Context: an optimization exercise on an open-source flow, tuned for small area. The choices shown serve that exercise and are no tape-out recipe.
RTL that was checked went through simulation tests only; none was proved equivalent to the original.
Not every run is shown, and edits may drop behaviour that the tests do not exercise.
Only the layout flow was run in runs 13 and 14; the RTL was not checked for function there.
The clock cells of runs 13 and 14 come from the design's own scripts or RTL, not from TritonCTS.
No driver is modelled on the clock port, so clock power and skew are understated where the tree is cut down; a real chip needs a root buffer or a tree.

File: design/flow/run.sh
#!/bin/bash
# synth_recipe.tcl (not shown) runs the flow's synth.tcl, then flattens the netlist and writes it again
# the make line also repeats each setting of config.mk as NAME=value (left out here)
make -C /OpenROAD-flow-scripts/flow DESIGN_CONFIG=/design/flow/config.mk WORK_HOME=/design/flow/orfs CLKGATE_MAP_FILE= SYNTH_SCRIPT=/design/flow/synth_recipe.tcl finish
File: design/flow/design.v
module project(clk,rst,echo,trigger,seg1,seg,seg2,seg3);
input clk,rst,echo;
output reg trigger;
output reg [6:0]seg;
output reg [6:0]seg1;
output reg [6:0]seg2;
output reg [6:0]seg3;
reg[31:0]distance;
reg [31:0]a;
reg [31:0]b;
reg [31:0]c;
reg [31:0]d;
reg [31:0]temp2;
reg [31:0]temp3;
reg [31:0]temp1;
reg [31:0]count8;
reg nclk;
reg [31:0]w1;
reg [31:0]w2;
reg [31:0]w3;
reg [31:0]w4;
reg [31:0]w5;
reg nclk_rise;
parameter oncount=500;
parameter offcount=30000;
parameter halfrefresh=500;
reg [31:0]count;
reg [31:0]timeofecho,finaltime,timeofecho2;
always@(posedge clk)
 begin
 if(rst)
   begin
	count<=0;
	trigger<=0;
	end
 else if(trigger==1)
   begin
	if(count+1==oncount)
	begin
	count<=0;
	trigger<=0;
	end
	else
	count<=count+1;
	end
 else
   begin
	if(count+1==offcount)
	begin
	count<=0;
	trigger<=1;
	end
	else
	count<=count+1;
	end
end
always@(*)
begin
 temp1=(timeofecho2)*(171);
 temp2=temp1/10;
 temp3=temp2/5;
 w5=temp3/10;
end
always@(posedge clk)
begin
 if(rst)
	distance<=0;
 else
	distance<=w5;
end
 always@(posedge clk)
 begin
    if(rst)
	 begin
	timeofecho<=0;
	finaltime<=0;
	timeofecho2<=0;
	 end
    else if(echo==1)
	 begin
	timeofecho<=timeofecho+1;
	finaltime<=timeofecho+1;
	 end
	 else
	 begin
	 timeofecho2<=finaltime+1;
	 timeofecho<=0;
	 end
end
always@(*)
begin
	nclk_rise=(count8+1==halfrefresh)&&(nclk==0);
end
always @(posedge clk) begin
	if(rst)
	begin
		count8<=0;
		nclk<=0;
	end
	else if(count8+1==halfrefresh)
	begin
		nclk<=~nclk;
		count8<=0;
	end
	else
		count8<=count8+1;
end
 always@(*)
	begin
	w1=distance/100;
   a=w1/10;
	w2=distance%100;
	w3=w2%10;
   w4=distance/100;
   b=w4%10;
	c=w2/10;
	d=(distance%10);
	end
	always @(posedge clk)
	begin
	if(nclk_rise)
	begin
		case(d)
		      0: seg<=7'b0000001;
			  	1: seg<=7'b1001111;
				2: seg<=7'b0010010;
				3: seg<=7'b0000110;
				4: seg<=7'b1001100;
				5: seg<=7'b0100100;
				6: seg<=7'b0100000;
				7: seg<=7'b0001111;
				8: seg<=7'b0000000;
				9: seg<=7'b0000100;
		endcase
		case(c)
		      0: seg1<=7'b0000001;
			  	1: seg1<=7'b1001111;
				2: seg1<=7'b0010010;
				3: seg1<=7'b0000110;
				4: seg1<=7'b1001100;
				5: seg1<=7'b0100100;
				6: seg1<=7'b0100000;
				7: seg1<=7'b0001111;
				8: seg1<=7'b0000000;
				9: seg1<=7'b0000100;
		endcase
		case(b)
		      0: seg2<=7'b0000001;
			  	1: seg2<=7'b1001111;
				2: seg2<=7'b0010010;
				3: seg2<=7'b0000110;
				4: seg2<=7'b1001100;
				5: seg2<=7'b0100100;
				6: seg2<=7'b0100000;
				7: seg2<=7'b0001111;
				8: seg2<=7'b0000000;
				9: seg2<=7'b0000100;
		endcase
		case(a)
		      0: seg3<=7'b0000001;
			  	1: seg3<=7'b1001111;
				2: seg3<=7'b0010010;
				3: seg3<=7'b0000110;
				4: seg3<=7'b1001100;
				5: seg3<=7'b0100100;
				6: seg3<=7'b0100000;
				7: seg3<=7'b0001111;
				8: seg3<=7'b0000000;
				9: seg3<=7'b0000100;
		endcase
	end
 end
endmodule
File: design/flow/constraint.sdc
create_clock -name core_clock -period 20.0 [get_ports {clk}]
set_input_delay 4.0000 -clock core_clock [delete_from_list [all_inputs] [get_ports {clk}]]
set_output_delay 4.0000 -clock core_clock [all_outputs]
set_load 0.01 [all_outputs]
File: design/flow/config.mk
export PLATFORM = sky130hd
export DESIGN_NAME = project
export DESIGN_NICKNAME = project
export VERILOG_FILES = /design/flow/design.v
export SDC_FILE = /design/flow/constraint.sdc
export NUM_CORES = 4
export LEC_CHECK = 0
export CAP_MARGIN = 20
export CORE_MARGIN = 2
export CORE_UTILIZATION = 40
export SLEW_MARGIN = 20
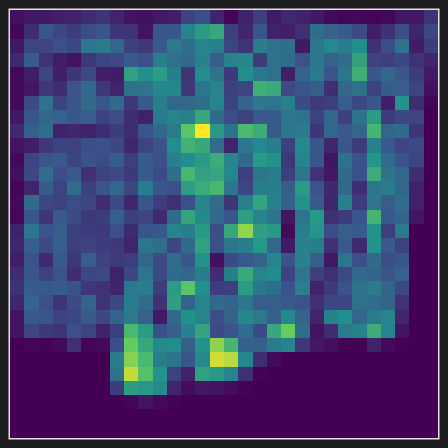
**Above:** run 1 (wiring heat map).
30 x 30 tiles, from dark purple (low) to yellow (high), scaled to the fullest tile. Values are wire area over tile area, all layers added.
- tiles over half the peak: 8.6%
- mean over tiles: 0.17
- fullest tile: 0.71
- emptiest ninth of the die: south-east

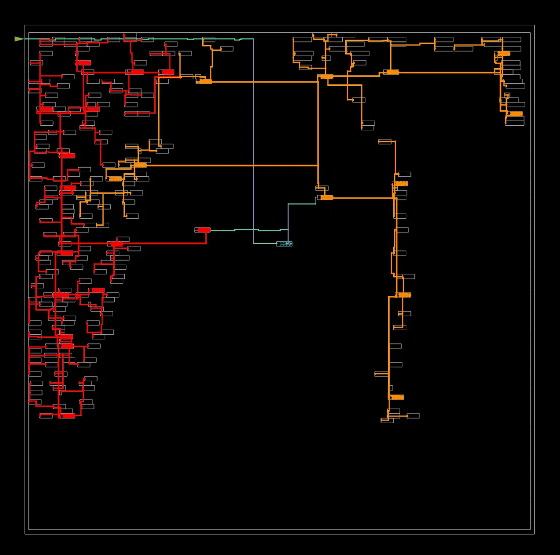
**Above:** run 1 (clock tree branches).
total CTS buffers: 27
Clock Tree Root: clkbuf_16
H-tree depth reported by CTS: 1

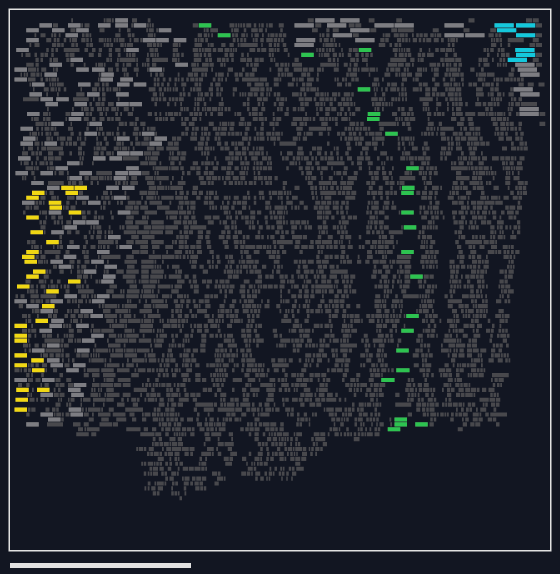
**Above:** run 1 (sequential cells colored by netlist name).
Bar = 100 um.
- yellow: `timeofecho` (placed flops 32; where west)
- green: `distance` (placed flops 24)
- cyan: `seg2` (placed flops 7; where north-east)

==> results.sh, run 1 <==
export IMPL_status="no timing/DRC/antenna violations"
export IMPL_relSlewSlack=0.304
export IMPL_syn_inst=4856
export IMPL_synth_cell_types=144
export IMPL_synth_simple_area_share=0.253
export IMPL_drv_slew=0
export IMPL_synth_fa_ha_area_frac=0.0892
export IMPL_cts_tree="done"
export IMPL_layoutNonFillerInstCount=5893
export IMPL_critical_path_class="register to register"
export IMPL_synth_most_common_cell="nor2_1"
export IMPL_synthToLayoutAreaGrowth_pct=7.48
export IMPL_drtAntennaViolNets=0
export IMPL_grtUsageMet3=0.0178
export IMPL_worst_hold_slack_ns=0.444
export IMPL_num_antenna_cells=0
export IMPL_sh_seq_area=0.123
export IMPL_ys_ff_latch=214
export IMPL_nWellTaps=1144
export IMPL_cp_data_arrival_time_ns=19.33
export IMPL_drc=0
export IMPL_nonClkBufAreaFrac=0.0353
export IMPL_dpl_instance_area_um2=35900
export IMPL_seq_cell_count=214
export IMPL_cp_depth=67
export IMPL_cp_end_kind="register"
export IMPL_dp_hpwl_um=67700
export IMPL_grt_max_degree=49
export IMPL_finalWorstSetupSlack_ns=1.13
export IMPL_gp_congestion=0.873
export IMPL_grt_first_pass_wirelength_um=158000
export IMPL_fmax_mhz=53.0
export IMPL_multi_input_area_um2=28200
export IMPL_drive_gt1_frac=0.0912
export IMPL_drv_cap=0
export IMPL_synth_compound_area_share=0.352
export IMPL_grt_total_usage=0.198
export IMPL_reg2reg_to="distance[0]$_SDFF_PP0_"
export IMPL_buffers=166
export IMPL_cts_setup_buffers=0
==> run 1 -> run 2 <==
==> design/flow/design.v (replaced) <==
module project(clk,rst,echo,trigger,seg1,seg,seg2,seg3);
input clk,rst,echo;
output trigger;
output [6:0]seg;
output [6:0]seg1;
output [6:0]seg2;
output [6:0]seg3;
reg [8:0] c;
reg [6:0] h;
wire cwrap = (c == 9'd499);
wire hwrap = cwrap & (h == 7'd121);
always @(posedge clk) begin
  c <= (rst | cwrap) ? 9'd0 : c + 9'd1;
  h <= (rst | hwrap) ? 7'd0 : h + {6'd0, cwrap};
end
assign trigger = (h == 7'd60) | (h == 7'd121);
wire upd = cwrap & ~h[0];
reg inp;
reg [8:0] acc;
reg [15:0] r;
wire [9:0] sum = acc + 10'd171;
wire cy = (sum >= 10'd500) & echo & inp;
wire [8:0] accn = (sum >= 10'd500) ? (acc - 9'd329) : sum[8:0];
wire [3:0] r0 = r[3:0], r1 = r[7:4], r2 = r[11:8], r3 = r[15:12];
wire c0 = cy & (r0 == 4'd9);
wire c1 = c0 & (r1 == 4'd9);
wire c2 = c1 & (r2 == 4'd9);
wire clr = rst | (echo & ~inp);
always @(posedge clk) begin
  inp <= ~rst & echo;
  acc <= inp ? accn : 9'd342;
  if (clr) r <= 16'd0;
  else begin
    if (cy) r[3:0] <= c0 ? 4'd0 : r0 + 4'd1;
    if (c0) r[7:4] <= c1 ? 4'd0 : r1 + 4'd1;
    if (c1) r[11:8] <= c2 ? 4'd0 : r2 + 4'd1;
    if (c2) r[15:12] <= r3 + 4'd1;
  end
end
reg [15:0] l, s;
always @(posedge clk) begin
  if (~inp) l <= r;
  if (upd) s <= l;
end
function [6:0] dec(input [3:0] v);
  begin
    dec[0] = (v == 4'd0) | (v == 4'd1) | (v == 4'd7);
    dec[1] = (v == 4'd1) | (v == 4'd2) | (v == 4'd3) | (v == 4'd7);
    dec[2] = (v == 4'd1) | (v == 4'd3) | (v == 4'd4) | (v == 4'd5) | (v == 4'd7) | (v == 4'd9);
    dec[3] = (v == 4'd1) | (v == 4'd4) | (v == 4'd7);
    dec[4] = (v == 4'd2);
    dec[5] = (v == 4'd5) | (v == 4'd6);
    dec[6] = (v == 4'd1) | (v == 4'd4);
  end
endfunction
assign seg  = dec(s[3:0]);
assign seg1 = dec(s[7:4]);
assign seg2 = dec(s[11:8]);
assign seg3 = dec(s[15:12]);
endmodule
--- a/design/flow/config.mk
+++ b/design/flow/config.mk
@@ -6,6 +6,7 @@
 export NUM_CORES = 4
 export LEC_CHECK = 0
+export ABC_AREA = 1
 export CAP_MARGIN = 20
 export CORE_MARGIN = 2
-export CORE_UTILIZATION = 40
+export CORE_UTILIZATION = 60
 export SLEW_MARGIN = 20
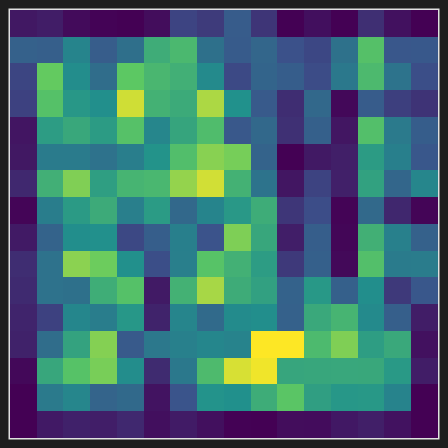
**Above:** run 2 (wiring heat map).
16 x 16 tiles, from dark purple (low) to yellow (high), scaled to the fullest tile. Values are wire area over tile area, all layers added.
- nearly empty tiles: 6.2%
- mean over tiles: 0.14
- tiles over half the peak: 33%
- densest ninth of the die: center
- fullest tile: 0.37

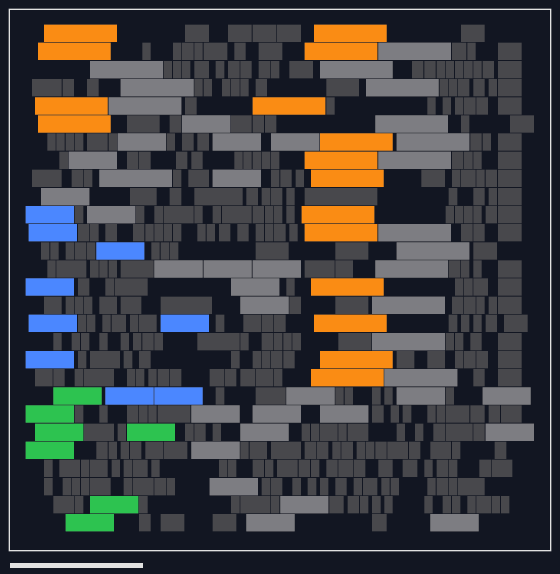
**Above:** run 2 (sequential cells colored by netlist name).
Bar = 20 um.
- green: `h` (placed flops 7; where south-west)
- orange: `l` (placed flops 16)
- blue: `c` (placed flops 9; where west)
Register Area: 1800 um^2
register share of the cell area: 0.436
utilization after layout: 0.710

==> results.sh, run 2 <==
export IMPL_cp_end_kind="output pin"
export IMPL_dp_slack_ns=14.52
export IMPL_rr_startpoint="acc[0]$_SDFF_PN0_"
export IMPL_finalWorstSetupSlack_ns=14.21
export IMPL_nonClkBufAreaFrac=0.0752
export IMPL_grt_max_degree=22
export IMPL_grt_first_pass_wirelength_um=10500
export IMPL_wl_per_cell_um=11.2
export IMPL_fin_worst_skew_ns=0.00872
export IMPL_gp_congestion=0.799
export IMPL_cts_setup_buffers=0
export IMPL_synth_flop_cell="dfxtp_1"
export IMPL_rrSetupSlack_ns=17.83
export IMPL_cpLargestDelayFamily="simple AND/OR/NAND/NOR gates"
export IMPL_layout_commonest_cell="nand2_1"
export IMPL_cts_tree="done"
export IMPL_syn_avg_cell_area_um2=8.46
export IMPL_cp_depth=5
export IMPL_fillers=468
export IMPL_startpoint_type="register"
export IMPL_die_y_um=81.0
export IMPL_synth_edff_count=32
export IMPL_vias_per_cell=5.09
export IMPL_synthToLayoutAreaGrowth_pct=16.0
export IMPL_setup_tns_ns=0
export IMPL_cp_data_arrival_time_ns=1.79
export IMPL_status="no timing/DRC/antenna violations"
export IMPL_fmax_mhz=173
export IMPL_relSlewSlack=0.460
export IMPL_required_ns=16.00
export IMPL_chipWidth_um=81.0
export IMPL_synth_cell_types=36
export IMPL_critical_path_class="register to output pin"
export IMPL_initial_core_util=0.612
export IMPL_synth_most_common_cell="nand2_1"
export IMPL_setup_worst_path_end="trigger"
export IMPL_drv_slew=0
export IMPL_io_buffers=31
export IMPL_worst_hold_slack_ns=0.417
export IMPL_synth_compound_area_share=0.0879
export IMPL_synth_mux_area_frac=0
export IMPL_reg2reg_to="r[9]$_SDFFE_PP0N_"
export IMPL_drtAntennaViolNets=0
export IMPL_path_max_fanout=3
export IMPL_design_core_area_um2=5820
export IMPL_cts_root_buf="clkbuf_8"
export IMPL_clk_latency_ns=0.33
export IMPL_grt_overflow_total=0
export IMPL_dr_max_layer_used="met4"
export IMPL_wl_um=6040
export IMPL_yosysTopAreaCellShare=0.270
export IMPL_critPathSlowestCell="clkdlybuf4s50_1"
export IMPL_finalHoldViolCount=0
export IMPL_period_share=0.290
export IMPL_cp_slowest_stage_delay_ns=0.52
export IMPL_largestRegisters="l (16), r (16), s (16)"
export IMPL_synth_simple_area_share=0.257
export IMPL_syn_inst=421
export IMPL_ys_ff_latch=74
export IMPL_drv_cap=0
export IMPL_dp_hpwl_um=4360
export IMPL_synth_area_um2=3560
export IMPL_synth_top_family_by_area="simple AND/OR/NAND/NOR gates"
export IMPL_dpl_instance_area_um2=3940
export IMPL_ys_top_cells_by_count="nand2_1 (77), inv_1 (58), nor2_1 (54)"
export IMPL_numCtsBuffers=9
export IMPL_most_common_layout_cells="nand2_1 (77), inv_1 (58), nor2_1 (54)"
export IMPL_stdcell_area_um2=4130
export IMPL_synth_fa_ha_area_frac=0.0422
export IMPL_buffers=31
export IMPL_layoutNonFillerInstCount=540
export IMPL_drive_gt1_frac=0.0731
export IMPL_drc=0
export IMPL_busiest_layer="met2"
export IMPL_grt_setup_unrepaired="false"
export IMPL_cts_clk_slew_worst_paths_ns=0.07
export IMPL_async_flop_share=0
export IMPL_grt_pass1_vias=2490
export IMPL_num_antenna_cells=0
export IMPL_drt_pass1_iter_count=4
export IMPL_floorplan_rows=28
export IMPL_grtUsageMet3=0.0500
export IMPL_multi_input_area_um2=1500
export IMPL_cts_buffer_depth=2
export IMPL_met3_length_um=196
export IMPL_numPlacedInstances=524
export IMPL_critPathBufInv=1
export IMPL_grt_total_usage=0.209
export IMPL_nWellTaps=75
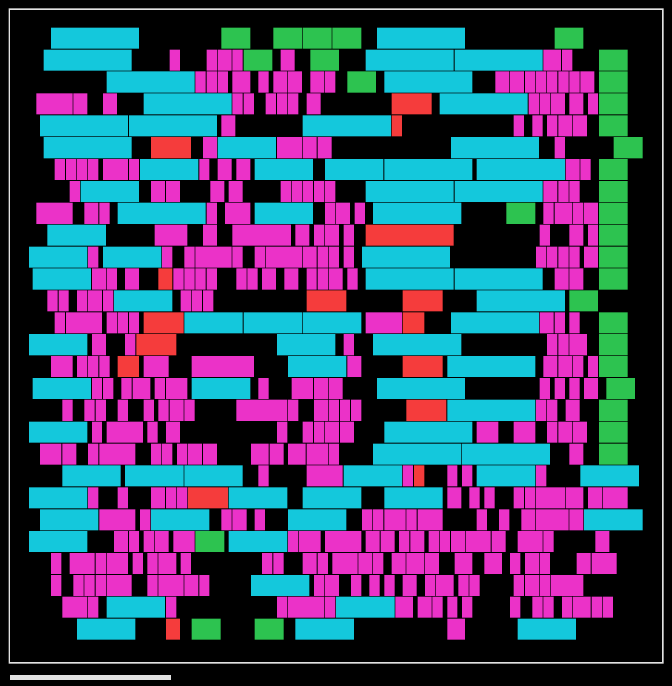
**Above:** run 2 (cells colored by class).
Bar = 20 um.
- red: clock drivers and dummy loads (cells 16)
- green: other buffers and delay cells (cells 31)
- cyan: flip-flops (cells 74)
- magenta: all other logic (cells 344)

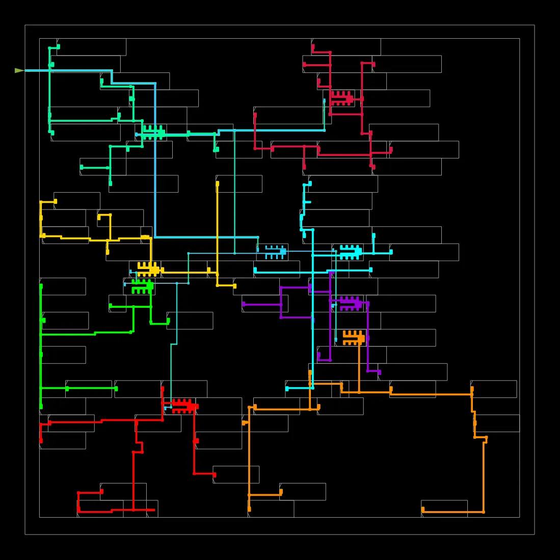
**Above:** run 2 (clock tree branches).
H-tree depth reported by CTS: 3
Clock Sinks: 74
FFs & Latches: 74

==> run 2 -> run 3 <==
==> design/flow/design.v (replaced) <==
module project(clk,rst,echo,trigger,seg1,seg,seg2,seg3);
input clk,rst,echo;
output trigger;
output [6:0]seg;
output [6:0]seg1;
output [6:0]seg2;
output [6:0]seg3;
reg [8:0] q;
wire cwrap = q[7] & q[6] & q[5] & q[3] & q[2] & q[1] & q[0];
wire qload = rst | cwrap;
always @(posedge clk)
  q <= qload ? 9'b111111011 : {q[7:0], ~(q[8] ^ q[3])};
reg [5:0] h;
reg p;
wire hlast = h[5] & h[4] & ~h[2] & ~h[1] & ~h[0];
always @(posedge clk) begin
  if (rst | (cwrap & hlast)) h <= 6'd0;
  else if (cwrap) h <= {h[4:0], ~(h[5] ^ h[0])};
  p <= ~rst & (p ^ cwrap);
end
assign trigger = hlast;
wire upd = cwrap & ~p;
reg inp;
reg [1:0] a;
reg [3:0] b;
reg [2:0] c;
reg e;
wire az = ~a[1] & ~a[0];
wire bz = (b == 4'd0);
wire cz = (c == 3'd0);
always @(posedge clk) begin
  inp <= ~rst & echo;
  if (~inp) begin
    a <= 2'b00; b <= 4'd12; c <= 3'd5; e <= 1'b0;
  end else begin
    a <= {az & ~bz, a[1] | (az & bz)};
    if (az) b <= bz ? {3'b110, cz} : b - 4'd1;
    if (az & bz) c <= cz ? {1'b1, ~e, e} : c - 3'd1;
    if (az & bz & cz) e <= ~e;
  end
end
reg [15:0] r;
wire clr = rst | (echo & ~inp);
wire t0 = az & echo & inp;
wire t1 = t0 & r[0] & r[3];
wire t2 = t1 & r[4] & r[7];
wire t3 = t2 & r[8] & r[11];
function [3:0] bcdinc(input [3:0] d, input t);
  begin
    bcdinc[0] = d[0] ^ t;
    bcdinc[1] = d[1] ^ (t & d[0] & ~d[3]);
    bcdinc[2] = d[2] ^ (t & d[0] & d[1]);
    bcdinc[3] = t & d[0] ? (d[1] & d[2]) : d[3];
  end
endfunction
always @(posedge clk)
  r <= clr ? 16'd0 : {bcdinc(r[15:12], t3), bcdinc(r[11:8], t2), bcdinc(r[7:4], t1), bcdinc(r[3:0], t0)};
reg [15:0] l, s;
always @(posedge clk) begin
  if (~inp) l <= r;
  if (upd) s <= l;
end
function [6:0] dec(input [3:0] v);
  begin
    dec[6] = ~v[1] & ((v[0] & ~v[2] & ~v[3]) | (v[2] & ~v[0]));
    dec[0] = (~v[1] & ~v[2] & ~v[3]) | (v[0] & v[1] & v[2]);
    dec[1] = (v[1] & ~v[2]) | (v[0] & v[1]) | (v[0] & ~v[2] & ~v[3]);
    dec[2] = v[0] | (v[2] & ~v[1]);
    dec[3] = dec[6] | (v[0] & v[1] & v[2]);
    dec[4] = v[1] & ~v[0] & ~v[2];
    dec[5] = v[2] & (v[0] ^ v[1]);
  end
endfunction
assign seg  = dec(s[3:0]);
assign seg1 = dec(s[7:4]);
assign seg2 = dec(s[11:8]);
assign seg3 = dec(s[15:12]);
endmodule
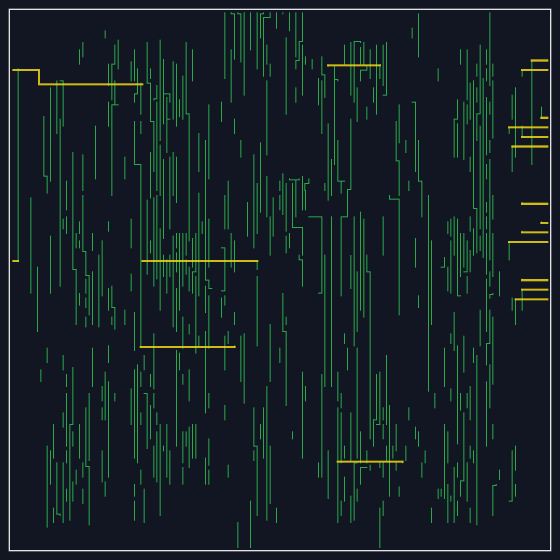
**Above:** run 3 (signal wires by layer).
Two of the layers only.
- green: met2 (wire length 2610 um)
- yellow: met3 (wire length 113 um)

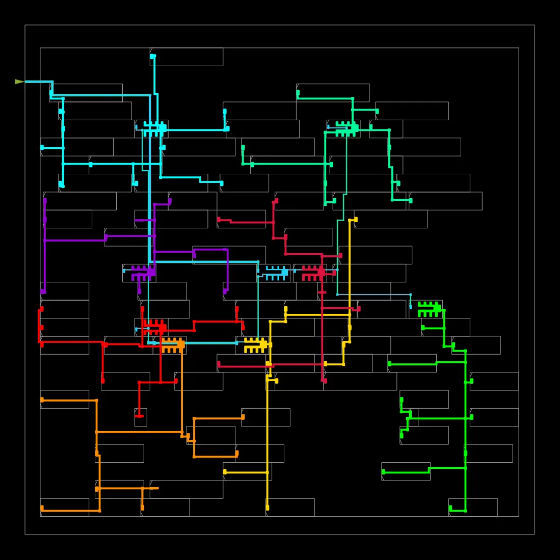
**Above:** run 3 (clock tree branches).
total CTS buffers: 9
Clock Tree Root: clkbuf_8
FFs & Latches: 75
Clock Sinks: 75

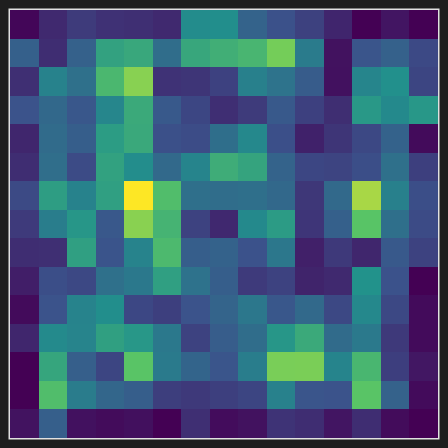
**Above:** run 3 (wiring heat map).
15 x 15 tiles, from dark purple (low) to yellow (high), scaled to the fullest tile. Values are wire area over tile area, all layers added.
- emptiest ninth of the die: north-east
- fullest tile: 0.43
- tiles over half the peak: 18%
DRT Wirelength: 5250 um
Total GRT Usage: 0.199

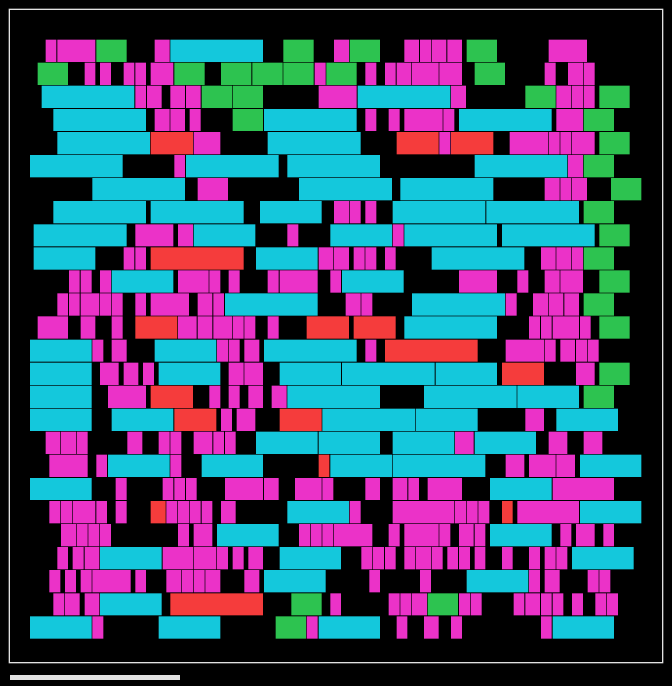
**Above:** run 3 (cells colored by class).
Bar = 20 um.
- cyan: flip-flops (cells 75)
- red: clock drivers and dummy loads (cells 16)
- green: other buffers and delay cells (cells 31)
- magenta: all other logic (cells 259)
core area: 5110 um^2
utilization after layout: 0.748
Site Rows: 26
register share of the cell area: 0.477

==> results.sh, run 3 <==
export IMPL_fillers=396
export IMPL_relSlewSlack=0.471
export IMPL_regArea_um2=1820
export IMPL_fmax_mhz=160
export IMPL_initial_core_util=0.624
export IMPL_most_common_layout_cells="inv_1 (66), nand2_1 (49), dfxtp_1 (43)"
export IMPL_yosys_warnings=1
export IMPL_dpl_instance_area_um2=3580
export IMPL_setup_worst_path_end="r[13]$_SDFF_PP0_"
export IMPL_fin_worst_skew_ns=0.00605
export IMPL_drc=0
export IMPL_status="no timing/DRC/antenna violations"
export IMPL_synth_cell_types=30
export IMPL_multi_input_area_share=0.290
export IMPL_cts_tree="done"
export IMPL_wl_per_cell_um=11.6
export IMPL_nWellTaps=70
export IMPL_synthToLayoutAreaGrowth_pct=19.8
export IMPL_drv_cap=0
export IMPL_grt_max_degree=23
export IMPL_layout_commonest_cell="inv_1"
export IMPL_required_ns=20.22
export IMPL_grt_overflow_total=0
export IMPL_num_antenna_cells=0
export IMPL_synth_flop_cell="dfxtp_1"
export IMPL_yosysTopAreaCellShare=0.301
export IMPL_drtAntennaViolNets=0
export IMPL_critPathSlowestCell="clkdlybuf4s50_1"
export IMPL_cp_slowest_stage_delay_ns=0.45
export IMPL_finalHoldViolCount=0
export IMPL_cts_clk_slew_worst_paths_ns=0.07
export IMPL_reg2reg_to="r[13]$_SDFF_PP0_"
export IMPL_chipWidth_um=76.9
export IMPL_clk_latency_ns=0.32
export IMPL_grt_pass1_vias=2180
export IMPL_async_flop_share=0
export IMPL_layoutNonFillerInstCount=451
export IMPL_ys_top_cells_by_count="inv_1 (66), nand2_1 (49), dfxtp_1 (43)"
export IMPL_ys_ff_latch=75
export IMPL_met3_length_um=113
export IMPL_grt_setup_unrepaired="false"
export IMPL_synth_compound_area_share=0.0765
export IMPL_dp_hpwl_um=3690
export IMPL_stdcell_area_um2=3820
export IMPL_min_path_type="register to register"
export IMPL_cp_data_arrival_time_ns=6.45
export IMPL_buffers=31
export IMPL_grt_first_pass_wirelength_um=9380
export IMPL_multi_input_area_um2=1110
export IMPL_critPathBufInv=6
export IMPL_htree_levels=3
export IMPL_synth_simple_area_share=0.209
export IMPL_synth_edff_count=32
export IMPL_cp_end_kind="register"
export IMPL_path_max_fanout=6
export IMPL_rr_worst_depth=16
export IMPL_synth_mux_area_frac=0
export IMPL_drive_gt1_frac=0.0761
export IMPL_cts_setup_buffers=0
export IMPL_syn_avg_cell_area_um2=9.52
export IMPL_drt_pass1_iter_count=4
export IMPL_period_share=0.312
export IMPL_cp_depth=17
export IMPL_startpoint_type="input port"
export IMPL_grtUsageMet3=0.0529
export IMPL_synth_fa_ha_area_frac=0.0589
export IMPL_cpLargestDelayFamily="adder cells"
export IMPL_rr_startpoint="inp$_DFF_P_"
export IMPL_rrSetupSlack_ns=16.94
export IMPL_gp_congestion=0.790
export IMPL_critical_path_class="input port to register"
export IMPL_largestRegisters="l (16), r (16), s (16)"
export IMPL_vias_per_cell=4.92
export IMPL_syn_inst=335
export IMPL_clkCellAreaFrac=0.0629
export IMPL_synth_area_um2=3190
export IMPL_die_y_um=76.9
export IMPL_busiest_layer="met2"
export IMPL_drv_slew=0
export IMPL_finalWorstSetupSlack_ns=13.77
export IMPL_numPlacedInstances=435
export IMPL_setup_tns_ns=0
export IMPL_dp_slack_ns=13.52
export IMPL_io_buffers=31
export IMPL_cts_buffer_depth=2
export IMPL_synth_top_family_by_area="simple AND/OR/NAND/NOR gates"
export IMPL_worst_hold_slack_ns=0.417
export IMPL_finalSetupViolCount=0
export IMPL_nonClkBufAreaFrac=0.0813
export IMPL_synth_most_common_cell="inv_1"
==> run 3 -> run 4 <==
--- a/design/flow/design.v
+++ b/design/flow/design.v
@@ -40,20 +40,42 @@
   end
 end
+function [6:0] dec(input [3:0] v);
+  begin
+    dec[0] = ((v[0] & ~v[3]));
+    dec[1] = ((~v[0] & ~v[2]) | (v[0] & v[1] & ~v[3]));
+    dec[2] = ((v[0] & v[1]) | (~v[0] & ~v[3]));
+    dec[3] = ((v[1] & ~v[3]));
+    dec[4] = ((~v[0] & v[3]));
+    dec[5] = ((v[0] & ~v[2] & v[3]));
+    dec[6] = ((v[1] & v[2]));
+  end
+endfunction
+function [3:0] inc(input [3:0] v, input t);
+  begin
+    inc[0] = v[0] ^ (t & ((v[2])));
+    inc[1] = v[1] ^ (t & ((~v[2])));
+    inc[2] = v[2] ^ (t & ((~v[3])));
+    inc[3] = v[3] ^ (t & ~((~v[1] & ~v[3]) | (v[0] & v[1] & v[3])));
+  end
+endfunction
+function [3:0] last(input [3:0] v, input t);
+  begin
+    last[0] = v[0] ^ (t & ((v[2])));
+    last[1] = v[1] ^ (t & ((~v[2])));
+    last[2] = v[2] ^ (t & ((~v[3])));
+    last[3] = v[3] ^ (t & ~((~v[1] & ~v[3]) | (v[0] & v[1] & v[3])));
+  end
+endfunction
+function nine(input [3:0] v);
+  nine = ((~v[0] & ~v[1] & v[2]));
+endfunction
 reg [15:0] r;
 wire clr = rst | (echo & ~inp);
 wire t0 = az & echo & inp;
-wire t1 = t0 & r[0] & r[3];
-wire t2 = t1 & r[4] & r[7];
-wire t3 = t2 & r[8] & r[11];
-function [3:0] bcdinc(input [3:0] d, input t);
-  begin
-    bcdinc[0] = d[0] ^ t;
-    bcdinc[1] = d[1] ^ (t & d[0] & ~d[3]);
-    bcdinc[2] = d[2] ^ (t & d[0] & d[1]);
-    bcdinc[3] = t & d[0] ? (d[1] & d[2]) : d[3];
-  end
-endfunction
+wire t1 = t0 & nine(r[3:0]);
+wire t2 = t1 & nine(r[7:4]);
+wire t3 = t2 & nine(r[11:8]);
 always @(posedge clk)
-  r <= clr ? 16'd0 : {bcdinc(r[15:12], t3), bcdinc(r[11:8], t2), bcdinc(r[7:4], t1), bcdinc(r[3:0], t0)};
+  r <= clr ? 16'h1111 : {last(r[15:12], t3), inc(r[11:8], t2), inc(r[7:4], t1), inc(r[3:0], t0)};
 reg [15:0] l, s;
 always @(posedge clk) begin
@@ -61,15 +83,4 @@
   if (upd) s <= l;
 end
-function [6:0] dec(input [3:0] v);
-  begin
-    dec[6] = ~v[1] & ((v[0] & ~v[2] & ~v[3]) | (v[2] & ~v[0]));
-    dec[0] = (~v[1] & ~v[2] & ~v[3]) | (v[0] & v[1] & v[2]);
-    dec[1] = (v[1] & ~v[2]) | (v[0] & v[1]) | (v[0] & ~v[2] & ~v[3]);
-    dec[2] = v[0] | (v[2] & ~v[1]);
-    dec[3] = dec[6] | (v[0] & v[1] & v[2]);
-    dec[4] = v[1] & ~v[0] & ~v[2];
-    dec[5] = v[2] & (v[0] ^ v[1]);
-  end
-endfunction
 assign seg  = dec(s[3:0]);
 assign seg1 = dec(s[7:4]);
==> design/flow/flow/run.sh (new file) <==
#!/bin/bash
# Standard ORFS flow with two changes to how the layout is made:
#  - synthesis maps logic with an area-oriented ABC script (flow/abc_area.script)
#  - port buffers use the smallest buffer cell
set -euo pipefail
rm -rf scripts_mod
cp -r "$FLOW_HOME/scripts" scripts_mod
cp flow/abc_area.script scripts_mod/abc_area.script
bash standard.sh SCRIPTS_DIR="$PWD/scripts_mod" BUFFER_PORTS_ARGS="-buffer_cell sky130_fd_sc_hd__buf_1" finish > standard.log 2>&1
==> design/flow/flow/abc_area.script (new file) <==
strash
dch
amap
topo
==> design/flow/standard.sh (new file) <==
#!/bin/bash
# synth_recipe.tcl (not shown) runs the flow's synth.tcl, then flattens the netlist and writes it again
# the make line also repeats each setting of config.mk as NAME=value (left out here)
make -C /OpenROAD-flow-scripts/flow DESIGN_CONFIG=/design/flow/config.mk WORK_HOME=/design/flow/orfs CLKGATE_MAP_FILE= SYNTH_SCRIPT=/design/flow/synth_recipe.tcl "${@:-finish}"
--- a/design/flow/config.mk
+++ b/design/flow/config.mk
@@ -10,3 +10,6 @@
 export CORE_MARGIN = 2
 export CORE_UTILIZATION = 60
+export CTS_BUF_LIST = sky130_fd_sc_hd__clkbuf_2 sky130_fd_sc_hd__clkbuf_4
+export CTS_CLUSTER_DIAMETER = 100
+export CTS_CLUSTER_SIZE = 25
 export SLEW_MARGIN = 20
removed: design/flow/run.sh
==> results.sh, run 4 <==
export IMPL_dp_hpwl_um=2830
export IMPL_largestRegisters="l (16), r (16), s (16)"
export IMPL_num_antenna_cells=0
export IMPL_numPlacedInstances=342
export IMPL_initial_core_util=0.627
export IMPL_synth_area_um2=2750
export IMPL_finalHoldViolCount=0
export IMPL_synth_flop_cell="dfxtp_1"
export IMPL_syn_avg_cell_area_um2=10.7
export IMPL_rr_worst_depth=12
export IMPL_cp_data_arrival_time_ns=7.46
export IMPL_critical_path_class="input port to register"
export IMPL_cpLargestDelayFamily="simple AND/OR/NAND/NOR gates"
export IMPL_grtUsageMet3=0.0633
export IMPL_worst_hold_slack_ns=0.421
export IMPL_ys_top_cells_by_count="nor2_1 (52), dfxtp_1 (43), clkinv_1 (37)"
export IMPL_critPathSlowestCell="nor4_1"
export IMPL_relSlewSlack=0.473
export IMPL_drc=0
export IMPL_clk_latency_ns=0.41
export IMPL_multi_input_area_share=0.257
export IMPL_path_max_fanout=4
export IMPL_synth_cell_types=29
export IMPL_cp_depth=13
export IMPL_cts_buffer_depth=2
export IMPL_min_path_type="register to register"
export IMPL_synthToLayoutAreaGrowth_pct=12.0
export IMPL_grt_pass1_vias=1603
export IMPL_gp_congestion=0.840
export IMPL_syn_inst=258
export IMPL_grt_overflow_total=0
export IMPL_drive_gt1_frac=0.0556
export IMPL_regArea_um2=1820
export IMPL_synth_simple_area_share=0.147
export IMPL_setup_tns_ns=0
export IMPL_yosys_warnings=1
export IMPL_reg2reg_to="r[14]$_SDFF_PP0_"
export IMPL_status="no timing/DRC/antenna violations"
export IMPL_required_ns=20.33
export IMPL_io_buffers=31
export IMPL_layoutNonFillerInstCount=358
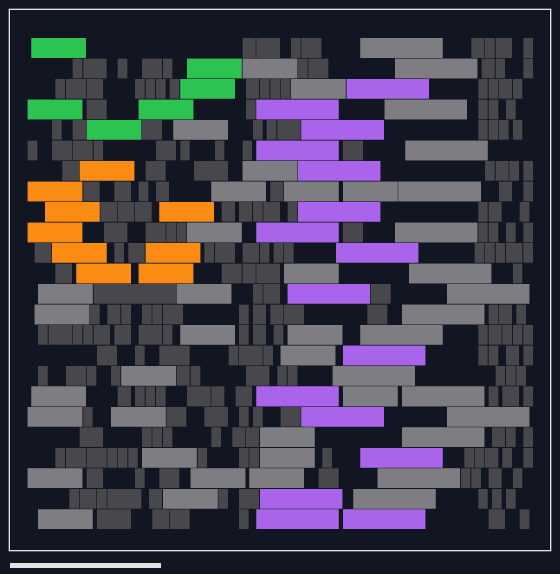
**Above:** run 4 (sequential cells colored by netlist name).
Bar = 20 um.
- purple: `l` (placed flops 16)
- orange: `q` (placed flops 9; where west)
- green: `h` (placed flops 6; where north-west)
- not colored: 44

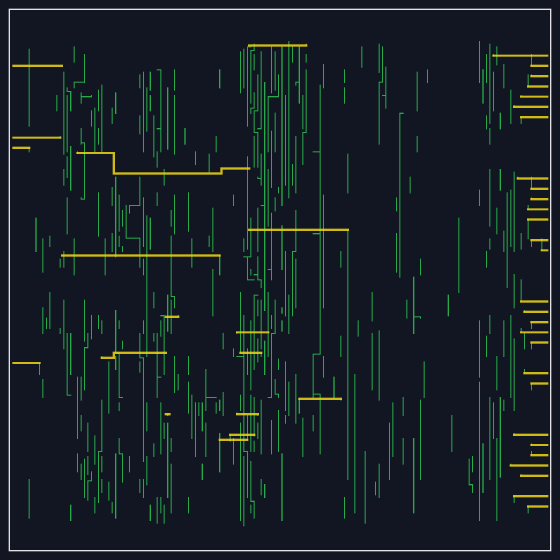
**Above:** run 4 (signal wires by layer).
Two of the layers only.
- yellow: met3 (wire length 203 um)
- green: met2 (wire length 1750 um)
DR vias: 1884
DRT Wirelength: 4050 um

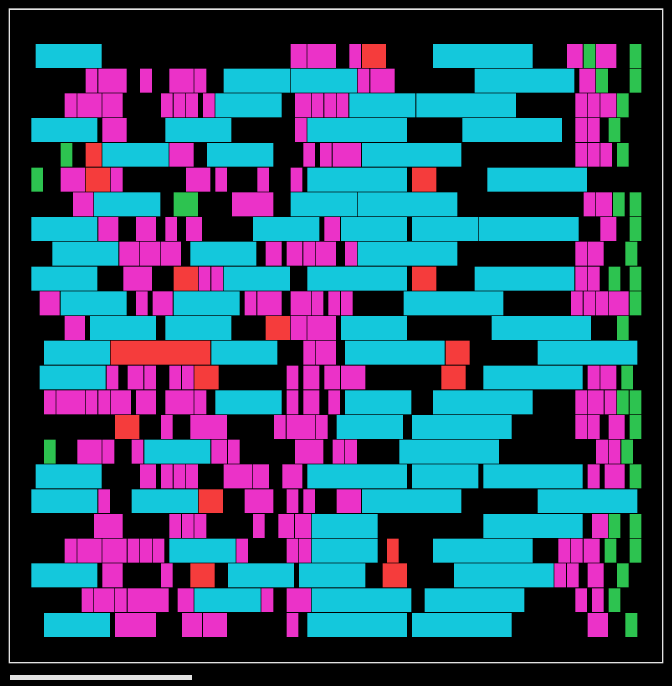
**Above:** run 4 (cells colored by class).
Bar = 20 um.
cell area after layout: 3080 um^2
register share of the cell area: 0.592
Site Rows: 24
core area: 4380 um^2
utilization after layout: 0.702

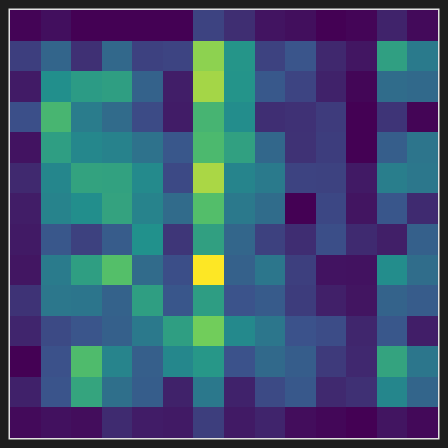
**Above:** run 4 (wiring heat map).
14 x 14 tiles, from dark purple (low) to yellow (high), scaled to the fullest tile. Values are wire area over tile area, all layers added.
- mean over tiles: 0.13
- nearly empty tiles: 7.7%
- emptiest ninth of the die: north-east
Total GRT Usage: 0.174
Routed WL per cell: 11.3 um

==> run 4 -> run 5 <==
--- a/design/flow/config.mk
+++ b/design/flow/config.mk
@@ -10,6 +10,3 @@
 export CORE_MARGIN = 2
 export CORE_UTILIZATION = 60
-export CTS_BUF_LIST = sky130_fd_sc_hd__clkbuf_2 sky130_fd_sc_hd__clkbuf_4
-export CTS_CLUSTER_DIAMETER = 100
-export CTS_CLUSTER_SIZE = 25
 export SLEW_MARGIN = 20
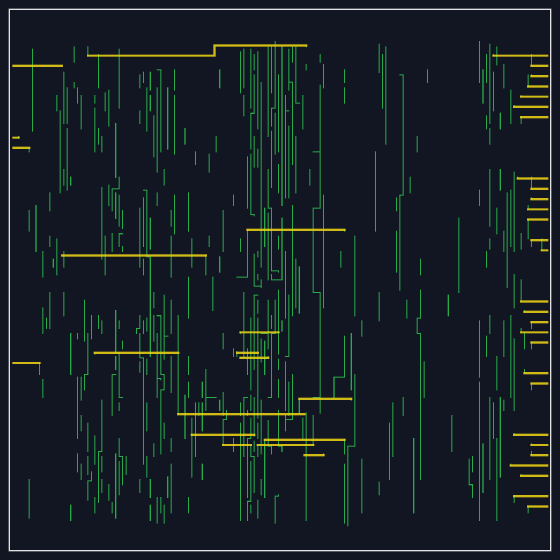
**Above:** run 5 (signal wires by layer).
Two of the layers only.
- yellow: met3 (wire length 237 um)
- green: met2 (wire length 1760 um)

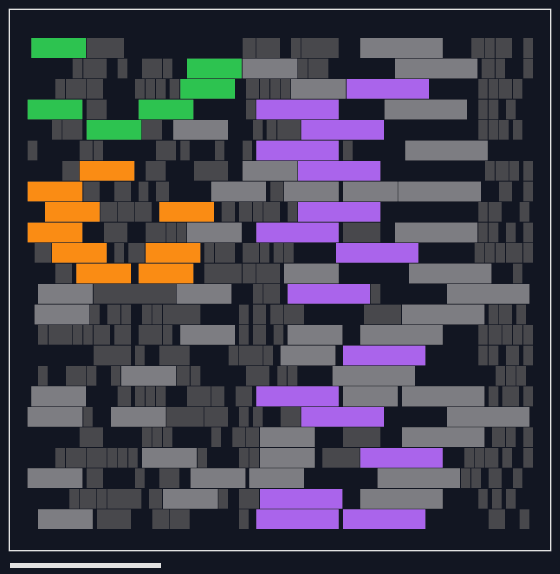
**Above:** run 5 (sequential cells colored by netlist name).
Bar = 20 um.
- green: `h` (placed flops 6; where north-west)
- orange: `q` (placed flops 9; where west)
- purple: `l` (placed flops 16)

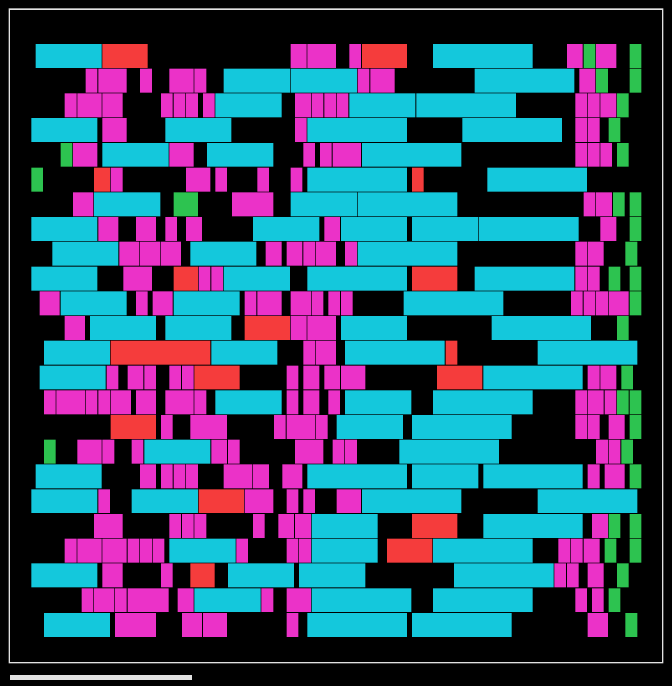
**Above:** run 5 (cells colored by class).
Bar = 20 um.
- red: clock drivers and dummy loads (cells 16)
- green: other buffers and delay cells (cells 32)
- cyan: flip-flops (cells 75)
- magenta: all other logic (cells 183)
cell area after layout: 3140 um^2
register share of the cell area: 0.581
utilization after layout: 0.715

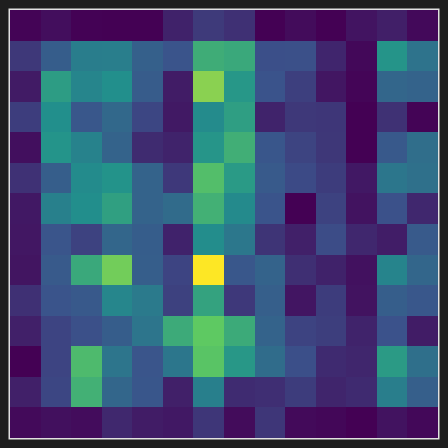
**Above:** run 5 (wiring heat map).
14 x 14 tiles, from dark purple (low) to yellow (high), scaled to the fullest tile. Values are wire area over tile area, all layers added.
Total GRT Usage: 0.174
DR vias: 1889

==> results.sh, run 5 <==
export IMPL_synth_most_common_cell="nor2_1"
export IMPL_ys_top_cells_by_count="nor2_1 (52), dfxtp_1 (43), clkinv_1 (37)"
export IMPL_cp_depth=13
export IMPL_critPathBufInv=6
export IMPL_critPathSlowestCell="nor4_1"
export IMPL_multi_input_area_um2=792
export IMPL_synth_cell_types=29
export IMPL_clock_sinks=75
export IMPL_numPlacedInstances=342
export IMPL_required_ns=20.25
export IMPL_synth_edff_count=32
export IMPL_cp_data_arrival_time_ns=7.47
export IMPL_drtAntennaViolNets=0
export IMPL_worst_hold_slack_ns=0.413
export IMPL_largestRegisters="l (16), r (16), s (16)"
export IMPL_multi_input_area_share=0.252
export IMPL_rr_worst_depth=12
export IMPL_nWellTaps=52
export IMPL_grt_overflow_total=0
export IMPL_yosys_warnings=1
export IMPL_synth_compound_area_share=0.123
export IMPL_min_path_type="register to register"
export IMPL_dp_hpwl_um=2830
export IMPL_synth_mux_area_frac=0
export IMPL_cts_clk_slew_worst_paths_ns=0.07
export IMPL_drt_pass1_iter_count=4
export IMPL_status="no timing/DRC/antenna violations"
export IMPL_syn_avg_cell_area_um2=10.7
export IMPL_critical_path_class="input port to register"
export IMPL_num_antenna_cells=0
export IMPL_htree_levels=3
export IMPL_cts_root_buf="clkbuf_8"
export IMPL_cp_end_kind="register"
export IMPL_async_flop_share=0
export IMPL_drv_cap=0
export IMPL_most_common_layout_cells="nor2_1 (52), dfxtp_1 (43), clkinv_1 (37)"
export IMPL_clkCellAreaFrac=0.0622
export IMPL_synth_area_um2=2750
export IMPL_grt_first_pass_wirelength_um=6760
export IMPL_cts_buffer_depth=2
export IMPL_dpl_instance_area_um2=2940
export IMPL_cts_setup_buffers=0
export IMPL_drc=0
export IMPL_grt_pass1_vias=1623
export IMPL_fin_worst_skew_ns=0.00514
export IMPL_grt_max_degree=26
export IMPL_die_y_um=71.7
export IMPL_drv_slew=0
export IMPL_synthToLayoutAreaGrowth_pct=14.1
export IMPL_dp_slack_ns=12.46
export IMPL_design_core_area_um2=4380
export IMPL_wl_per_cell_um=11.3
export IMPL_vias_per_cell=5.28
export IMPL_setup_tns_ns=0
export IMPL_grtUsageMet3=0.0675
export IMPL_layout_commonest_cell="nor2_1"
export IMPL_relSlewSlack=0.468
export IMPL_gp_congestion=0.840
export IMPL_drive_gt1_frac=0.0523
export IMPL_layoutNonFillerInstCount=358
export IMPL_grt_setup_unrepaired="false"
export IMPL_io_buffers=31
export IMPL_initial_core_util=0.627
export IMPL_yosysTopAreaCellShare=0.350
export IMPL_synth_flop_cell="dfxtp_1"
export IMPL_clk_latency_ns=0.33
export IMPL_reg2reg_to="r[14]$_SDFF_PP0_"
export IMPL_setup_worst_path_end="r[14]$_SDFF_PP0_"
export IMPL_synth_simple_area_share=0.147
export IMPL_finalSetupViolCount=0
export IMPL_busiest_layer="met2"
export IMPL_buffers=32
export IMPL_regArea_um2=1820
export IMPL_ys_ff_latch=75
export IMPL_fmax_mhz=139
export IMPL_chipWidth_um=71.7
export IMPL_startpoint_type="input port"
export IMPL_seq_cell_count=75
export IMPL_nonClkBufAreaFrac=0.0395
export IMPL_rrSetupSlack_ns=15.37
export IMPL_floorplan_rows=24
==> run 5 -> run 6 <==
--- a/design/flow/config.mk
+++ b/design/flow/config.mk
@@ -10,3 +10,6 @@
 export CORE_MARGIN = 2
 export CORE_UTILIZATION = 60
+export CTS_BUF_LIST = sky130_fd_sc_hd__clkbuf_4 sky130_fd_sc_hd__clkbuf_8
+export CTS_CLUSTER_DIAMETER = 200
+export CTS_CLUSTER_SIZE = 40
 export SLEW_MARGIN = 20
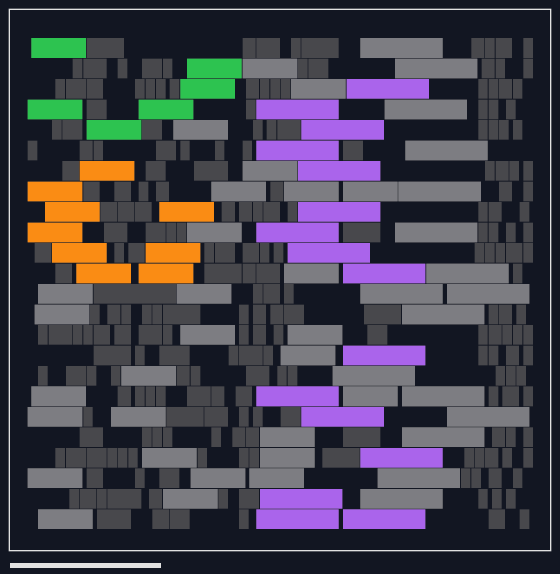
**Above:** run 6 (sequential cells colored by netlist name).
Bar = 20 um.
- green: `h` (placed flops 6; where north-west)
- orange: `q` (placed flops 9; where west)
- purple: `l` (placed flops 16)
- not colored: 44
utilization after layout: 0.717

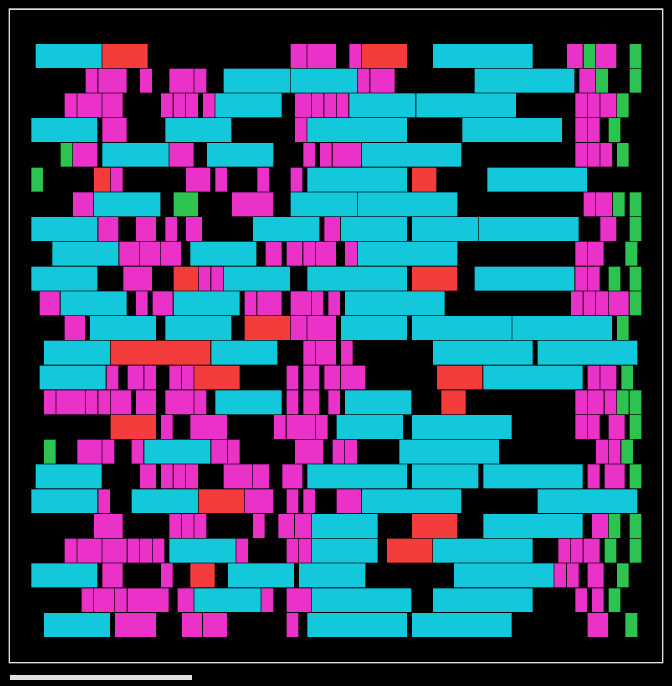
**Above:** run 6 (cells colored by class).
Bar = 20 um.
- cyan: flip-flops (cells 75)
- magenta: all other logic (cells 183)
- green: other buffers and delay cells (cells 32)
- red: clock drivers and dummy loads (cells 16)

==> results.sh, run 6 <==
export IMPL_relSlewSlack=0.458
export IMPL_finalSetupViolCount=0
export IMPL_gp_congestion=0.840
export IMPL_critPathSlowestCell="nor4_1"
export IMPL_multi_input_area_share=0.252
export IMPL_startpoint_type="input port"
export IMPL_dpl_instance_area_um2=2940
export IMPL_drive_gt1_frac=0.0588
export IMPL_synth_mux_area_frac=0
export IMPL_synth_fa_ha_area_frac=0.0137
export IMPL_met3_length_um=234
export IMPL_synth_simple_area_share=0.147
export IMPL_status="no timing/DRC/antenna violations"
export IMPL_grt_pass1_vias=1630
export IMPL_syn_avg_cell_area_um2=10.7
export IMPL_layout_commonest_cell="nor2_1"
export IMPL_busiest_layer="met2"
export IMPL_fin_worst_skew_ns=0.00540
export IMPL_required_ns=20.25
export IMPL_most_common_layout_cells="nor2_1 (52), dfxtp_1 (43), clkinv_1 (37)"
export IMPL_nWellTaps=52
export IMPL_grt_max_degree=26
export IMPL_num_antenna_cells=0
export IMPL_rr_worst_depth=12
export IMPL_numCtsBuffers=9
export IMPL_cts_tree="done"
export IMPL_floorplan_rows=24
export IMPL_drc=0
export IMPL_synth_most_common_cell="nor2_1"
export IMPL_cp_slowest_stage_delay_ns=0.54
export IMPL_worst_hold_slack_ns=0.413
export IMPL_reg2reg_to="r[14]$_SDFF_PP0_"
export IMPL_synth_cell_types=29
export IMPL_dp_slack_ns=12.46
export IMPL_syn_inst=258
export IMPL_setup_tns_ns=0
export IMPL_grt_setup_unrepaired="false"
export IMPL_clkCellAreaFrac=0.0645
export IMPL_synth_flop_cell="dfxtp_1"
export IMPL_design_core_area_um2=4380
export IMPL_setup_worst_path_end="r[14]$_SDFF_PP0_"
export IMPL_fmax_mhz=137
export IMPL_cts_buffer_depth=2
export IMPL_dp_hpwl_um=2830
export IMPL_sh_seq_area=0.579
export IMPL_min_path_type="register to register"
export IMPL_cts_root_buf="clkbuf_8"
export IMPL_critical_path_class="input port to register"
export IMPL_stdcell_area_um2=3140
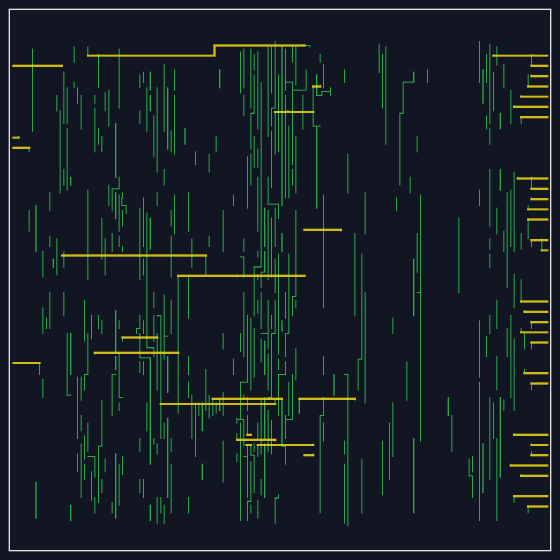
**Above:** run 6 (signal wires by layer).
Two of the layers only.
- yellow: met3 (wire length 235 um)
- green: met2 (wire length 1770 um)

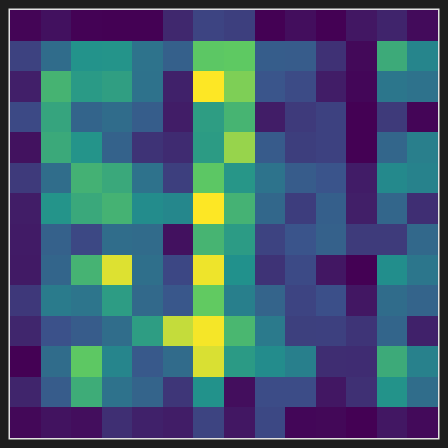
**Above:** run 6 (wiring heat map).
14 x 14 tiles, from dark purple (low) to yellow (high), scaled to the fullest tile. Values are wire area over tile area, all layers added.
- fullest tile: 0.41
- mean over tiles: 0.13
- tiles over half the peak: 22%
- emptiest ninth of the die: north-east
- densest ninth of the die: center
- nearly empty tiles: 7.1%
DRT Wirelength: 4130 um
Total GRT Usage: 0.175

==> run 6 -> run 7 <==
--- a/design/flow/flow/run.sh
+++ b/design/flow/flow/run.sh
@@ -7,3 +7,3 @@
 cp -r "$FLOW_HOME/scripts" scripts_mod
 cp flow/abc_area.script scripts_mod/abc_area.script
-bash standard.sh SCRIPTS_DIR="$PWD/scripts_mod" BUFFER_PORTS_ARGS="-buffer_cell sky130_fd_sc_hd__buf_1" finish > standard.log 2>&1
+bash standard.sh SCRIPTS_DIR="$PWD/scripts_mod" BUFFER_PORTS_ARGS="-buffer_cell sky130_fd_sc_hd__buf_1" CTS_ARGS="-repair_clock_nets -dont_use_dummy_load -buf_list sky130_fd_sc_hd__clkbuf_16" finish > standard.log 2>&1
--- a/design/flow/config.mk
+++ b/design/flow/config.mk
@@ -10,6 +10,3 @@
 export CORE_MARGIN = 2
 export CORE_UTILIZATION = 60
-export CTS_BUF_LIST = sky130_fd_sc_hd__clkbuf_4 sky130_fd_sc_hd__clkbuf_8
-export CTS_CLUSTER_DIAMETER = 200
-export CTS_CLUSTER_SIZE = 40
 export SLEW_MARGIN = 20
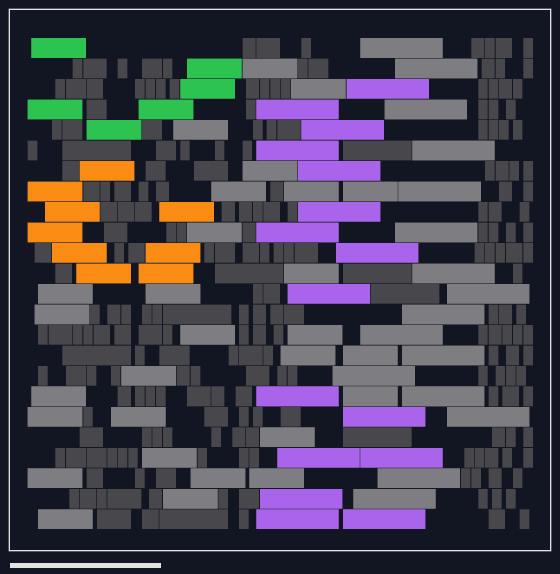
**Above:** run 7 (sequential cells colored by netlist name).
Bar = 20 um.
- green: `h` (placed flops 6; where north-west)
- orange: `q` (placed flops 9; where west)
- purple: `l` (placed flops 16)

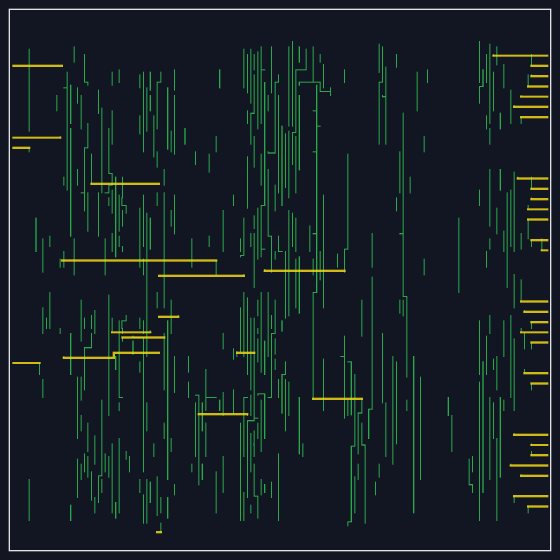
**Above:** run 7 (signal wires by layer).
Two of the layers only.
Routed WL per cell: 11.7 um
Total GRT Usage: 0.174
DRT Wirelength: 4120 um
DR vias: 1871

==> results.sh, run 7 <==
export IMPL_status="no timing/DRC/antenna violations"
export IMPL_cp_depth=13
export IMPL_synth_simple_area_share=0.147
export IMPL_synth_edff_count=32
export IMPL_busiest_layer="met2"
export IMPL_yosysTopAreaCellShare=0.350
export IMPL_ys_ff_latch=75
export IMPL_setup_worst_path_end="r[14]$_SDFF_PP0_"
export IMPL_cpMostUsedCell="clkinv_1"
export IMPL_sh_seq_area=0.575
export IMPL_cts_clk_slew_worst_paths_ns=0.05
export IMPL_required_ns=20.24
export IMPL_fin_worst_skew_ns=0.0118
export IMPL_async_flop_share=0
export IMPL_synth_fa_ha_area_frac=0.0137
export IMPL_drive_gt1_frac=0.0368
export IMPL_relSlewSlack=0.479
export IMPL_synth_mux_area_frac=0
export IMPL_stdcell_area_um2=3170
export IMPL_clock_sinks=75
export IMPL_min_path_type="register to register"
export IMPL_gp_congestion=0.840
export IMPL_numCtsBuffers=9
export IMPL_synth_area_um2=2750
export IMPL_period_share=0.366
export IMPL_grt_pass1_vias=1631
export IMPL_regArea_um2=1820
export IMPL_fillers=326
export IMPL_multi_input_area_um2=792
export IMPL_htree_levels=3
export IMPL_dpl_instance_area_um2=2940
export IMPL_nWellTaps=52
export IMPL_syn_avg_cell_area_um2=10.7
export IMPL_cpLargestDelayFamily="simple AND/OR/NAND/NOR gates"
export IMPL_startpoint_type="input port"
export IMPL_synthToLayoutAreaGrowth_pct=15.2
export IMPL_clkCellAreaFrac=0.0711
export IMPL_grt_first_pass_wirelength_um=6840
export IMPL_clk_latency_ns=0.32
export IMPL_rr_worst_depth=12
export IMPL_design_core_area_um2=4380
export IMPL_drt_pass1_iter_count=4
export IMPL_cp_end_kind="register"
export IMPL_drt_iter0_markers=92
export IMPL_rr_startpoint="inp$_DFF_P_"
export IMPL_cts_setup_buffers=0
export IMPL_worst_hold_slack_ns=0.405
export IMPL_critPathLaunch="echo"
export IMPL_synth_most_common_cell="nor2_1"
export IMPL_initial_core_util=0.627
export IMPL_layout_commonest_cell="nor2_1"
export IMPL_grt_max_degree=26
export IMPL_floorplan_rows=24
export IMPL_die_y_um=71.7
export IMPL_final_core_utilization=0.722
export IMPL_nonClkBufAreaFrac=0.0391
export IMPL_cts_root_buf="clkbuf_16"
export IMPL_multi_input_area_share=0.250
export IMPL_syn_inst=258
export IMPL_drc=0
export IMPL_ys_top_cells_by_count="nor2_1 (52), dfxtp_1 (43), clkinv_1 (37)"
export IMPL_buffers=32
export IMPL_dp_slack_ns=12.46
export IMPL_most_common_layout_cells="nor2_1 (52), dfxtp_1 (43), clkinv_1 (37)"
export IMPL_layoutNonFillerInstCount=351
export IMPL_synth_cell_types=29
export IMPL_grt_setup_unrepaired="false"
export IMPL_yosys_warnings=1
export IMPL_critPathSlowestCell="nor4_1"
export IMPL_vias_per_cell=5.33
export IMPL_synth_compound_area_share=0.123
export IMPL_cp_data_arrival_time_ns=7.56
export IMPL_num_antenna_cells=0
export IMPL_seq_cell_count=75
export IMPL_numPlacedInstances=342
export IMPL_cts_buffer_depth=2
export IMPL_critPathBufInv=6
export IMPL_finalHoldViolCount=0
export IMPL_io_buffers=31
export IMPL_drv_slew=0
export IMPL_drv_cap=0
export IMPL_setup_tns_ns=0
export IMPL_use_met2=0.276
export IMPL_reg2reg_to="r[14]$_SDFF_PP0_"
export IMPL_grtUsageMet3=0.0380
export IMPL_grt_overflow_total=0
export IMPL_synth_top_family_by_area="simple AND/OR/NAND/NOR gates"
export IMPL_finalWorstSetupSlack_ns=12.67
export IMPL_drtAntennaViolNets=0
export IMPL_dp_hpwl_um=2830
export IMPL_met3_length_um=195
export IMPL_path_max_fanout=4
export IMPL_fmax_mhz=137
export IMPL_critical_path_class="input port to register"
export IMPL_dr_max_layer_used="met4"
export IMPL_cts_tree="done"
export IMPL_finalSetupViolCount=0
export IMPL_synth_flop_cell="dfxtp_1"
export IMPL_largestRegisters="l (16), r (16), s (16)"
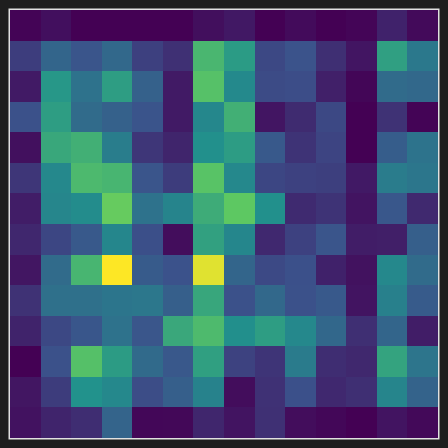
**Above:** run 7 (wiring heat map).
14 x 14 tiles, from dark purple (low) to yellow (high), scaled to the fullest tile. Values are wire area over tile area, all layers added.

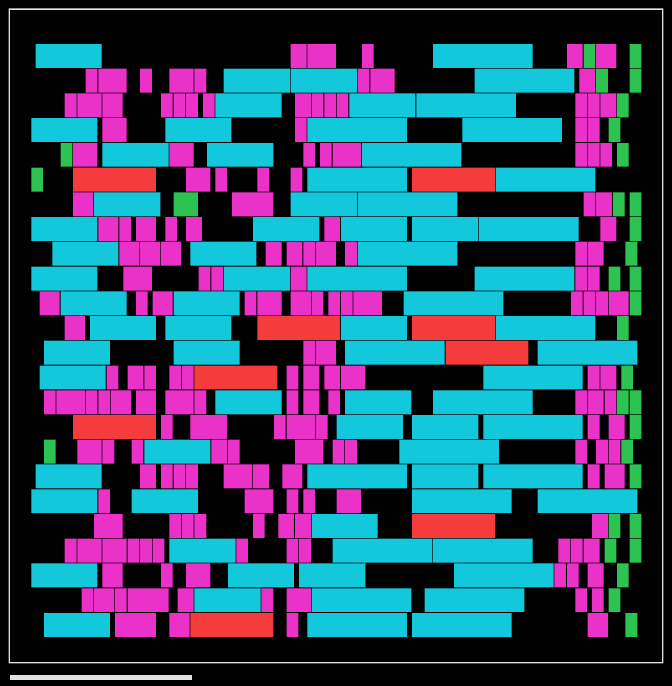
**Above:** run 7 (cells colored by class).
Bar = 20 um.
- green: other buffers and delay cells (cells 32)
- magenta: all other logic (cells 183)
- cyan: flip-flops (cells 75)
- red: cells driving clock nets (cells 9)

==> run 7 -> run 8 <==
==> design/flow/flow/run.sh (replaced) <==
#!/bin/bash
# Standard ORFS flow with two changes to how the layout is made:
#  - synthesis maps logic with an area-oriented ABC script (flow/abc_area.script)
#  - port buffers use the smallest buffer cell
set -euo pipefail
rm -rf scripts_mod
cp -r "$FLOW_HOME/scripts" scripts_mod
cp flow/abc_area.script scripts_mod/abc_area.script
bash standard.sh SCRIPTS_DIR="$PWD/scripts_mod" BUFFER_PORTS_ARGS="-buffer_cell sky130_fd_sc_hd__buf_1" CTS_ARGS="-sink_clustering_enable -repair_clock_nets -dont_use_dummy_load -buf_list sky130_fd_sc_hd__clkbuf_8 -sink_clustering_size 40 -sink_clustering_max_diameter 300" finish > standard.log 2>&1
==> results.sh, run 8 <==
export IMPL_grt_overflow_total=0
export IMPL_wl_per_cell_um=11.4
export IMPL_fin_worst_skew_ns=0.0174
export IMPL_multi_input_area_um2=792
export IMPL_drtAntennaViolNets=0
export IMPL_largestRegisters="l (16), r (16), s (16)"
export IMPL_required_ns=20.25
export IMPL_status="no timing/DRC/antenna violations"
export IMPL_finalHoldViolCount=0
export IMPL_die_y_um=71.7
export IMPL_setup_tns_ns=0
export IMPL_grt_pass1_vias=1607
export IMPL_seq_cell_count=75
export IMPL_critPathSlowestCell="nor4_1"
export IMPL_dpl_instance_area_um2=2940
export IMPL_cts_buffer_depth=2
export IMPL_drt_pass1_iter_count=5
export IMPL_numPlacedInstances=342
export IMPL_drive_gt1_frac=0.0368
export IMPL_chipWidth_um=71.7
export IMPL_dp_slack_ns=12.46
export IMPL_grt_first_pass_wirelength_um=6750
export IMPL_finalSetupViolCount=0
export IMPL_drv_cap=0
export IMPL_period_share=0.363
export IMPL_synth_area_um2=2750
export IMPL_synth_flop_cell="dfxtp_1"
export IMPL_wl_um=4020
export IMPL_io_pins=32
export IMPL_cts_tree="done"
export IMPL_vias_per_cell=5.31
export IMPL_vias=1863
export IMPL_synth_cell_types=29
export IMPL_ys_top_cells_by_count="nor2_1 (52), dfxtp_1 (43), clkinv_1 (37)"
export IMPL_drc=0
export IMPL_synth_most_common_cell="nor2_1"
export IMPL_synth_edff_count=32
export IMPL_min_path_type="register to register"
export IMPL_busiest_layer="met2"
export IMPL_buffers=32
export IMPL_yosys_warnings=1
export IMPL_syn_inst=258
export IMPL_rr_worst_depth=12
export IMPL_drt_iter0_markers=99
export IMPL_nonClkBufAreaFrac=0.0404
export IMPL_grt_total_usage=0.174
export IMPL_cts_root_buf="clkbuf_8"
export IMPL_gp_congestion=0.840
export IMPL_critPathBufInv=6
export IMPL_multi_input_area_share=0.258
export IMPL_initial_core_util=0.627
export IMPL_async_flop_share=0
export IMPL_clock_sinks=75
export IMPL_cp_end_kind="register"
export IMPL_finalWorstSetupSlack_ns=12.74
export IMPL_worst_hold_slack_ns=0.409
export IMPL_cpLargestDelayFamily="simple AND/OR/NAND/NOR gates"
export IMPL_critical_path_class="input port to register"
export IMPL_io_buffers=31
export IMPL_rr_startpoint="inp$_DFF_P_"
export IMPL_cts_clk_slew_worst_paths_ns=0.07
export IMPL_layoutNonFillerInstCount=351
export IMPL_critPathLaunch="echo"
export IMPL_reg2reg_to="r[14]$_SDFF_PP0_"
export IMPL_most_common_layout_cells="nor2_1 (52), dfxtp_1 (43), clkinv_1 (37)"
export IMPL_sh_seq_area=0.594
export IMPL_grtUsageMet3=0.0675
export IMPL_stdcell_area_um2=3070
export IMPL_synth_top_family_by_area="simple AND/OR/NAND/NOR gates"
export IMPL_setup_worst_path_end="r[14]$_SDFF_PP0_"
export IMPL_yosysTopAreaCellShare=0.350
export IMPL_numCtsBuffers=9
export IMPL_drv_slew=0
export IMPL_synthToLayoutAreaGrowth_pct=11.5
export IMPL_clkCellAreaFrac=0.0404
export IMPL_path_max_fanout=4
export IMPL_cp_data_arrival_time_ns=7.51
export IMPL_layout_commonest_cell="nor2_1"
export IMPL_syn_avg_cell_area_um2=10.7
export IMPL_design_core_area_um2=4380
export IMPL_clk_latency_ns=0.33
export IMPL_met3_length_um=209
export IMPL_fmax_mhz=138
export IMPL_cp_slowest_stage_delay_ns=0.54
export IMPL_synth_compound_area_share=0.123
export IMPL_floorplan_rows=24
export IMPL_ys_ff_latch=75
export IMPL_dp_hpwl_um=2830
export IMPL_cp_cell_sequence="buf_1 > clkinv_1 > nor3_1 > clkinv_1 > nor4_1 > clkinv_1 > nor4_1 > clkinv_1 > nor4_1 > clkinv_1 > nor2_1 > nor2_1 > a211oi_1"
export IMPL_rrSetupSlack_ns=15.35
export IMPL_cts_setup_buffers=0
export IMPL_cpMostUsedCell="clkinv_1"
export IMPL_synth_simple_area_share=0.147
export IMPL_synth_mux_area_frac=0
export IMPL_htree_levels=3
export IMPL_dr_max_layer_used="met3"
export IMPL_relSlewSlack=0.473
export IMPL_grt_max_degree=26
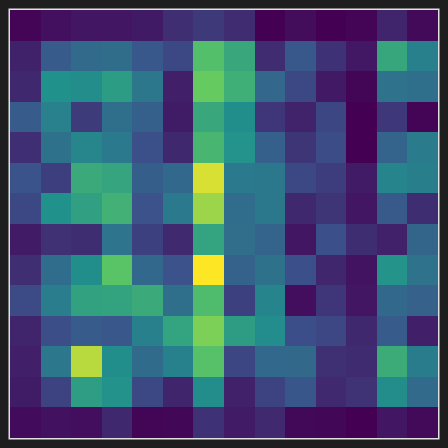
**Above:** run 8 (wiring heat map).
14 x 14 tiles, from dark purple (low) to yellow (high), scaled to the fullest tile. Values are wire area over tile area, all layers added.
- fullest tile: 0.43
- nearly empty tiles: 6.1%
- emptiest ninth of the die: north-east
- mean over tiles: 0.12

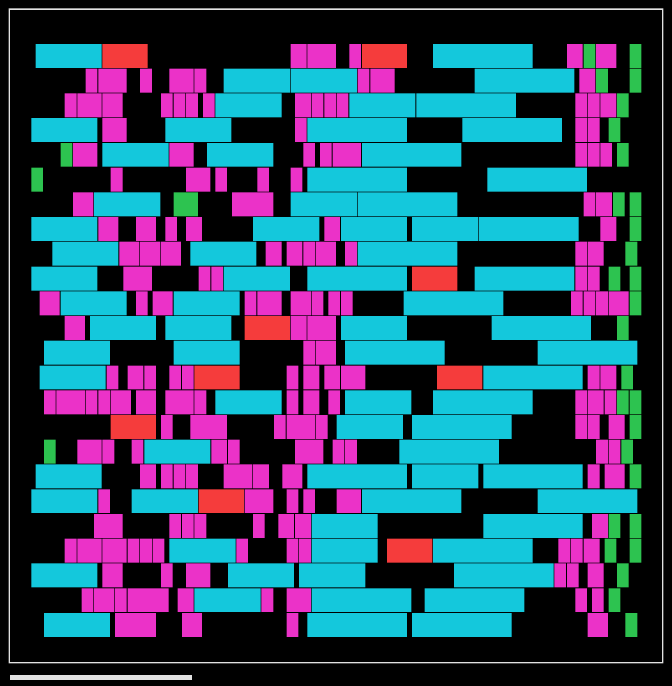
**Above:** run 8 (cells colored by class).
Bar = 20 um.
- red: cells driving clock nets (cells 9)
- cyan: flip-flops (cells 75)
- green: other buffers and delay cells (cells 32)
- magenta: all other logic (cells 183)

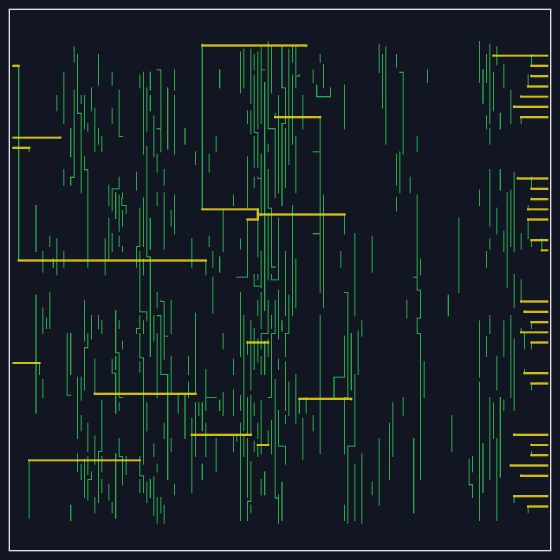
**Above:** run 8 (signal wires by layer).
Two of the layers only.
- green: met2 (wire length 1870 um)
- yellow: met3 (wire length 209 um)

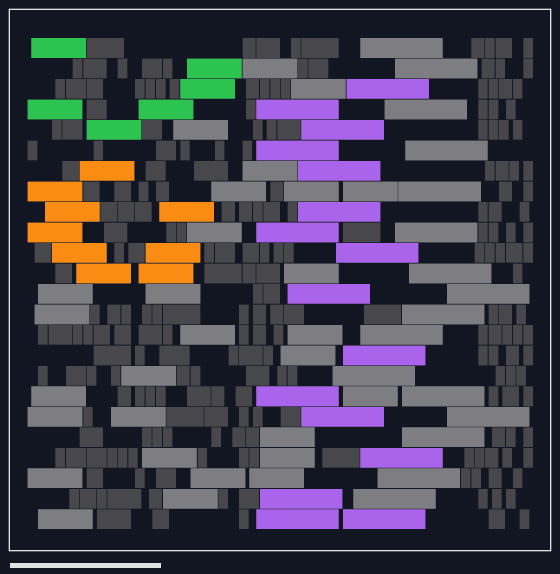
**Above:** run 8 (sequential cells colored by netlist name).
Bar = 20 um.
- green: `h` (placed flops 6; where north-west)
- purple: `l` (placed flops 16)
- orange: `q` (placed flops 9; where west)
Register Area: 1820 um^2
utilization after layout: 0.699

==> run 8 -> run 9 <==
==> design/flow/flow/run.sh (replaced) <==
#!/bin/bash
# Standard ORFS flow with two changes to how the layout is made:
#  - synthesis maps logic with an area-oriented ABC script (flow/abc_area.script)
#  - port buffers use the smallest buffer cell
set -euo pipefail
rm -rf scripts_mod
cp -r "$FLOW_HOME/scripts" scripts_mod
cp flow/abc_area.script scripts_mod/abc_area.script
bash standard.sh SCRIPTS_DIR="$PWD/scripts_mod" BUFFER_PORTS_ARGS="-buffer_cell sky130_fd_sc_hd__buf_1" CTS_ARGS="-sink_clustering_enable -repair_clock_nets -dont_use_dummy_load -buf_list sky130_fd_sc_hd__clkbuf_4 -sink_clustering_size 30 -sink_clustering_max_diameter 300 -sink_clustering_levels 1" finish > standard.log 2>&1
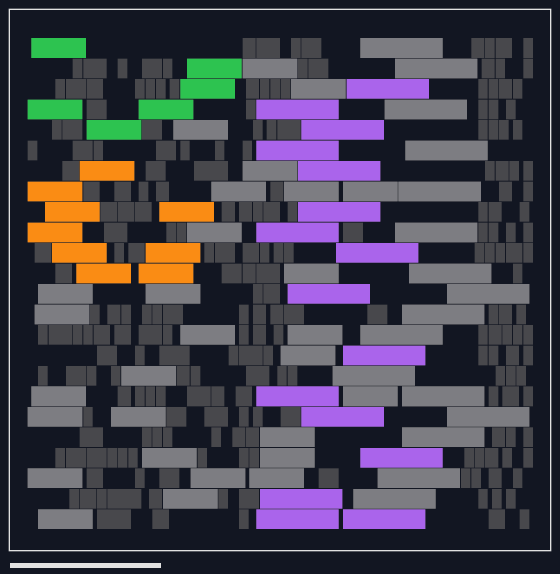
**Above:** run 9 (sequential cells colored by netlist name).
Bar = 20 um.
- orange: `q` (placed flops 9; where west)
- green: `h` (placed flops 6; where north-west)
- purple: `l` (placed flops 16)
- not colored: 44

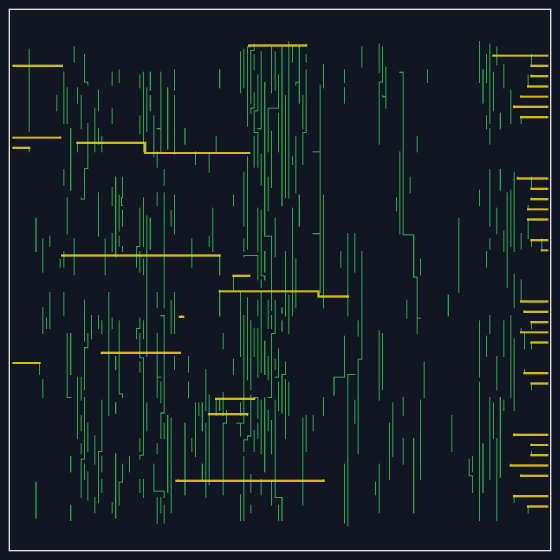
**Above:** run 9 (signal wires by layer).
Two of the layers only.
- yellow: met3 (wire length 214 um)
- green: met2 (wire length 1770 um)

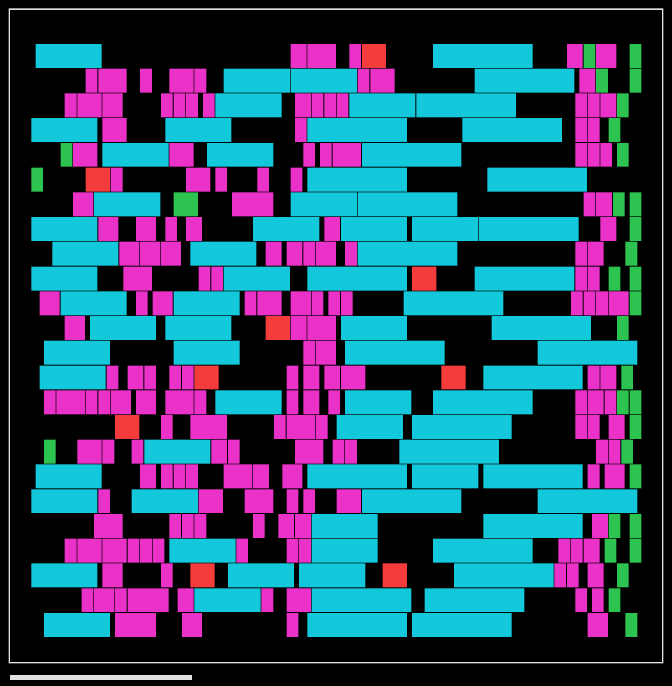
**Above:** run 9 (cells colored by class).
Bar = 20 um.
- cyan: flip-flops (cells 75)
- magenta: all other logic (cells 183)
- green: other buffers and delay cells (cells 32)
- red: cells driving clock nets (cells 9)
register share of the cell area: 0.605
utilization after layout: 0.686
cell area after layout: 3010 um^2

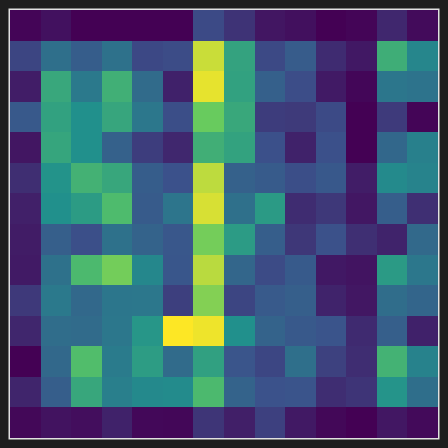
**Above:** run 9 (wiring heat map).
14 x 14 tiles, from dark purple (low) to yellow (high), scaled to the fullest tile. Values are wire area over tile area, all layers added.
DR vias: 1866
Total GRT Usage: 0.174
DRT Wirelength: 4040 um

==> results.sh, run 9 <==
export IMPL_cp_depth=13
export IMPL_cts_buffer_depth=2
export IMPL_cp_slowest_stage_delay_ns=0.53
export IMPL_grtUsageMet3=0.0633
export IMPL_most_common_layout_cells="nor2_1 (52), dfxtp_1 (43), clkinv_1 (37)"
export IMPL_drt_pass1_iter_count=4
export IMPL_clk_latency_ns=0.41
export IMPL_cts_clk_slew_worst_paths_ns=0.11
export IMPL_grt_max_degree=26
export IMPL_synth_flop_cell="dfxtp_1"
export IMPL_grt_overflow_total=0
export IMPL_setup_worst_path_end="r[14]$_SDFF_PP0_"
export IMPL_fin_worst_skew_ns=0.0278
export IMPL_cpMostUsedCell="clkinv_1"
export IMPL_cp_data_arrival_time_ns=7.47
export IMPL_numPlacedInstances=342
export IMPL_clkCellAreaFrac=0.0225
export IMPL_grt_pass1_vias=1603
export IMPL_critical_path_class="input port to register"
export IMPL_synth_mux_area_frac=0
export IMPL_buffers=32
export IMPL_critPathLaunch="echo"
export IMPL_cpLargestDelayFamily="simple AND/OR/NAND/NOR gates"
export IMPL_largestRegisters="l (16), r (16), s (16)"
export IMPL_syn_inst=258
export IMPL_critPathSlowestCell="nor4_1"
export IMPL_busiest_layer="met2"
export IMPL_syn_avg_cell_area_um2=10.7
export IMPL_cp_cell_sequence="buf_1 > clkinv_1 > nor3_1 > clkinv_1 > nor4_1 > clkinv_1 > nor4_1 > clkinv_1 > nor4_1 > clkinv_1 > nor2_1 > nor2_1 > a211oi_1"
export IMPL_drv_cap=0
export IMPL_wl_per_cell_um=11.5
export IMPL_drc=0
export IMPL_drv_slew=0
export IMPL_use_met2=0.269
export IMPL_worst_hold_slack_ns=0.417
export IMPL_startpoint_type="input port"
export IMPL_yosys_warnings=1
export IMPL_chipWidth_um=71.7
export IMPL_path_max_fanout=4
export IMPL_io_pins=32
export IMPL_vias_per_cell=5.32
export IMPL_io_buffers=31
export IMPL_nonClkBufAreaFrac=0.0412
export IMPL_dp_hpwl_um=2830
export IMPL_synth_simple_area_share=0.147
export IMPL_grt_setup_unrepaired="false"
export IMPL_ys_ff_latch=75
export IMPL_relSlewSlack=0.484
export IMPL_reg2reg_to="r[14]$_SDFF_PP0_"
export IMPL_synth_area_um2=2750
export IMPL_multi_input_area_share=0.263
export IMPL_status="no timing/DRC/antenna violations"
export IMPL_synth_top_family_by_area="simple AND/OR/NAND/NOR gates"
export IMPL_ys_top_cells_by_count="nor2_1 (52), dfxtp_1 (43), clkinv_1 (37)"
export IMPL_cts_setup_buffers=0
export IMPL_synth_fa_ha_area_frac=0.0137
export IMPL_drtAntennaViolNets=0
export IMPL_dr_max_layer_used="met4"
export IMPL_synth_most_common_cell="nor2_1"
export IMPL_cts_root_buf="clkbuf_4"
export IMPL_design_core_area_um2=4380
export IMPL_rrSetupSlack_ns=15.42
export IMPL_dp_slack_ns=12.46
export IMPL_synth_cell_types=29
export IMPL_synthToLayoutAreaGrowth_pct=9.47
export IMPL_finalWorstSetupSlack_ns=12.86
export IMPL_multi_input_area_um2=792
export IMPL_critPathBufInv=6
export IMPL_gp_congestion=0.840
export IMPL_regArea_um2=1820
export IMPL_cp_end_kind="register"
==> run 9 -> run 10 <==
==> design/flow/flow/run.sh (replaced) <==
#!/bin/bash
# Standard ORFS flow with two changes to how the layout is made:
#  - synthesis maps logic with an area-oriented ABC script (flow/abc_area.script)
#  - port buffers use the smallest buffer cell
set -euo pipefail
rm -rf scripts_mod
cp -r "$FLOW_HOME/scripts" scripts_mod
cp flow/abc_area.script scripts_mod/abc_area.script
bash standard.sh SCRIPTS_DIR="$PWD/scripts_mod" BUFFER_PORTS_ARGS="-buffer_cell sky130_fd_sc_hd__buf_1" CTS_ARGS="-sink_clustering_enable -repair_clock_nets -dont_use_dummy_load -buf_list sky130_fd_sc_hd__clkbuf_16 -sink_clustering_size 80 -sink_clustering_max_diameter 1000" finish > standard.log 2>&1
==> results.sh, run 10 <==
export IMPL_status="no timing/DRC/antenna violations"
export IMPL_path_max_fanout=4
export IMPL_cp_end_kind="register"
export IMPL_met3_length_um=195
export IMPL_syn_inst=258
export IMPL_design_core_area_um2=4380
export IMPL_htree_levels=3
export IMPL_cpMostUsedCell="clkinv_1"
export IMPL_regArea_um2=1820
export IMPL_worst_hold_slack_ns=0.405
export IMPL_finalWorstSetupSlack_ns=12.67
export IMPL_grt_overflow_total=0
export IMPL_numCtsBuffers=9
export IMPL_clock_sinks=75
export IMPL_final_core_utilization=0.722
export IMPL_use_met2=0.276
export IMPL_period_share=0.366
export IMPL_cts_root_buf="clkbuf_16"
export IMPL_stdcell_area_um2=3170
export IMPL_cp_cell_sequence="buf_1 > clkinv_1 > nor3_1 > clkinv_1 > nor4_1 > clkinv_1 > nor4_1 > clkinv_1 > nor4_1 > clkinv_1 > nor2_1 > nor2_1 > a211oi_1"
export IMPL_most_common_layout_cells="nor2_1 (52), dfxtp_1 (43), clkinv_1 (37)"
export IMPL_grt_setup_unrepaired="false"
export IMPL_setup_tns_ns=0
export IMPL_drv_slew=0
export IMPL_gp_congestion=0.840
export IMPL_wl_per_cell_um=11.7
export IMPL_synthToLayoutAreaGrowth_pct=15.2
export IMPL_ys_ff_latch=75
export IMPL_vias_per_cell=5.33
export IMPL_die_y_um=71.7
export IMPL_drtAntennaViolNets=0
export IMPL_rrSetupSlack_ns=15.31
export IMPL_initial_core_util=0.627
export IMPL_finalSetupViolCount=0
export IMPL_drc=0
export IMPL_grt_max_degree=26
export IMPL_grtUsageMet3=0.0380
export IMPL_synth_simple_area_share=0.147
export IMPL_finalHoldViolCount=0
==> run 10 -> run 11 <==
==> design/flow/flow/run.sh (replaced) <==
#!/bin/bash
# Standard ORFS flow with two changes to how the layout is made:
#  - synthesis maps logic with an area-oriented ABC script (flow/abc_area.script)
#  - port buffers use the smallest buffer cell
set -euo pipefail
rm -rf scripts_mod
cp -r "$FLOW_HOME/scripts" scripts_mod
cp flow/abc_area.script scripts_mod/abc_area.script
bash standard.sh SCRIPTS_DIR="$PWD/scripts_mod" BUFFER_PORTS_ARGS="-buffer_cell sky130_fd_sc_hd__buf_1" CTS_ARGS="-sink_clustering_enable -repair_clock_nets -dont_use_dummy_load -buf_list sky130_fd_sc_hd__clkbuf_4 -sink_clustering_size 25 -sink_clustering_max_diameter 100" finish > standard.log 2>&1
==> results.sh, run 11 <==
export IMPL_synth_simple_area_share=0.147
export IMPL_cpLargestDelayFamily="simple AND/OR/NAND/NOR gates"
export IMPL_clkCellAreaFrac=0.0225
export IMPL_rr_worst_depth=12
export IMPL_use_met2=0.269
export IMPL_synth_compound_area_share=0.123
export IMPL_synth_top_family_by_area="simple AND/OR/NAND/NOR gates"
export IMPL_yosys_warnings=1
export IMPL_finalHoldViolCount=0
export IMPL_synth_area_um2=2750
export IMPL_syn_avg_cell_area_um2=10.7
export IMPL_rrSetupSlack_ns=15.42
export IMPL_multi_input_area_um2=792
export IMPL_floorplan_rows=24
export IMPL_drt_iter0_markers=87
export IMPL_fmax_mhz=140
export IMPL_regArea_um2=1820
export IMPL_cp_data_arrival_time_ns=7.47
export IMPL_status="no timing/DRC/antenna violations"
export IMPL_synthToLayoutAreaGrowth_pct=9.47
export IMPL_grtUsageMet3=0.0633
export IMPL_nWellTaps=52
export IMPL_worst_hold_slack_ns=0.417
export IMPL_finalSetupViolCount=0
export IMPL_chipWidth_um=71.7
export IMPL_relSlewSlack=0.484
export IMPL_numCtsBuffers=9
export IMPL_cp_end_kind="register"
export IMPL_rr_startpoint="inp$_DFF_P_"
export IMPL_cts_tree="done"
export IMPL_cts_root_buf="clkbuf_4"
export IMPL_critical_path_class="input port to register"
export IMPL_die_y_um=71.7
export IMPL_wl_per_cell_um=11.5
export IMPL_synth_fa_ha_area_frac=0.0137
export IMPL_buffers=32
export IMPL_finalWorstSetupSlack_ns=12.86
export IMPL_reg2reg_to="r[14]$_SDFF_PP0_"
export IMPL_most_common_layout_cells="nor2_1 (52), dfxtp_1 (43), clkinv_1 (37)"
export IMPL_dpl_instance_area_um2=2940
export IMPL_period_share=0.357
export IMPL_final_core_utilization=0.686
export IMPL_htree_levels=3
export IMPL_grt_pass1_vias=1603
export IMPL_layoutNonFillerInstCount=351
export IMPL_synth_edff_count=32
export IMPL_num_antenna_cells=0
export IMPL_largestRegisters="l (16), r (16), s (16)"
export IMPL_ys_top_cells_by_count="nor2_1 (52), dfxtp_1 (43), clkinv_1 (37)"
export IMPL_synth_cell_types=29
export IMPL_critPathSlowestCell="nor4_1"
export IMPL_numPlacedInstances=342
export IMPL_synth_flop_cell="dfxtp_1"
==> run 11 -> run 12 <==
--- a/design/flow/design.v
+++ b/design/flow/design.v
@@ -42,11 +42,11 @@
 function [6:0] dec(input [3:0] v);
   begin
-    dec[0] = ((v[0] & ~v[3]));
-    dec[1] = ((~v[0] & ~v[2]) | (v[0] & v[1] & ~v[3]));
-    dec[2] = ((v[0] & v[1]) | (~v[0] & ~v[3]));
-    dec[3] = ((v[1] & ~v[3]));
-    dec[4] = ((~v[0] & v[3]));
-    dec[5] = ((v[0] & ~v[2] & v[3]));
-    dec[6] = ((v[1] & v[2]));
+    dec[0] = ~((v[0] & ~v[1]) | (~v[2]));
+    dec[1] = ((~v[0] & v[2]) | (~v[2] & ~v[3]));
+    dec[2] = ~((v[0] & v[1]) | (~v[0] & ~v[1] & ~v[2]));
+    dec[3] = ((~v[1] & v[2]));
+    dec[4] = ((v[1] & ~v[3]));
+    dec[5] = ((~v[0] & ~v[2]));
+    dec[6] = ((v[2] & ~v[3]));
   end
 endfunction
@@ -54,7 +54,7 @@
   begin
     inc[0] = v[0] ^ (t & ((v[2])));
-    inc[1] = v[1] ^ (t & ((~v[2])));
-    inc[2] = v[2] ^ (t & ((~v[3])));
-    inc[3] = v[3] ^ (t & ~((~v[1] & ~v[3]) | (v[0] & v[1] & v[3])));
+    inc[1] = v[1] ^ (t & ((v[1]) | (v[2]) | (v[0] & v[3])));
+    inc[2] = v[2] ^ (t & ((~v[1])));
+    inc[3] = v[3] ^ (t & ((v[0] & v[2])));
   end
 endfunction
@@ -62,11 +62,11 @@
   begin
     last[0] = v[0] ^ (t & ((v[2])));
-    last[1] = v[1] ^ (t & ((~v[2])));
-    last[2] = v[2] ^ (t & ((~v[3])));
-    last[3] = v[3] ^ (t & ~((~v[1] & ~v[3]) | (v[0] & v[1] & v[3])));
+    last[1] = v[1] ^ (t & ((v[1]) | (v[2])));
+    last[2] = v[2] ^ (t & ((~v[1])));
+    last[3] = v[3] ^ (t & ((v[0] & v[2])));
   end
 endfunction
 function nine(input [3:0] v);
-  nine = ((~v[0] & ~v[1] & v[2]));
+  nine = ((v[0] & ~v[1] & v[3]));
 endfunction
 reg [15:0] r;
@@ -77,5 +77,5 @@
 wire t3 = t2 & nine(r[11:8]);
 always @(posedge clk)
-  r <= clr ? 16'h1111 : {last(r[15:12], t3), inc(r[11:8], t2), inc(r[7:4], t1), inc(r[3:0], t0)};
+  r <= clr ? 16'hffff : {last(r[15:12], t3), inc(r[11:8], t2), inc(r[7:4], t1), inc(r[3:0], t0)};
 reg [15:0] l, s;
 always @(posedge clk) begin
==> design/flow/flow/abc_area.script (replaced) <==
strash
&get -n
&deepsyn -T 30
&put
dch
amap
topo
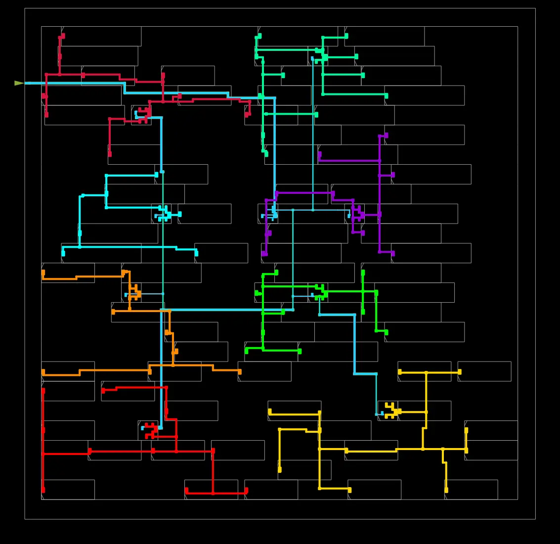
**Above:** run 12 (clock tree branches).
Clock Tree Root: clkbuf_4

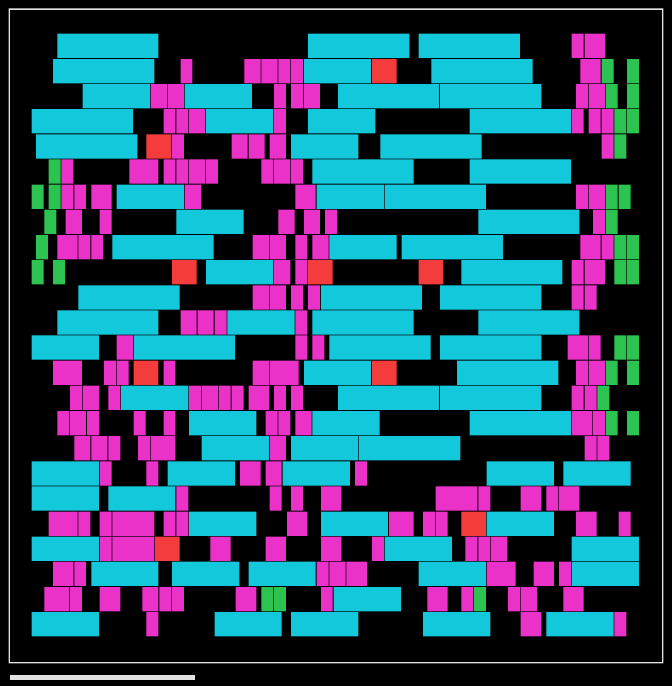
**Above:** run 12 (cells colored by class).
Bar = 20 um.
- cyan: flip-flops (cells 75)
- magenta: all other logic (cells 174)
- red: cells driving clock nets (cells 9)
- green: other buffers and delay cells (cells 31)
utilization after layout: 0.676
core area: 4290 um^2
register share of the cell area: 0.627

==> results.sh, run 12 <==
export IMPL_fillers=327
export IMPL_clk_latency_ns=0.39
export IMPL_status="no timing/DRC/antenna violations"
export IMPL_drv_slew=0
export IMPL_nonClkBufAreaFrac=0.0401
export IMPL_ys_top_cells_by_count="nor2_1 (47), dfxtp_1 (43), clkinv_1 (37)"
export IMPL_synth_cell_types=22
export IMPL_yosysTopAreaCellShare=0.362
export IMPL_htree_levels=3
export IMPL_fin_worst_skew_ns=0.0297
export IMPL_drv_cap=0
export IMPL_cts_tree="done"
export IMPL_rr_worst_depth=4
export IMPL_layoutNonFillerInstCount=341
export IMPL_synth_simple_area_share=0.139
export IMPL_busiest_layer="met2"
export IMPL_drtAntennaViolNets=0
export IMPL_cts_setup_buffers=0
export IMPL_wl_per_cell_um=11.5
export IMPL_dr_max_layer_used="met4"
export IMPL_met3_length_um=172
export IMPL_dp_hpwl_um=2730
export IMPL_numCtsBuffers=9
export IMPL_multi_input_area_share=0.239
export IMPL_stdcell_area_um2=2900
export IMPL_finalHoldViolCount=0
export IMPL_numPlacedInstances=332
export IMPL_dpl_instance_area_um2=2840
export IMPL_reg2reg_to="r[13]$_SDFF_PP1_"
export IMPL_clkCellAreaFrac=0.0233
export IMPL_use_met2=0.266
export IMPL_seq_cell_count=75
export IMPL_synth_area_um2=2660
export IMPL_relSlewSlack=0.463
export IMPL_path_max_fanout=5
export IMPL_synth_mux_area_frac=0
export IMPL_die_y_um=70.5
export IMPL_drt_iter0_markers=70
export IMPL_critPathBufInv=2
export IMPL_multi_input_area_um2=694
export IMPL_setup_worst_path_end="r[15]$_SDFF_PP1_"
export IMPL_async_flop_share=0
export IMPL_cp_end_kind="register"
export IMPL_yosys_warnings=1
export IMPL_ys_ff_latch=75
export IMPL_clock_sinks=75
export IMPL_grt_first_pass_wirelength_um=7000
export IMPL_cp_slowest_stage_delay_ns=0.32
export IMPL_cp_cell_sequence="buf_1 > clkinv_1 > nor3_1 > nand3_1 > nor2_1 > nand3_1 > nor2_1 > nand3_1 > nor2_1 > nand2_1 > a21oi_1 > o21ai_0"
export IMPL_largestRegisters="l (16), r (16), s (16)"
export IMPL_synth_compound_area_share=0.109
export IMPL_min_path_type="register to register"
export IMPL_io_buffers=31
export IMPL_drt_pass1_iter_count=4
export IMPL_regArea_um2=1820
export IMPL_critical_path_class="input port to register"
export IMPL_synth_flop_cell="dfxtp_1"
export IMPL_floorplan_rows=24
export IMPL_wl_um=3910
export IMPL_grt_max_degree=24
export IMPL_finalSetupViolCount=0
export IMPL_critPathLaunch="echo"
export IMPL_syn_avg_cell_area_um2=10.7
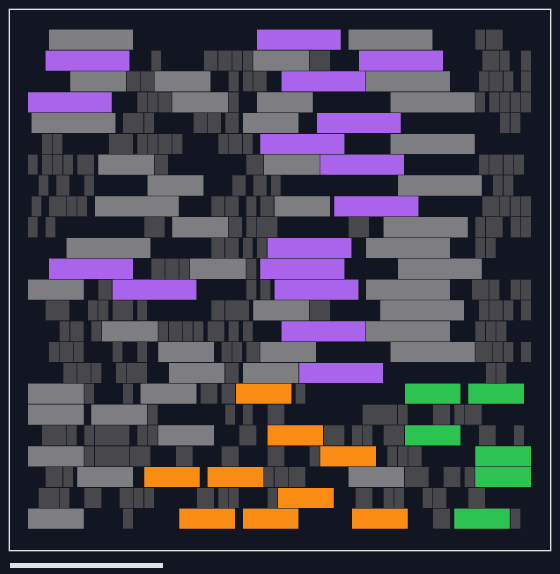
**Above:** run 12 (sequential cells colored by netlist name).
Bar = 20 um.
- orange: `q` (placed flops 9; where south)
- green: `h` (placed flops 6; where south-east)
- purple: `l` (placed flops 16)
- not colored: 44

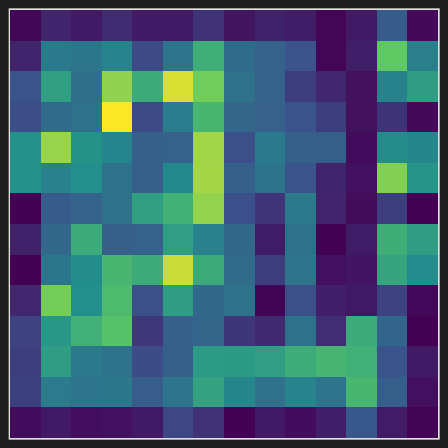
**Above:** run 12 (wiring heat map).
14 x 14 tiles, from dark purple (low) to yellow (high), scaled to the fullest tile. Values are wire area over tile area, all layers added.
- densest ninth of the die: center
- nearly empty tiles: 5.6%
- mean over tiles: 0.12

==> run 12 -> run 13 <==
--- a/design/flow/design.v
+++ b/design/flow/design.v
@@ -21,18 +21,19 @@
 assign trigger = hlast;
 wire upd = cwrap & ~p;
-reg inp;
 reg [1:0] a;
 reg [3:0] b;
 reg [2:0] c;
 reg e;
+wire idle = a[1] & a[0];
 wire az = ~a[1] & ~a[0];
 wire bz = (b == 4'd0);
 wire cz = (c == 3'd0);
 always @(posedge clk) begin
-  inp <= ~rst & echo;
-  if (~inp) begin
-    a <= 2'b00; b <= 4'd12; c <= 3'd5; e <= 1'b0;
+  if (rst | ~echo) a <= 2'b11;
+  else if (idle) a <= 2'b00;
+  else a <= {az & ~bz, a[1] | (az & bz)};
+  if (idle) begin
+    b <= 4'd12; c <= 3'd5; e <= 1'b0;
   end else begin
-    a <= {az & ~bz, a[1] | (az & bz)};
     if (az) b <= bz ? {3'b110, cz} : b - 4'd1;
     if (az & bz) c <= cz ? {1'b1, ~e, e} : c - 3'd1;
@@ -71,6 +72,6 @@
 endfunction
 reg [15:0] r;
-wire clr = rst | (echo & ~inp);
-wire t0 = az & echo & inp;
+wire clr = rst | (echo & idle);
+wire t0 = az & echo;
 wire t1 = t0 & nine(r[3:0]);
 wire t2 = t1 & nine(r[7:4]);
@@ -80,5 +81,5 @@
 reg [15:0] l, s;
 always @(posedge clk) begin
-  if (~inp) l <= r;
+  if (idle) l <= r;
   if (upd) s <= l;
 end
==> design/flow/flow/run.sh (replaced) <==
#!/bin/bash
# Standard ORFS flow with these changes to how the layout is made:
#  - synthesis maps logic with an area-oriented ABC script (flow/abc_area.script)
#  - port buffers use the smallest buffer cell
#  - clock buffering by flow/cts_manual.tcl: the clock port drives 4 clock
#    buffers, each driving one quadrant's registers (in place of TritonCTS)
set -euo pipefail
rm -rf scripts_mod
cp -r "$FLOW_HOME/scripts" scripts_mod
cp flow/abc_area.script scripts_mod/abc_area.script
cp flow/cts_manual.tcl scripts_mod/cts_manual.tcl
python3 - <<'PY'
p = 'scripts_mod/cts.tcl'
s = open(p).read()
old = 'log_cmd clock_tree_synthesis {*}$cts_args'
assert old in s
open(p, 'w').write(s.replace(old, 'source $::env(SCRIPTS_DIR)/cts_manual.tcl'))
PY
export MANUAL_CTS_CELL=${MANUAL_CTS_CELL:-sky130_fd_sc_hd__clkbuf_8}
export MANUAL_CTS_COLS=${MANUAL_CTS_COLS:-2}
export MANUAL_CTS_ROWS=${MANUAL_CTS_ROWS:-2}
bash standard.sh SCRIPTS_DIR="$PWD/scripts_mod" BUFFER_PORTS_ARGS="-buffer_cell sky130_fd_sc_hd__buf_1" finish > standard.log 2>&1
==> design/flow/flow/cts_manual.tcl (new file) <==
# Clock buffering in place of TritonCTS: the clock port drives a few clock
# buffers, each of which drives the clock pins of one group of nearby registers.
set block [ord::get_db_block]
set db [ord::get_db]
set master [$db findMaster $::env(MANUAL_CTS_CELL)]
set clknet [$block findNet clk]
set ffs {}
foreach it [$clknet getITerms] {
  lappend ffs [list [$it getInst] [lindex [[$it getInst] getLocation] 0] [lindex [[$it getInst] getLocation] 1]]
}
proc split_by {items idx parts} {
  set s [lsort -real -index $idx $items]
  set n [llength $s]
  set out {}
  for {set k 0} {$k < $parts} {incr k} {
    lappend out [lrange $s [expr {$k * $n / $parts}] [expr {($k + 1) * $n / $parts - 1}]]
  }
  return $out
}
set groups {}
foreach col [split_by $ffs 1 $::env(MANUAL_CTS_COLS)] {
  foreach g [split_by $col 2 $::env(MANUAL_CTS_ROWS)] { lappend groups $g }
}
set k 0
foreach g $groups {
  set sx 0; set sy 0
  foreach f $g { set sx [expr {$sx + [lindex $f 1]}]; set sy [expr {$sy + [lindex $f 2]}] }
  set n [llength $g]
  set buf [odb::dbInst_create $block $master "clkbuf_leaf_$k"]
  set net [odb::dbNet_create $block "clknet_leaf_$k"]
  $net setSigType CLOCK
  [$buf findITerm A] connect $clknet
  [$buf findITerm X] connect $net
  foreach f $g {
    set it [[lindex $f 0] findITerm CLK]
    $it disconnect
    $it connect $net
  }
  $buf setLocation [expr {int($sx / $n)}] [expr {int($sy / $n)}]
  $buf setPlacementStatus PLACED
  incr k
}
puts "manual clock buffering: [llength $groups] buffers of $::env(MANUAL_CTS_CELL) for [llength $ffs] registers"
set_propagated_clock [all_clocks]
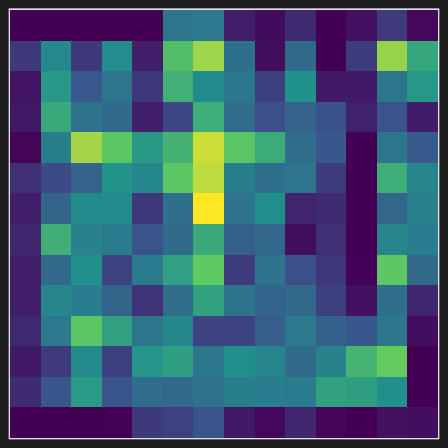
**Above:** run 13 (wiring heat map).
14 x 14 tiles, from dark purple (low) to yellow (high), scaled to the fullest tile. Values are wire area over tile area, all layers added.
- fullest tile: 0.36
- nearly empty tiles: 11%
- tiles over half the peak: 19%
- densest ninth of the die: center
- mean over tiles: 0.12

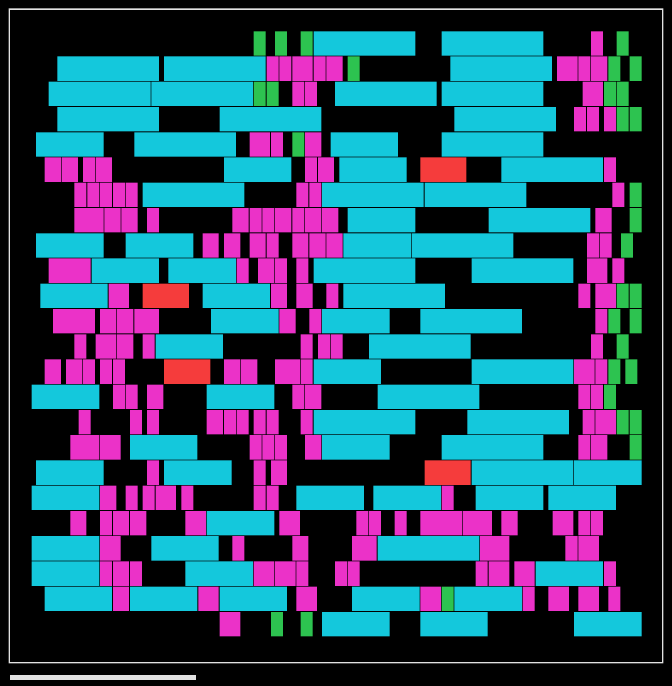
**Above:** run 13 (cells colored by class).
Bar = 20 um.
- red: cells driving clock nets (cells 4)
- cyan: flip-flops (cells 74)
- magenta: all other logic (cells 173)
- green: other buffers and delay cells (cells 31)

==> results.sh, run 13 <==
export IMPL_drt_pass1_iter_count=4
export IMPL_seq_cell_count=74
export IMPL_critPathBufInv=3
export IMPL_cpMostUsedCell="nor2_1"
export IMPL_rr_startpoint="a[0]$_SDFF_PP1_"
export IMPL_cts_clk_slew_worst_paths_ns=0.10
export IMPL_numPlacedInstances=330
export IMPL_dp_slack_ns=13.97
export IMPL_path_max_fanout=5
export IMPL_grt_setup_unrepaired="false"
export IMPL_drtAntennaViolNets=0
export IMPL_vias=1702
export IMPL_synth_flop_cell="dfxtp_1"
export IMPL_drt_iter0_markers=87
export IMPL_setup_tns_ns=0
export IMPL_grt_pass1_vias=1452
export IMPL_finalWorstSetupSlack_ns=14.16
export IMPL_cp_end_kind="register"
export IMPL_synthToLayoutAreaGrowth_pct=8.98
export IMPL_yosys_warnings=1
export IMPL_drv_cap=0
export IMPL_period_share=0.292
export IMPL_grt_max_degree=20
export IMPL_cpLargestDelayFamily="simple AND/OR/NAND/NOR gates"
export IMPL_busiest_layer="met2"
export IMPL_io_buffers=31
export IMPL_nWellTaps=52
export IMPL_layoutNonFillerInstCount=334
export IMPL_chipWidth_um=70.2
export IMPL_async_flop_share=0
export IMPL_status="no timing/DRC/antenna violations"
export IMPL_grt_overflow_total=0
export IMPL_num_antenna_cells=0
export IMPL_wl_per_cell_um=10.9
export IMPL_finalHoldViolCount=0
export IMPL_largestRegisters="l (16), r (16), s (16)"
export IMPL_cts_setup_buffers=0
export IMPL_finalSetupViolCount=0
export IMPL_gp_congestion=0.794
export IMPL_fmax_mhz=171
export IMPL_critPathSlowestCell="nand3_1"
export IMPL_startpoint_type="input port"
export IMPL_synth_top_family_by_area="simple AND/OR/NAND/NOR gates"
export IMPL_die_y_um=70.2
export IMPL_cp_data_arrival_time_ns=5.90
export IMPL_grtUsageMet3=0.0101
export IMPL_syn_avg_cell_area_um2=10.7
export IMPL_multi_input_area_share=0.242
export IMPL_critical_path_class="input port to register"
export IMPL_grt_first_pass_wirelength_um=6340
export IMPL_use_met2=0.260
export IMPL_synth_edff_count=32
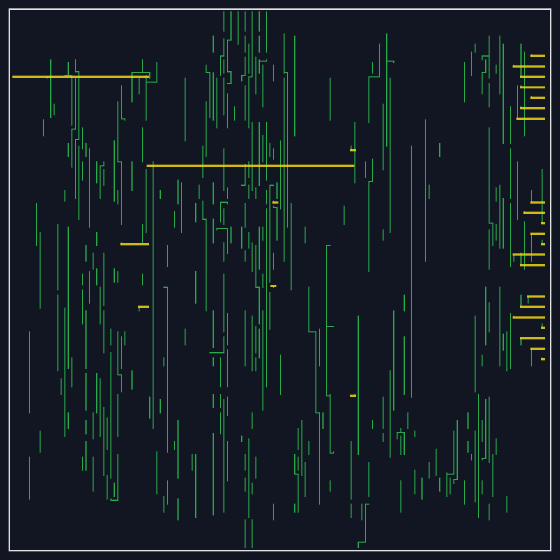
**Above:** run 13 (signal wires by layer).
Two of the layers only.
DRT Wirelength: 3630 um
Total GRT Usage: 0.152

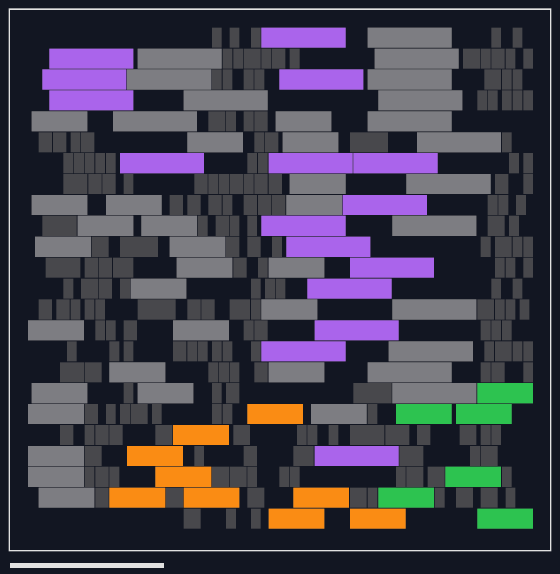
**Above:** run 13 (sequential cells colored by netlist name).
Bar = 20 um.
register share of the cell area: 0.628
utilization after layout: 0.668
Register Area: 1800 um^2

==> run 13 -> run 14 <==
--- a/design/flow/flow/run.sh
+++ b/design/flow/flow/run.sh
@@ -17,5 +17,5 @@
 open(p, 'w').write(s.replace(old, 'source $::env(SCRIPTS_DIR)/cts_manual.tcl'))
 PY
-export MANUAL_CTS_CELL=${MANUAL_CTS_CELL:-sky130_fd_sc_hd__clkbuf_8}
+export MANUAL_CTS_CELL=${MANUAL_CTS_CELL:-sky130_fd_sc_hd__buf_6}
 export MANUAL_CTS_COLS=${MANUAL_CTS_COLS:-2}
 export MANUAL_CTS_ROWS=${MANUAL_CTS_ROWS:-2}
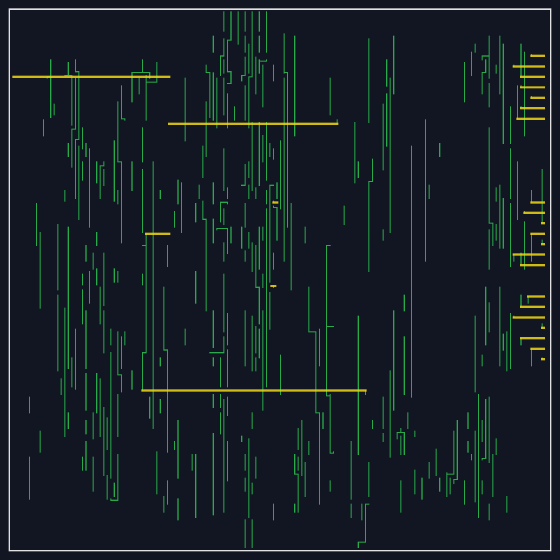
**Above:** run 14 (signal wires by layer).
Two of the layers only.
- green: met2 (wire length 1700 um)
- yellow: met3 (wire length 121 um)
DRT Wirelength: 3650 um
Total GRT Usage: 0.152

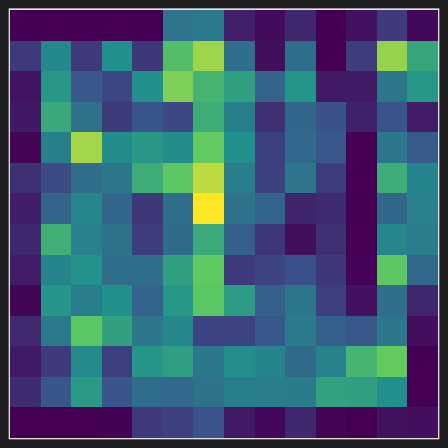
**Above:** run 14 (wiring heat map).
14 x 14 tiles, from dark purple (low) to yellow (high), scaled to the fullest tile. Values are wire area over tile area, all layers added.
- tiles over half the peak: 20%
- nearly empty tiles: 11%
- densest ninth of the die: center
- fullest tile: 0.36
- mean over tiles: 0.12
DR vias: 1699
Routed WL per cell: 10.9 um

==> results.sh, run 14 <==
export IMPL_synthToLayoutAreaGrowth_pct=8.60
export IMPL_synth_flop_cell="dfxtp_1"
export IMPL_grt_pass1_vias=1458
export IMPL_cpLargestDelayFamily="simple AND/OR/NAND/NOR gates"
export IMPL_busiest_layer="met2"
export IMPL_grtUsageMet3=0.0159
export IMPL_async_flop_share=0
export IMPL_path_max_fanout=5
export IMPL_drtAntennaViolNets=0
export IMPL_finalSetupViolCount=0
export IMPL_status="no timing/DRC/antenna violations"
export IMPL_drt_iter0_markers=87
export IMPL_drive_gt1_frac=0.0142
export IMPL_rr_startpoint="a[0]$_SDFF_PP1_"
export IMPL_io_buffers=31
export IMPL_syn_avg_cell_area_um2=10.7
export IMPL_largestRegisters="l (16), r (16), s (16)"
export IMPL_synth_mux_area_frac=0
export IMPL_cp_end_kind="register"
export IMPL_cp_data_arrival_time_ns=5.90
export IMPL_setup_tns_ns=0
export IMPL_grt_overflow_total=0
export IMPL_num_antenna_cells=0
export IMPL_seq_cell_count=74
export IMPL_finalHoldViolCount=0
export IMPL_setup_worst_path_end="r[15]$_SDFF_PP1_"
export IMPL_met3_length_um=121
export IMPL_grt_setup_unrepaired="false"
export IMPL_dpl_instance_area_um2=2810
export IMPL_cp_cell_sequence="buf_1 > clkinv_1 > nor2_1 > clkinv_1 > nor2_1 > nand3_1 > nor2_1 > nand3_1 > nor2_1 > nand3_1 > nor2_1 > nand2_1 > a21oi_1 > o21ai_0"
export IMPL_rrSetupSlack_ns=17.37
export IMPL_io_pins=32
export IMPL_worst_hold_slack_ns=0.431
export IMPL_gp_congestion=0.794
export IMPL_design_core_area_um2=4290
export IMPL_clk_latency_ns=0.14
export IMPL_synth_edff_count=32
export IMPL_syn_inst=247
export IMPL_most_common_layout_cells="nor2_1 (43), dfxtp_1 (42), clkinv_1 (36)"
export IMPL_die_y_um=70.2
export IMPL_fin_worst_skew_ns=0.00690
export IMPL_min_path_type="register to register"
export IMPL_grt_first_pass_wirelength_um=6350
export IMPL_period_share=0.293
export IMPL_ys_ff_latch=74
export IMPL_finalWorstSetupSlack_ns=14.14
export IMPL_cts_setup_buffers=0
export IMPL_grt_max_degree=20
export IMPL_cpMostUsedCell="nor2_1"
export IMPL_drt_pass1_iter_count=4
export IMPL_required_ns=20.04
export IMPL_synth_simple_area_share=0.137
export IMPL_critPathLaunch="echo"
export IMPL_synth_fa_ha_area_frac=0.0143
export IMPL_regArea_um2=1800
export IMPL_cp_slowest_stage_delay_ns=0.19
export IMPL_fmax_mhz=171
export IMPL_relSlewSlack=0.502
export IMPL_yosysTopAreaCellShare=0.365
export IMPL_synth_most_common_cell="nor2_1"
export IMPL_synth_top_family_by_area="simple AND/OR/NAND/NOR gates"
export IMPL_drv_slew=0
export IMPL_use_met2=0.260
export IMPL_nWellTaps=52
export IMPL_layoutNonFillerInstCount=334
export IMPL_critPathBufInv=3
export IMPL_synth_compound_area_share=0.113
export IMPL_synth_cell_types=23
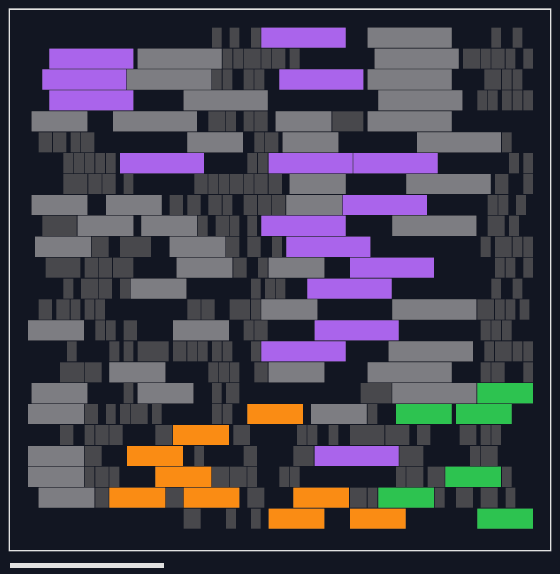
**Above:** run 14 (sequential cells colored by netlist name).
Bar = 20 um.
utilization after layout: 0.666
register share of the cell area: 0.630

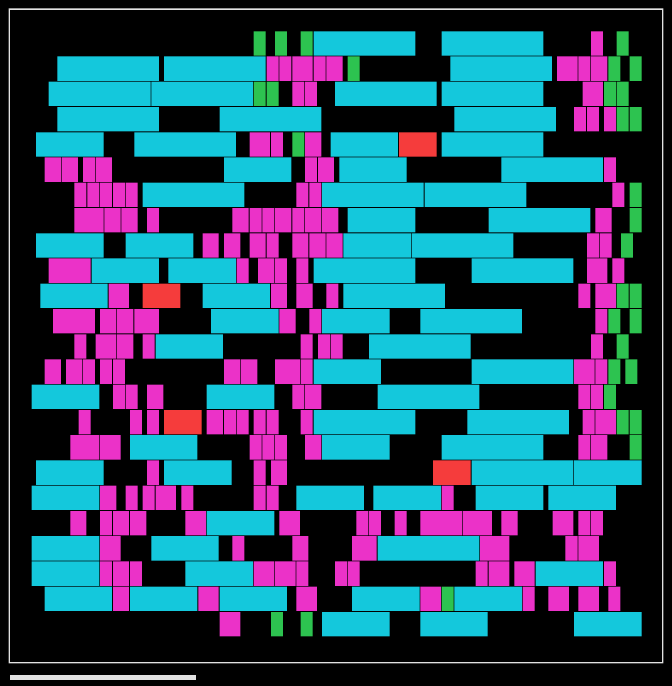
**Above:** run 14 (cells colored by class).
Bar = 20 um.
- magenta: all other logic (cells 173)
- cyan: flip-flops (cells 74)
- green: other buffers and delay cells (cells 31)
- red: cells driving clock nets (cells 4)
cell area after layout: 2860 um^2


## Gallery

Signal wires by layer.
Two of the layers only.
picture 1
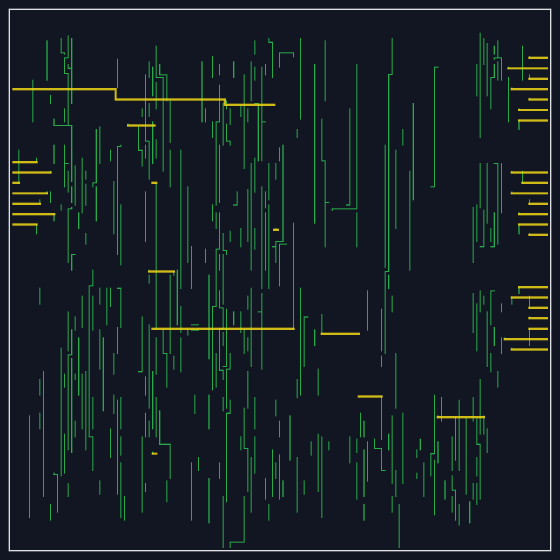
picture 2
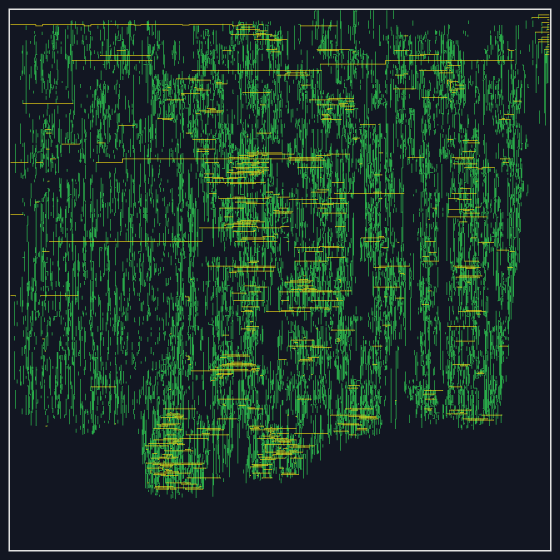
picture 3
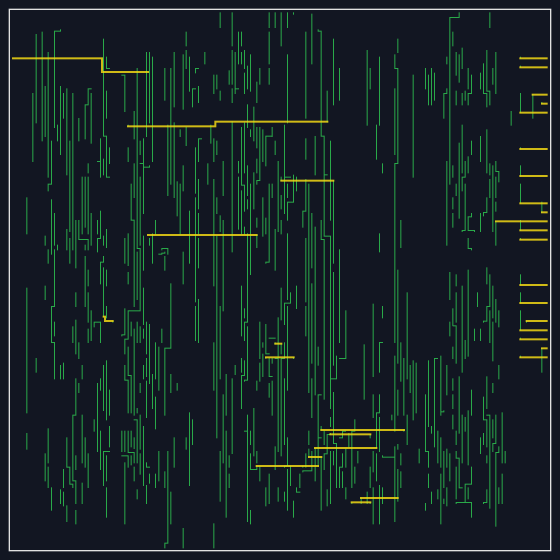
Of these, most wire: picture 2
Of these, least wire: picture 1
For run 1, see picture 2.
For run 12, see picture 1.
For run 2, see picture 3.

Key to picture 2:
- green: met2 (wire length 42.0 mm)
- yellow: met3 (wire length 4510 um)

static timing again, ports no longer ideal:
How much do the figures lean on ideal ports? The routed layouts below were timed once more, with nothing changed but the port constraints.
Step 1 assumes that a clkbuf_16 drives the clock port and a buf_2 every other input.
Step 2, shift: input delay + t, output delay - t, t = (earliest + latest rising clock arrival at the registers) / 2. This alone moves slack from input paths to output paths.
a / b / c = ideal / step 1 / step 2; a / b = the first two.
run | shift t [ns] | setup WS [ns] | worst hold slack (ns)
run 1 | 0.641 | 1.127 / 1.127 / 1.127 | 0.444 / 0.444 / 0.444
run 2 | 0.352 | 14.206 / 14.177 / 14.520 | 0.417 / 0.417 / 0.417
run 3 | 0.347 | 13.769 / 13.776 / 13.428 | 0.417 / 0.417 / 0.417
run 4 | 0.429 | 12.875 / 12.877 / 12.448 | 0.421 / 0.421 / 0.421
run 5 | 0.357 | 12.784 / 12.787 / 12.429 | 0.413 / 0.413 / 0.413
run 6 | 0.359 | 12.706 / 12.709 / 12.350 | 0.413 / 0.413 / 0.413
run 7 | 0.345 | 12.674 / 12.682 / 12.337 | 0.405 / 0.405 / 0.405
run 8 | 0.349 | 12.745 / 12.746 / 12.397 | 0.409 / 0.409 / 0.409
run 9 | 0.417 | 12.863 / 12.864 / 12.447 | 0.417 / 0.417 / 0.417
run 10 | 0.345 | 12.674 / 12.682 / 12.337 | 0.405 / 0.405 / 0.405
run 11 | 0.417 | 12.863 / 12.864 / 12.447 | 0.417 / 0.417 / 0.417
run 12 | 0.400 | 14.340 / 14.341 / 13.941 | 0.424 / 0.424 / 0.424
run 13 | 0.208 | 14.159 / 14.188 / 13.980 | 0.429 / 0.429 / 0.429
run 14 | 0.190 | 14.140 / 14.171 / 13.982 | 0.431 / 0.431 / 0.431
After both steps every run listed still meets setup and hold. The setup slack of run 4, which loses most, moves by +0.002 ns with the drivers and by -0.427 ns with both steps.
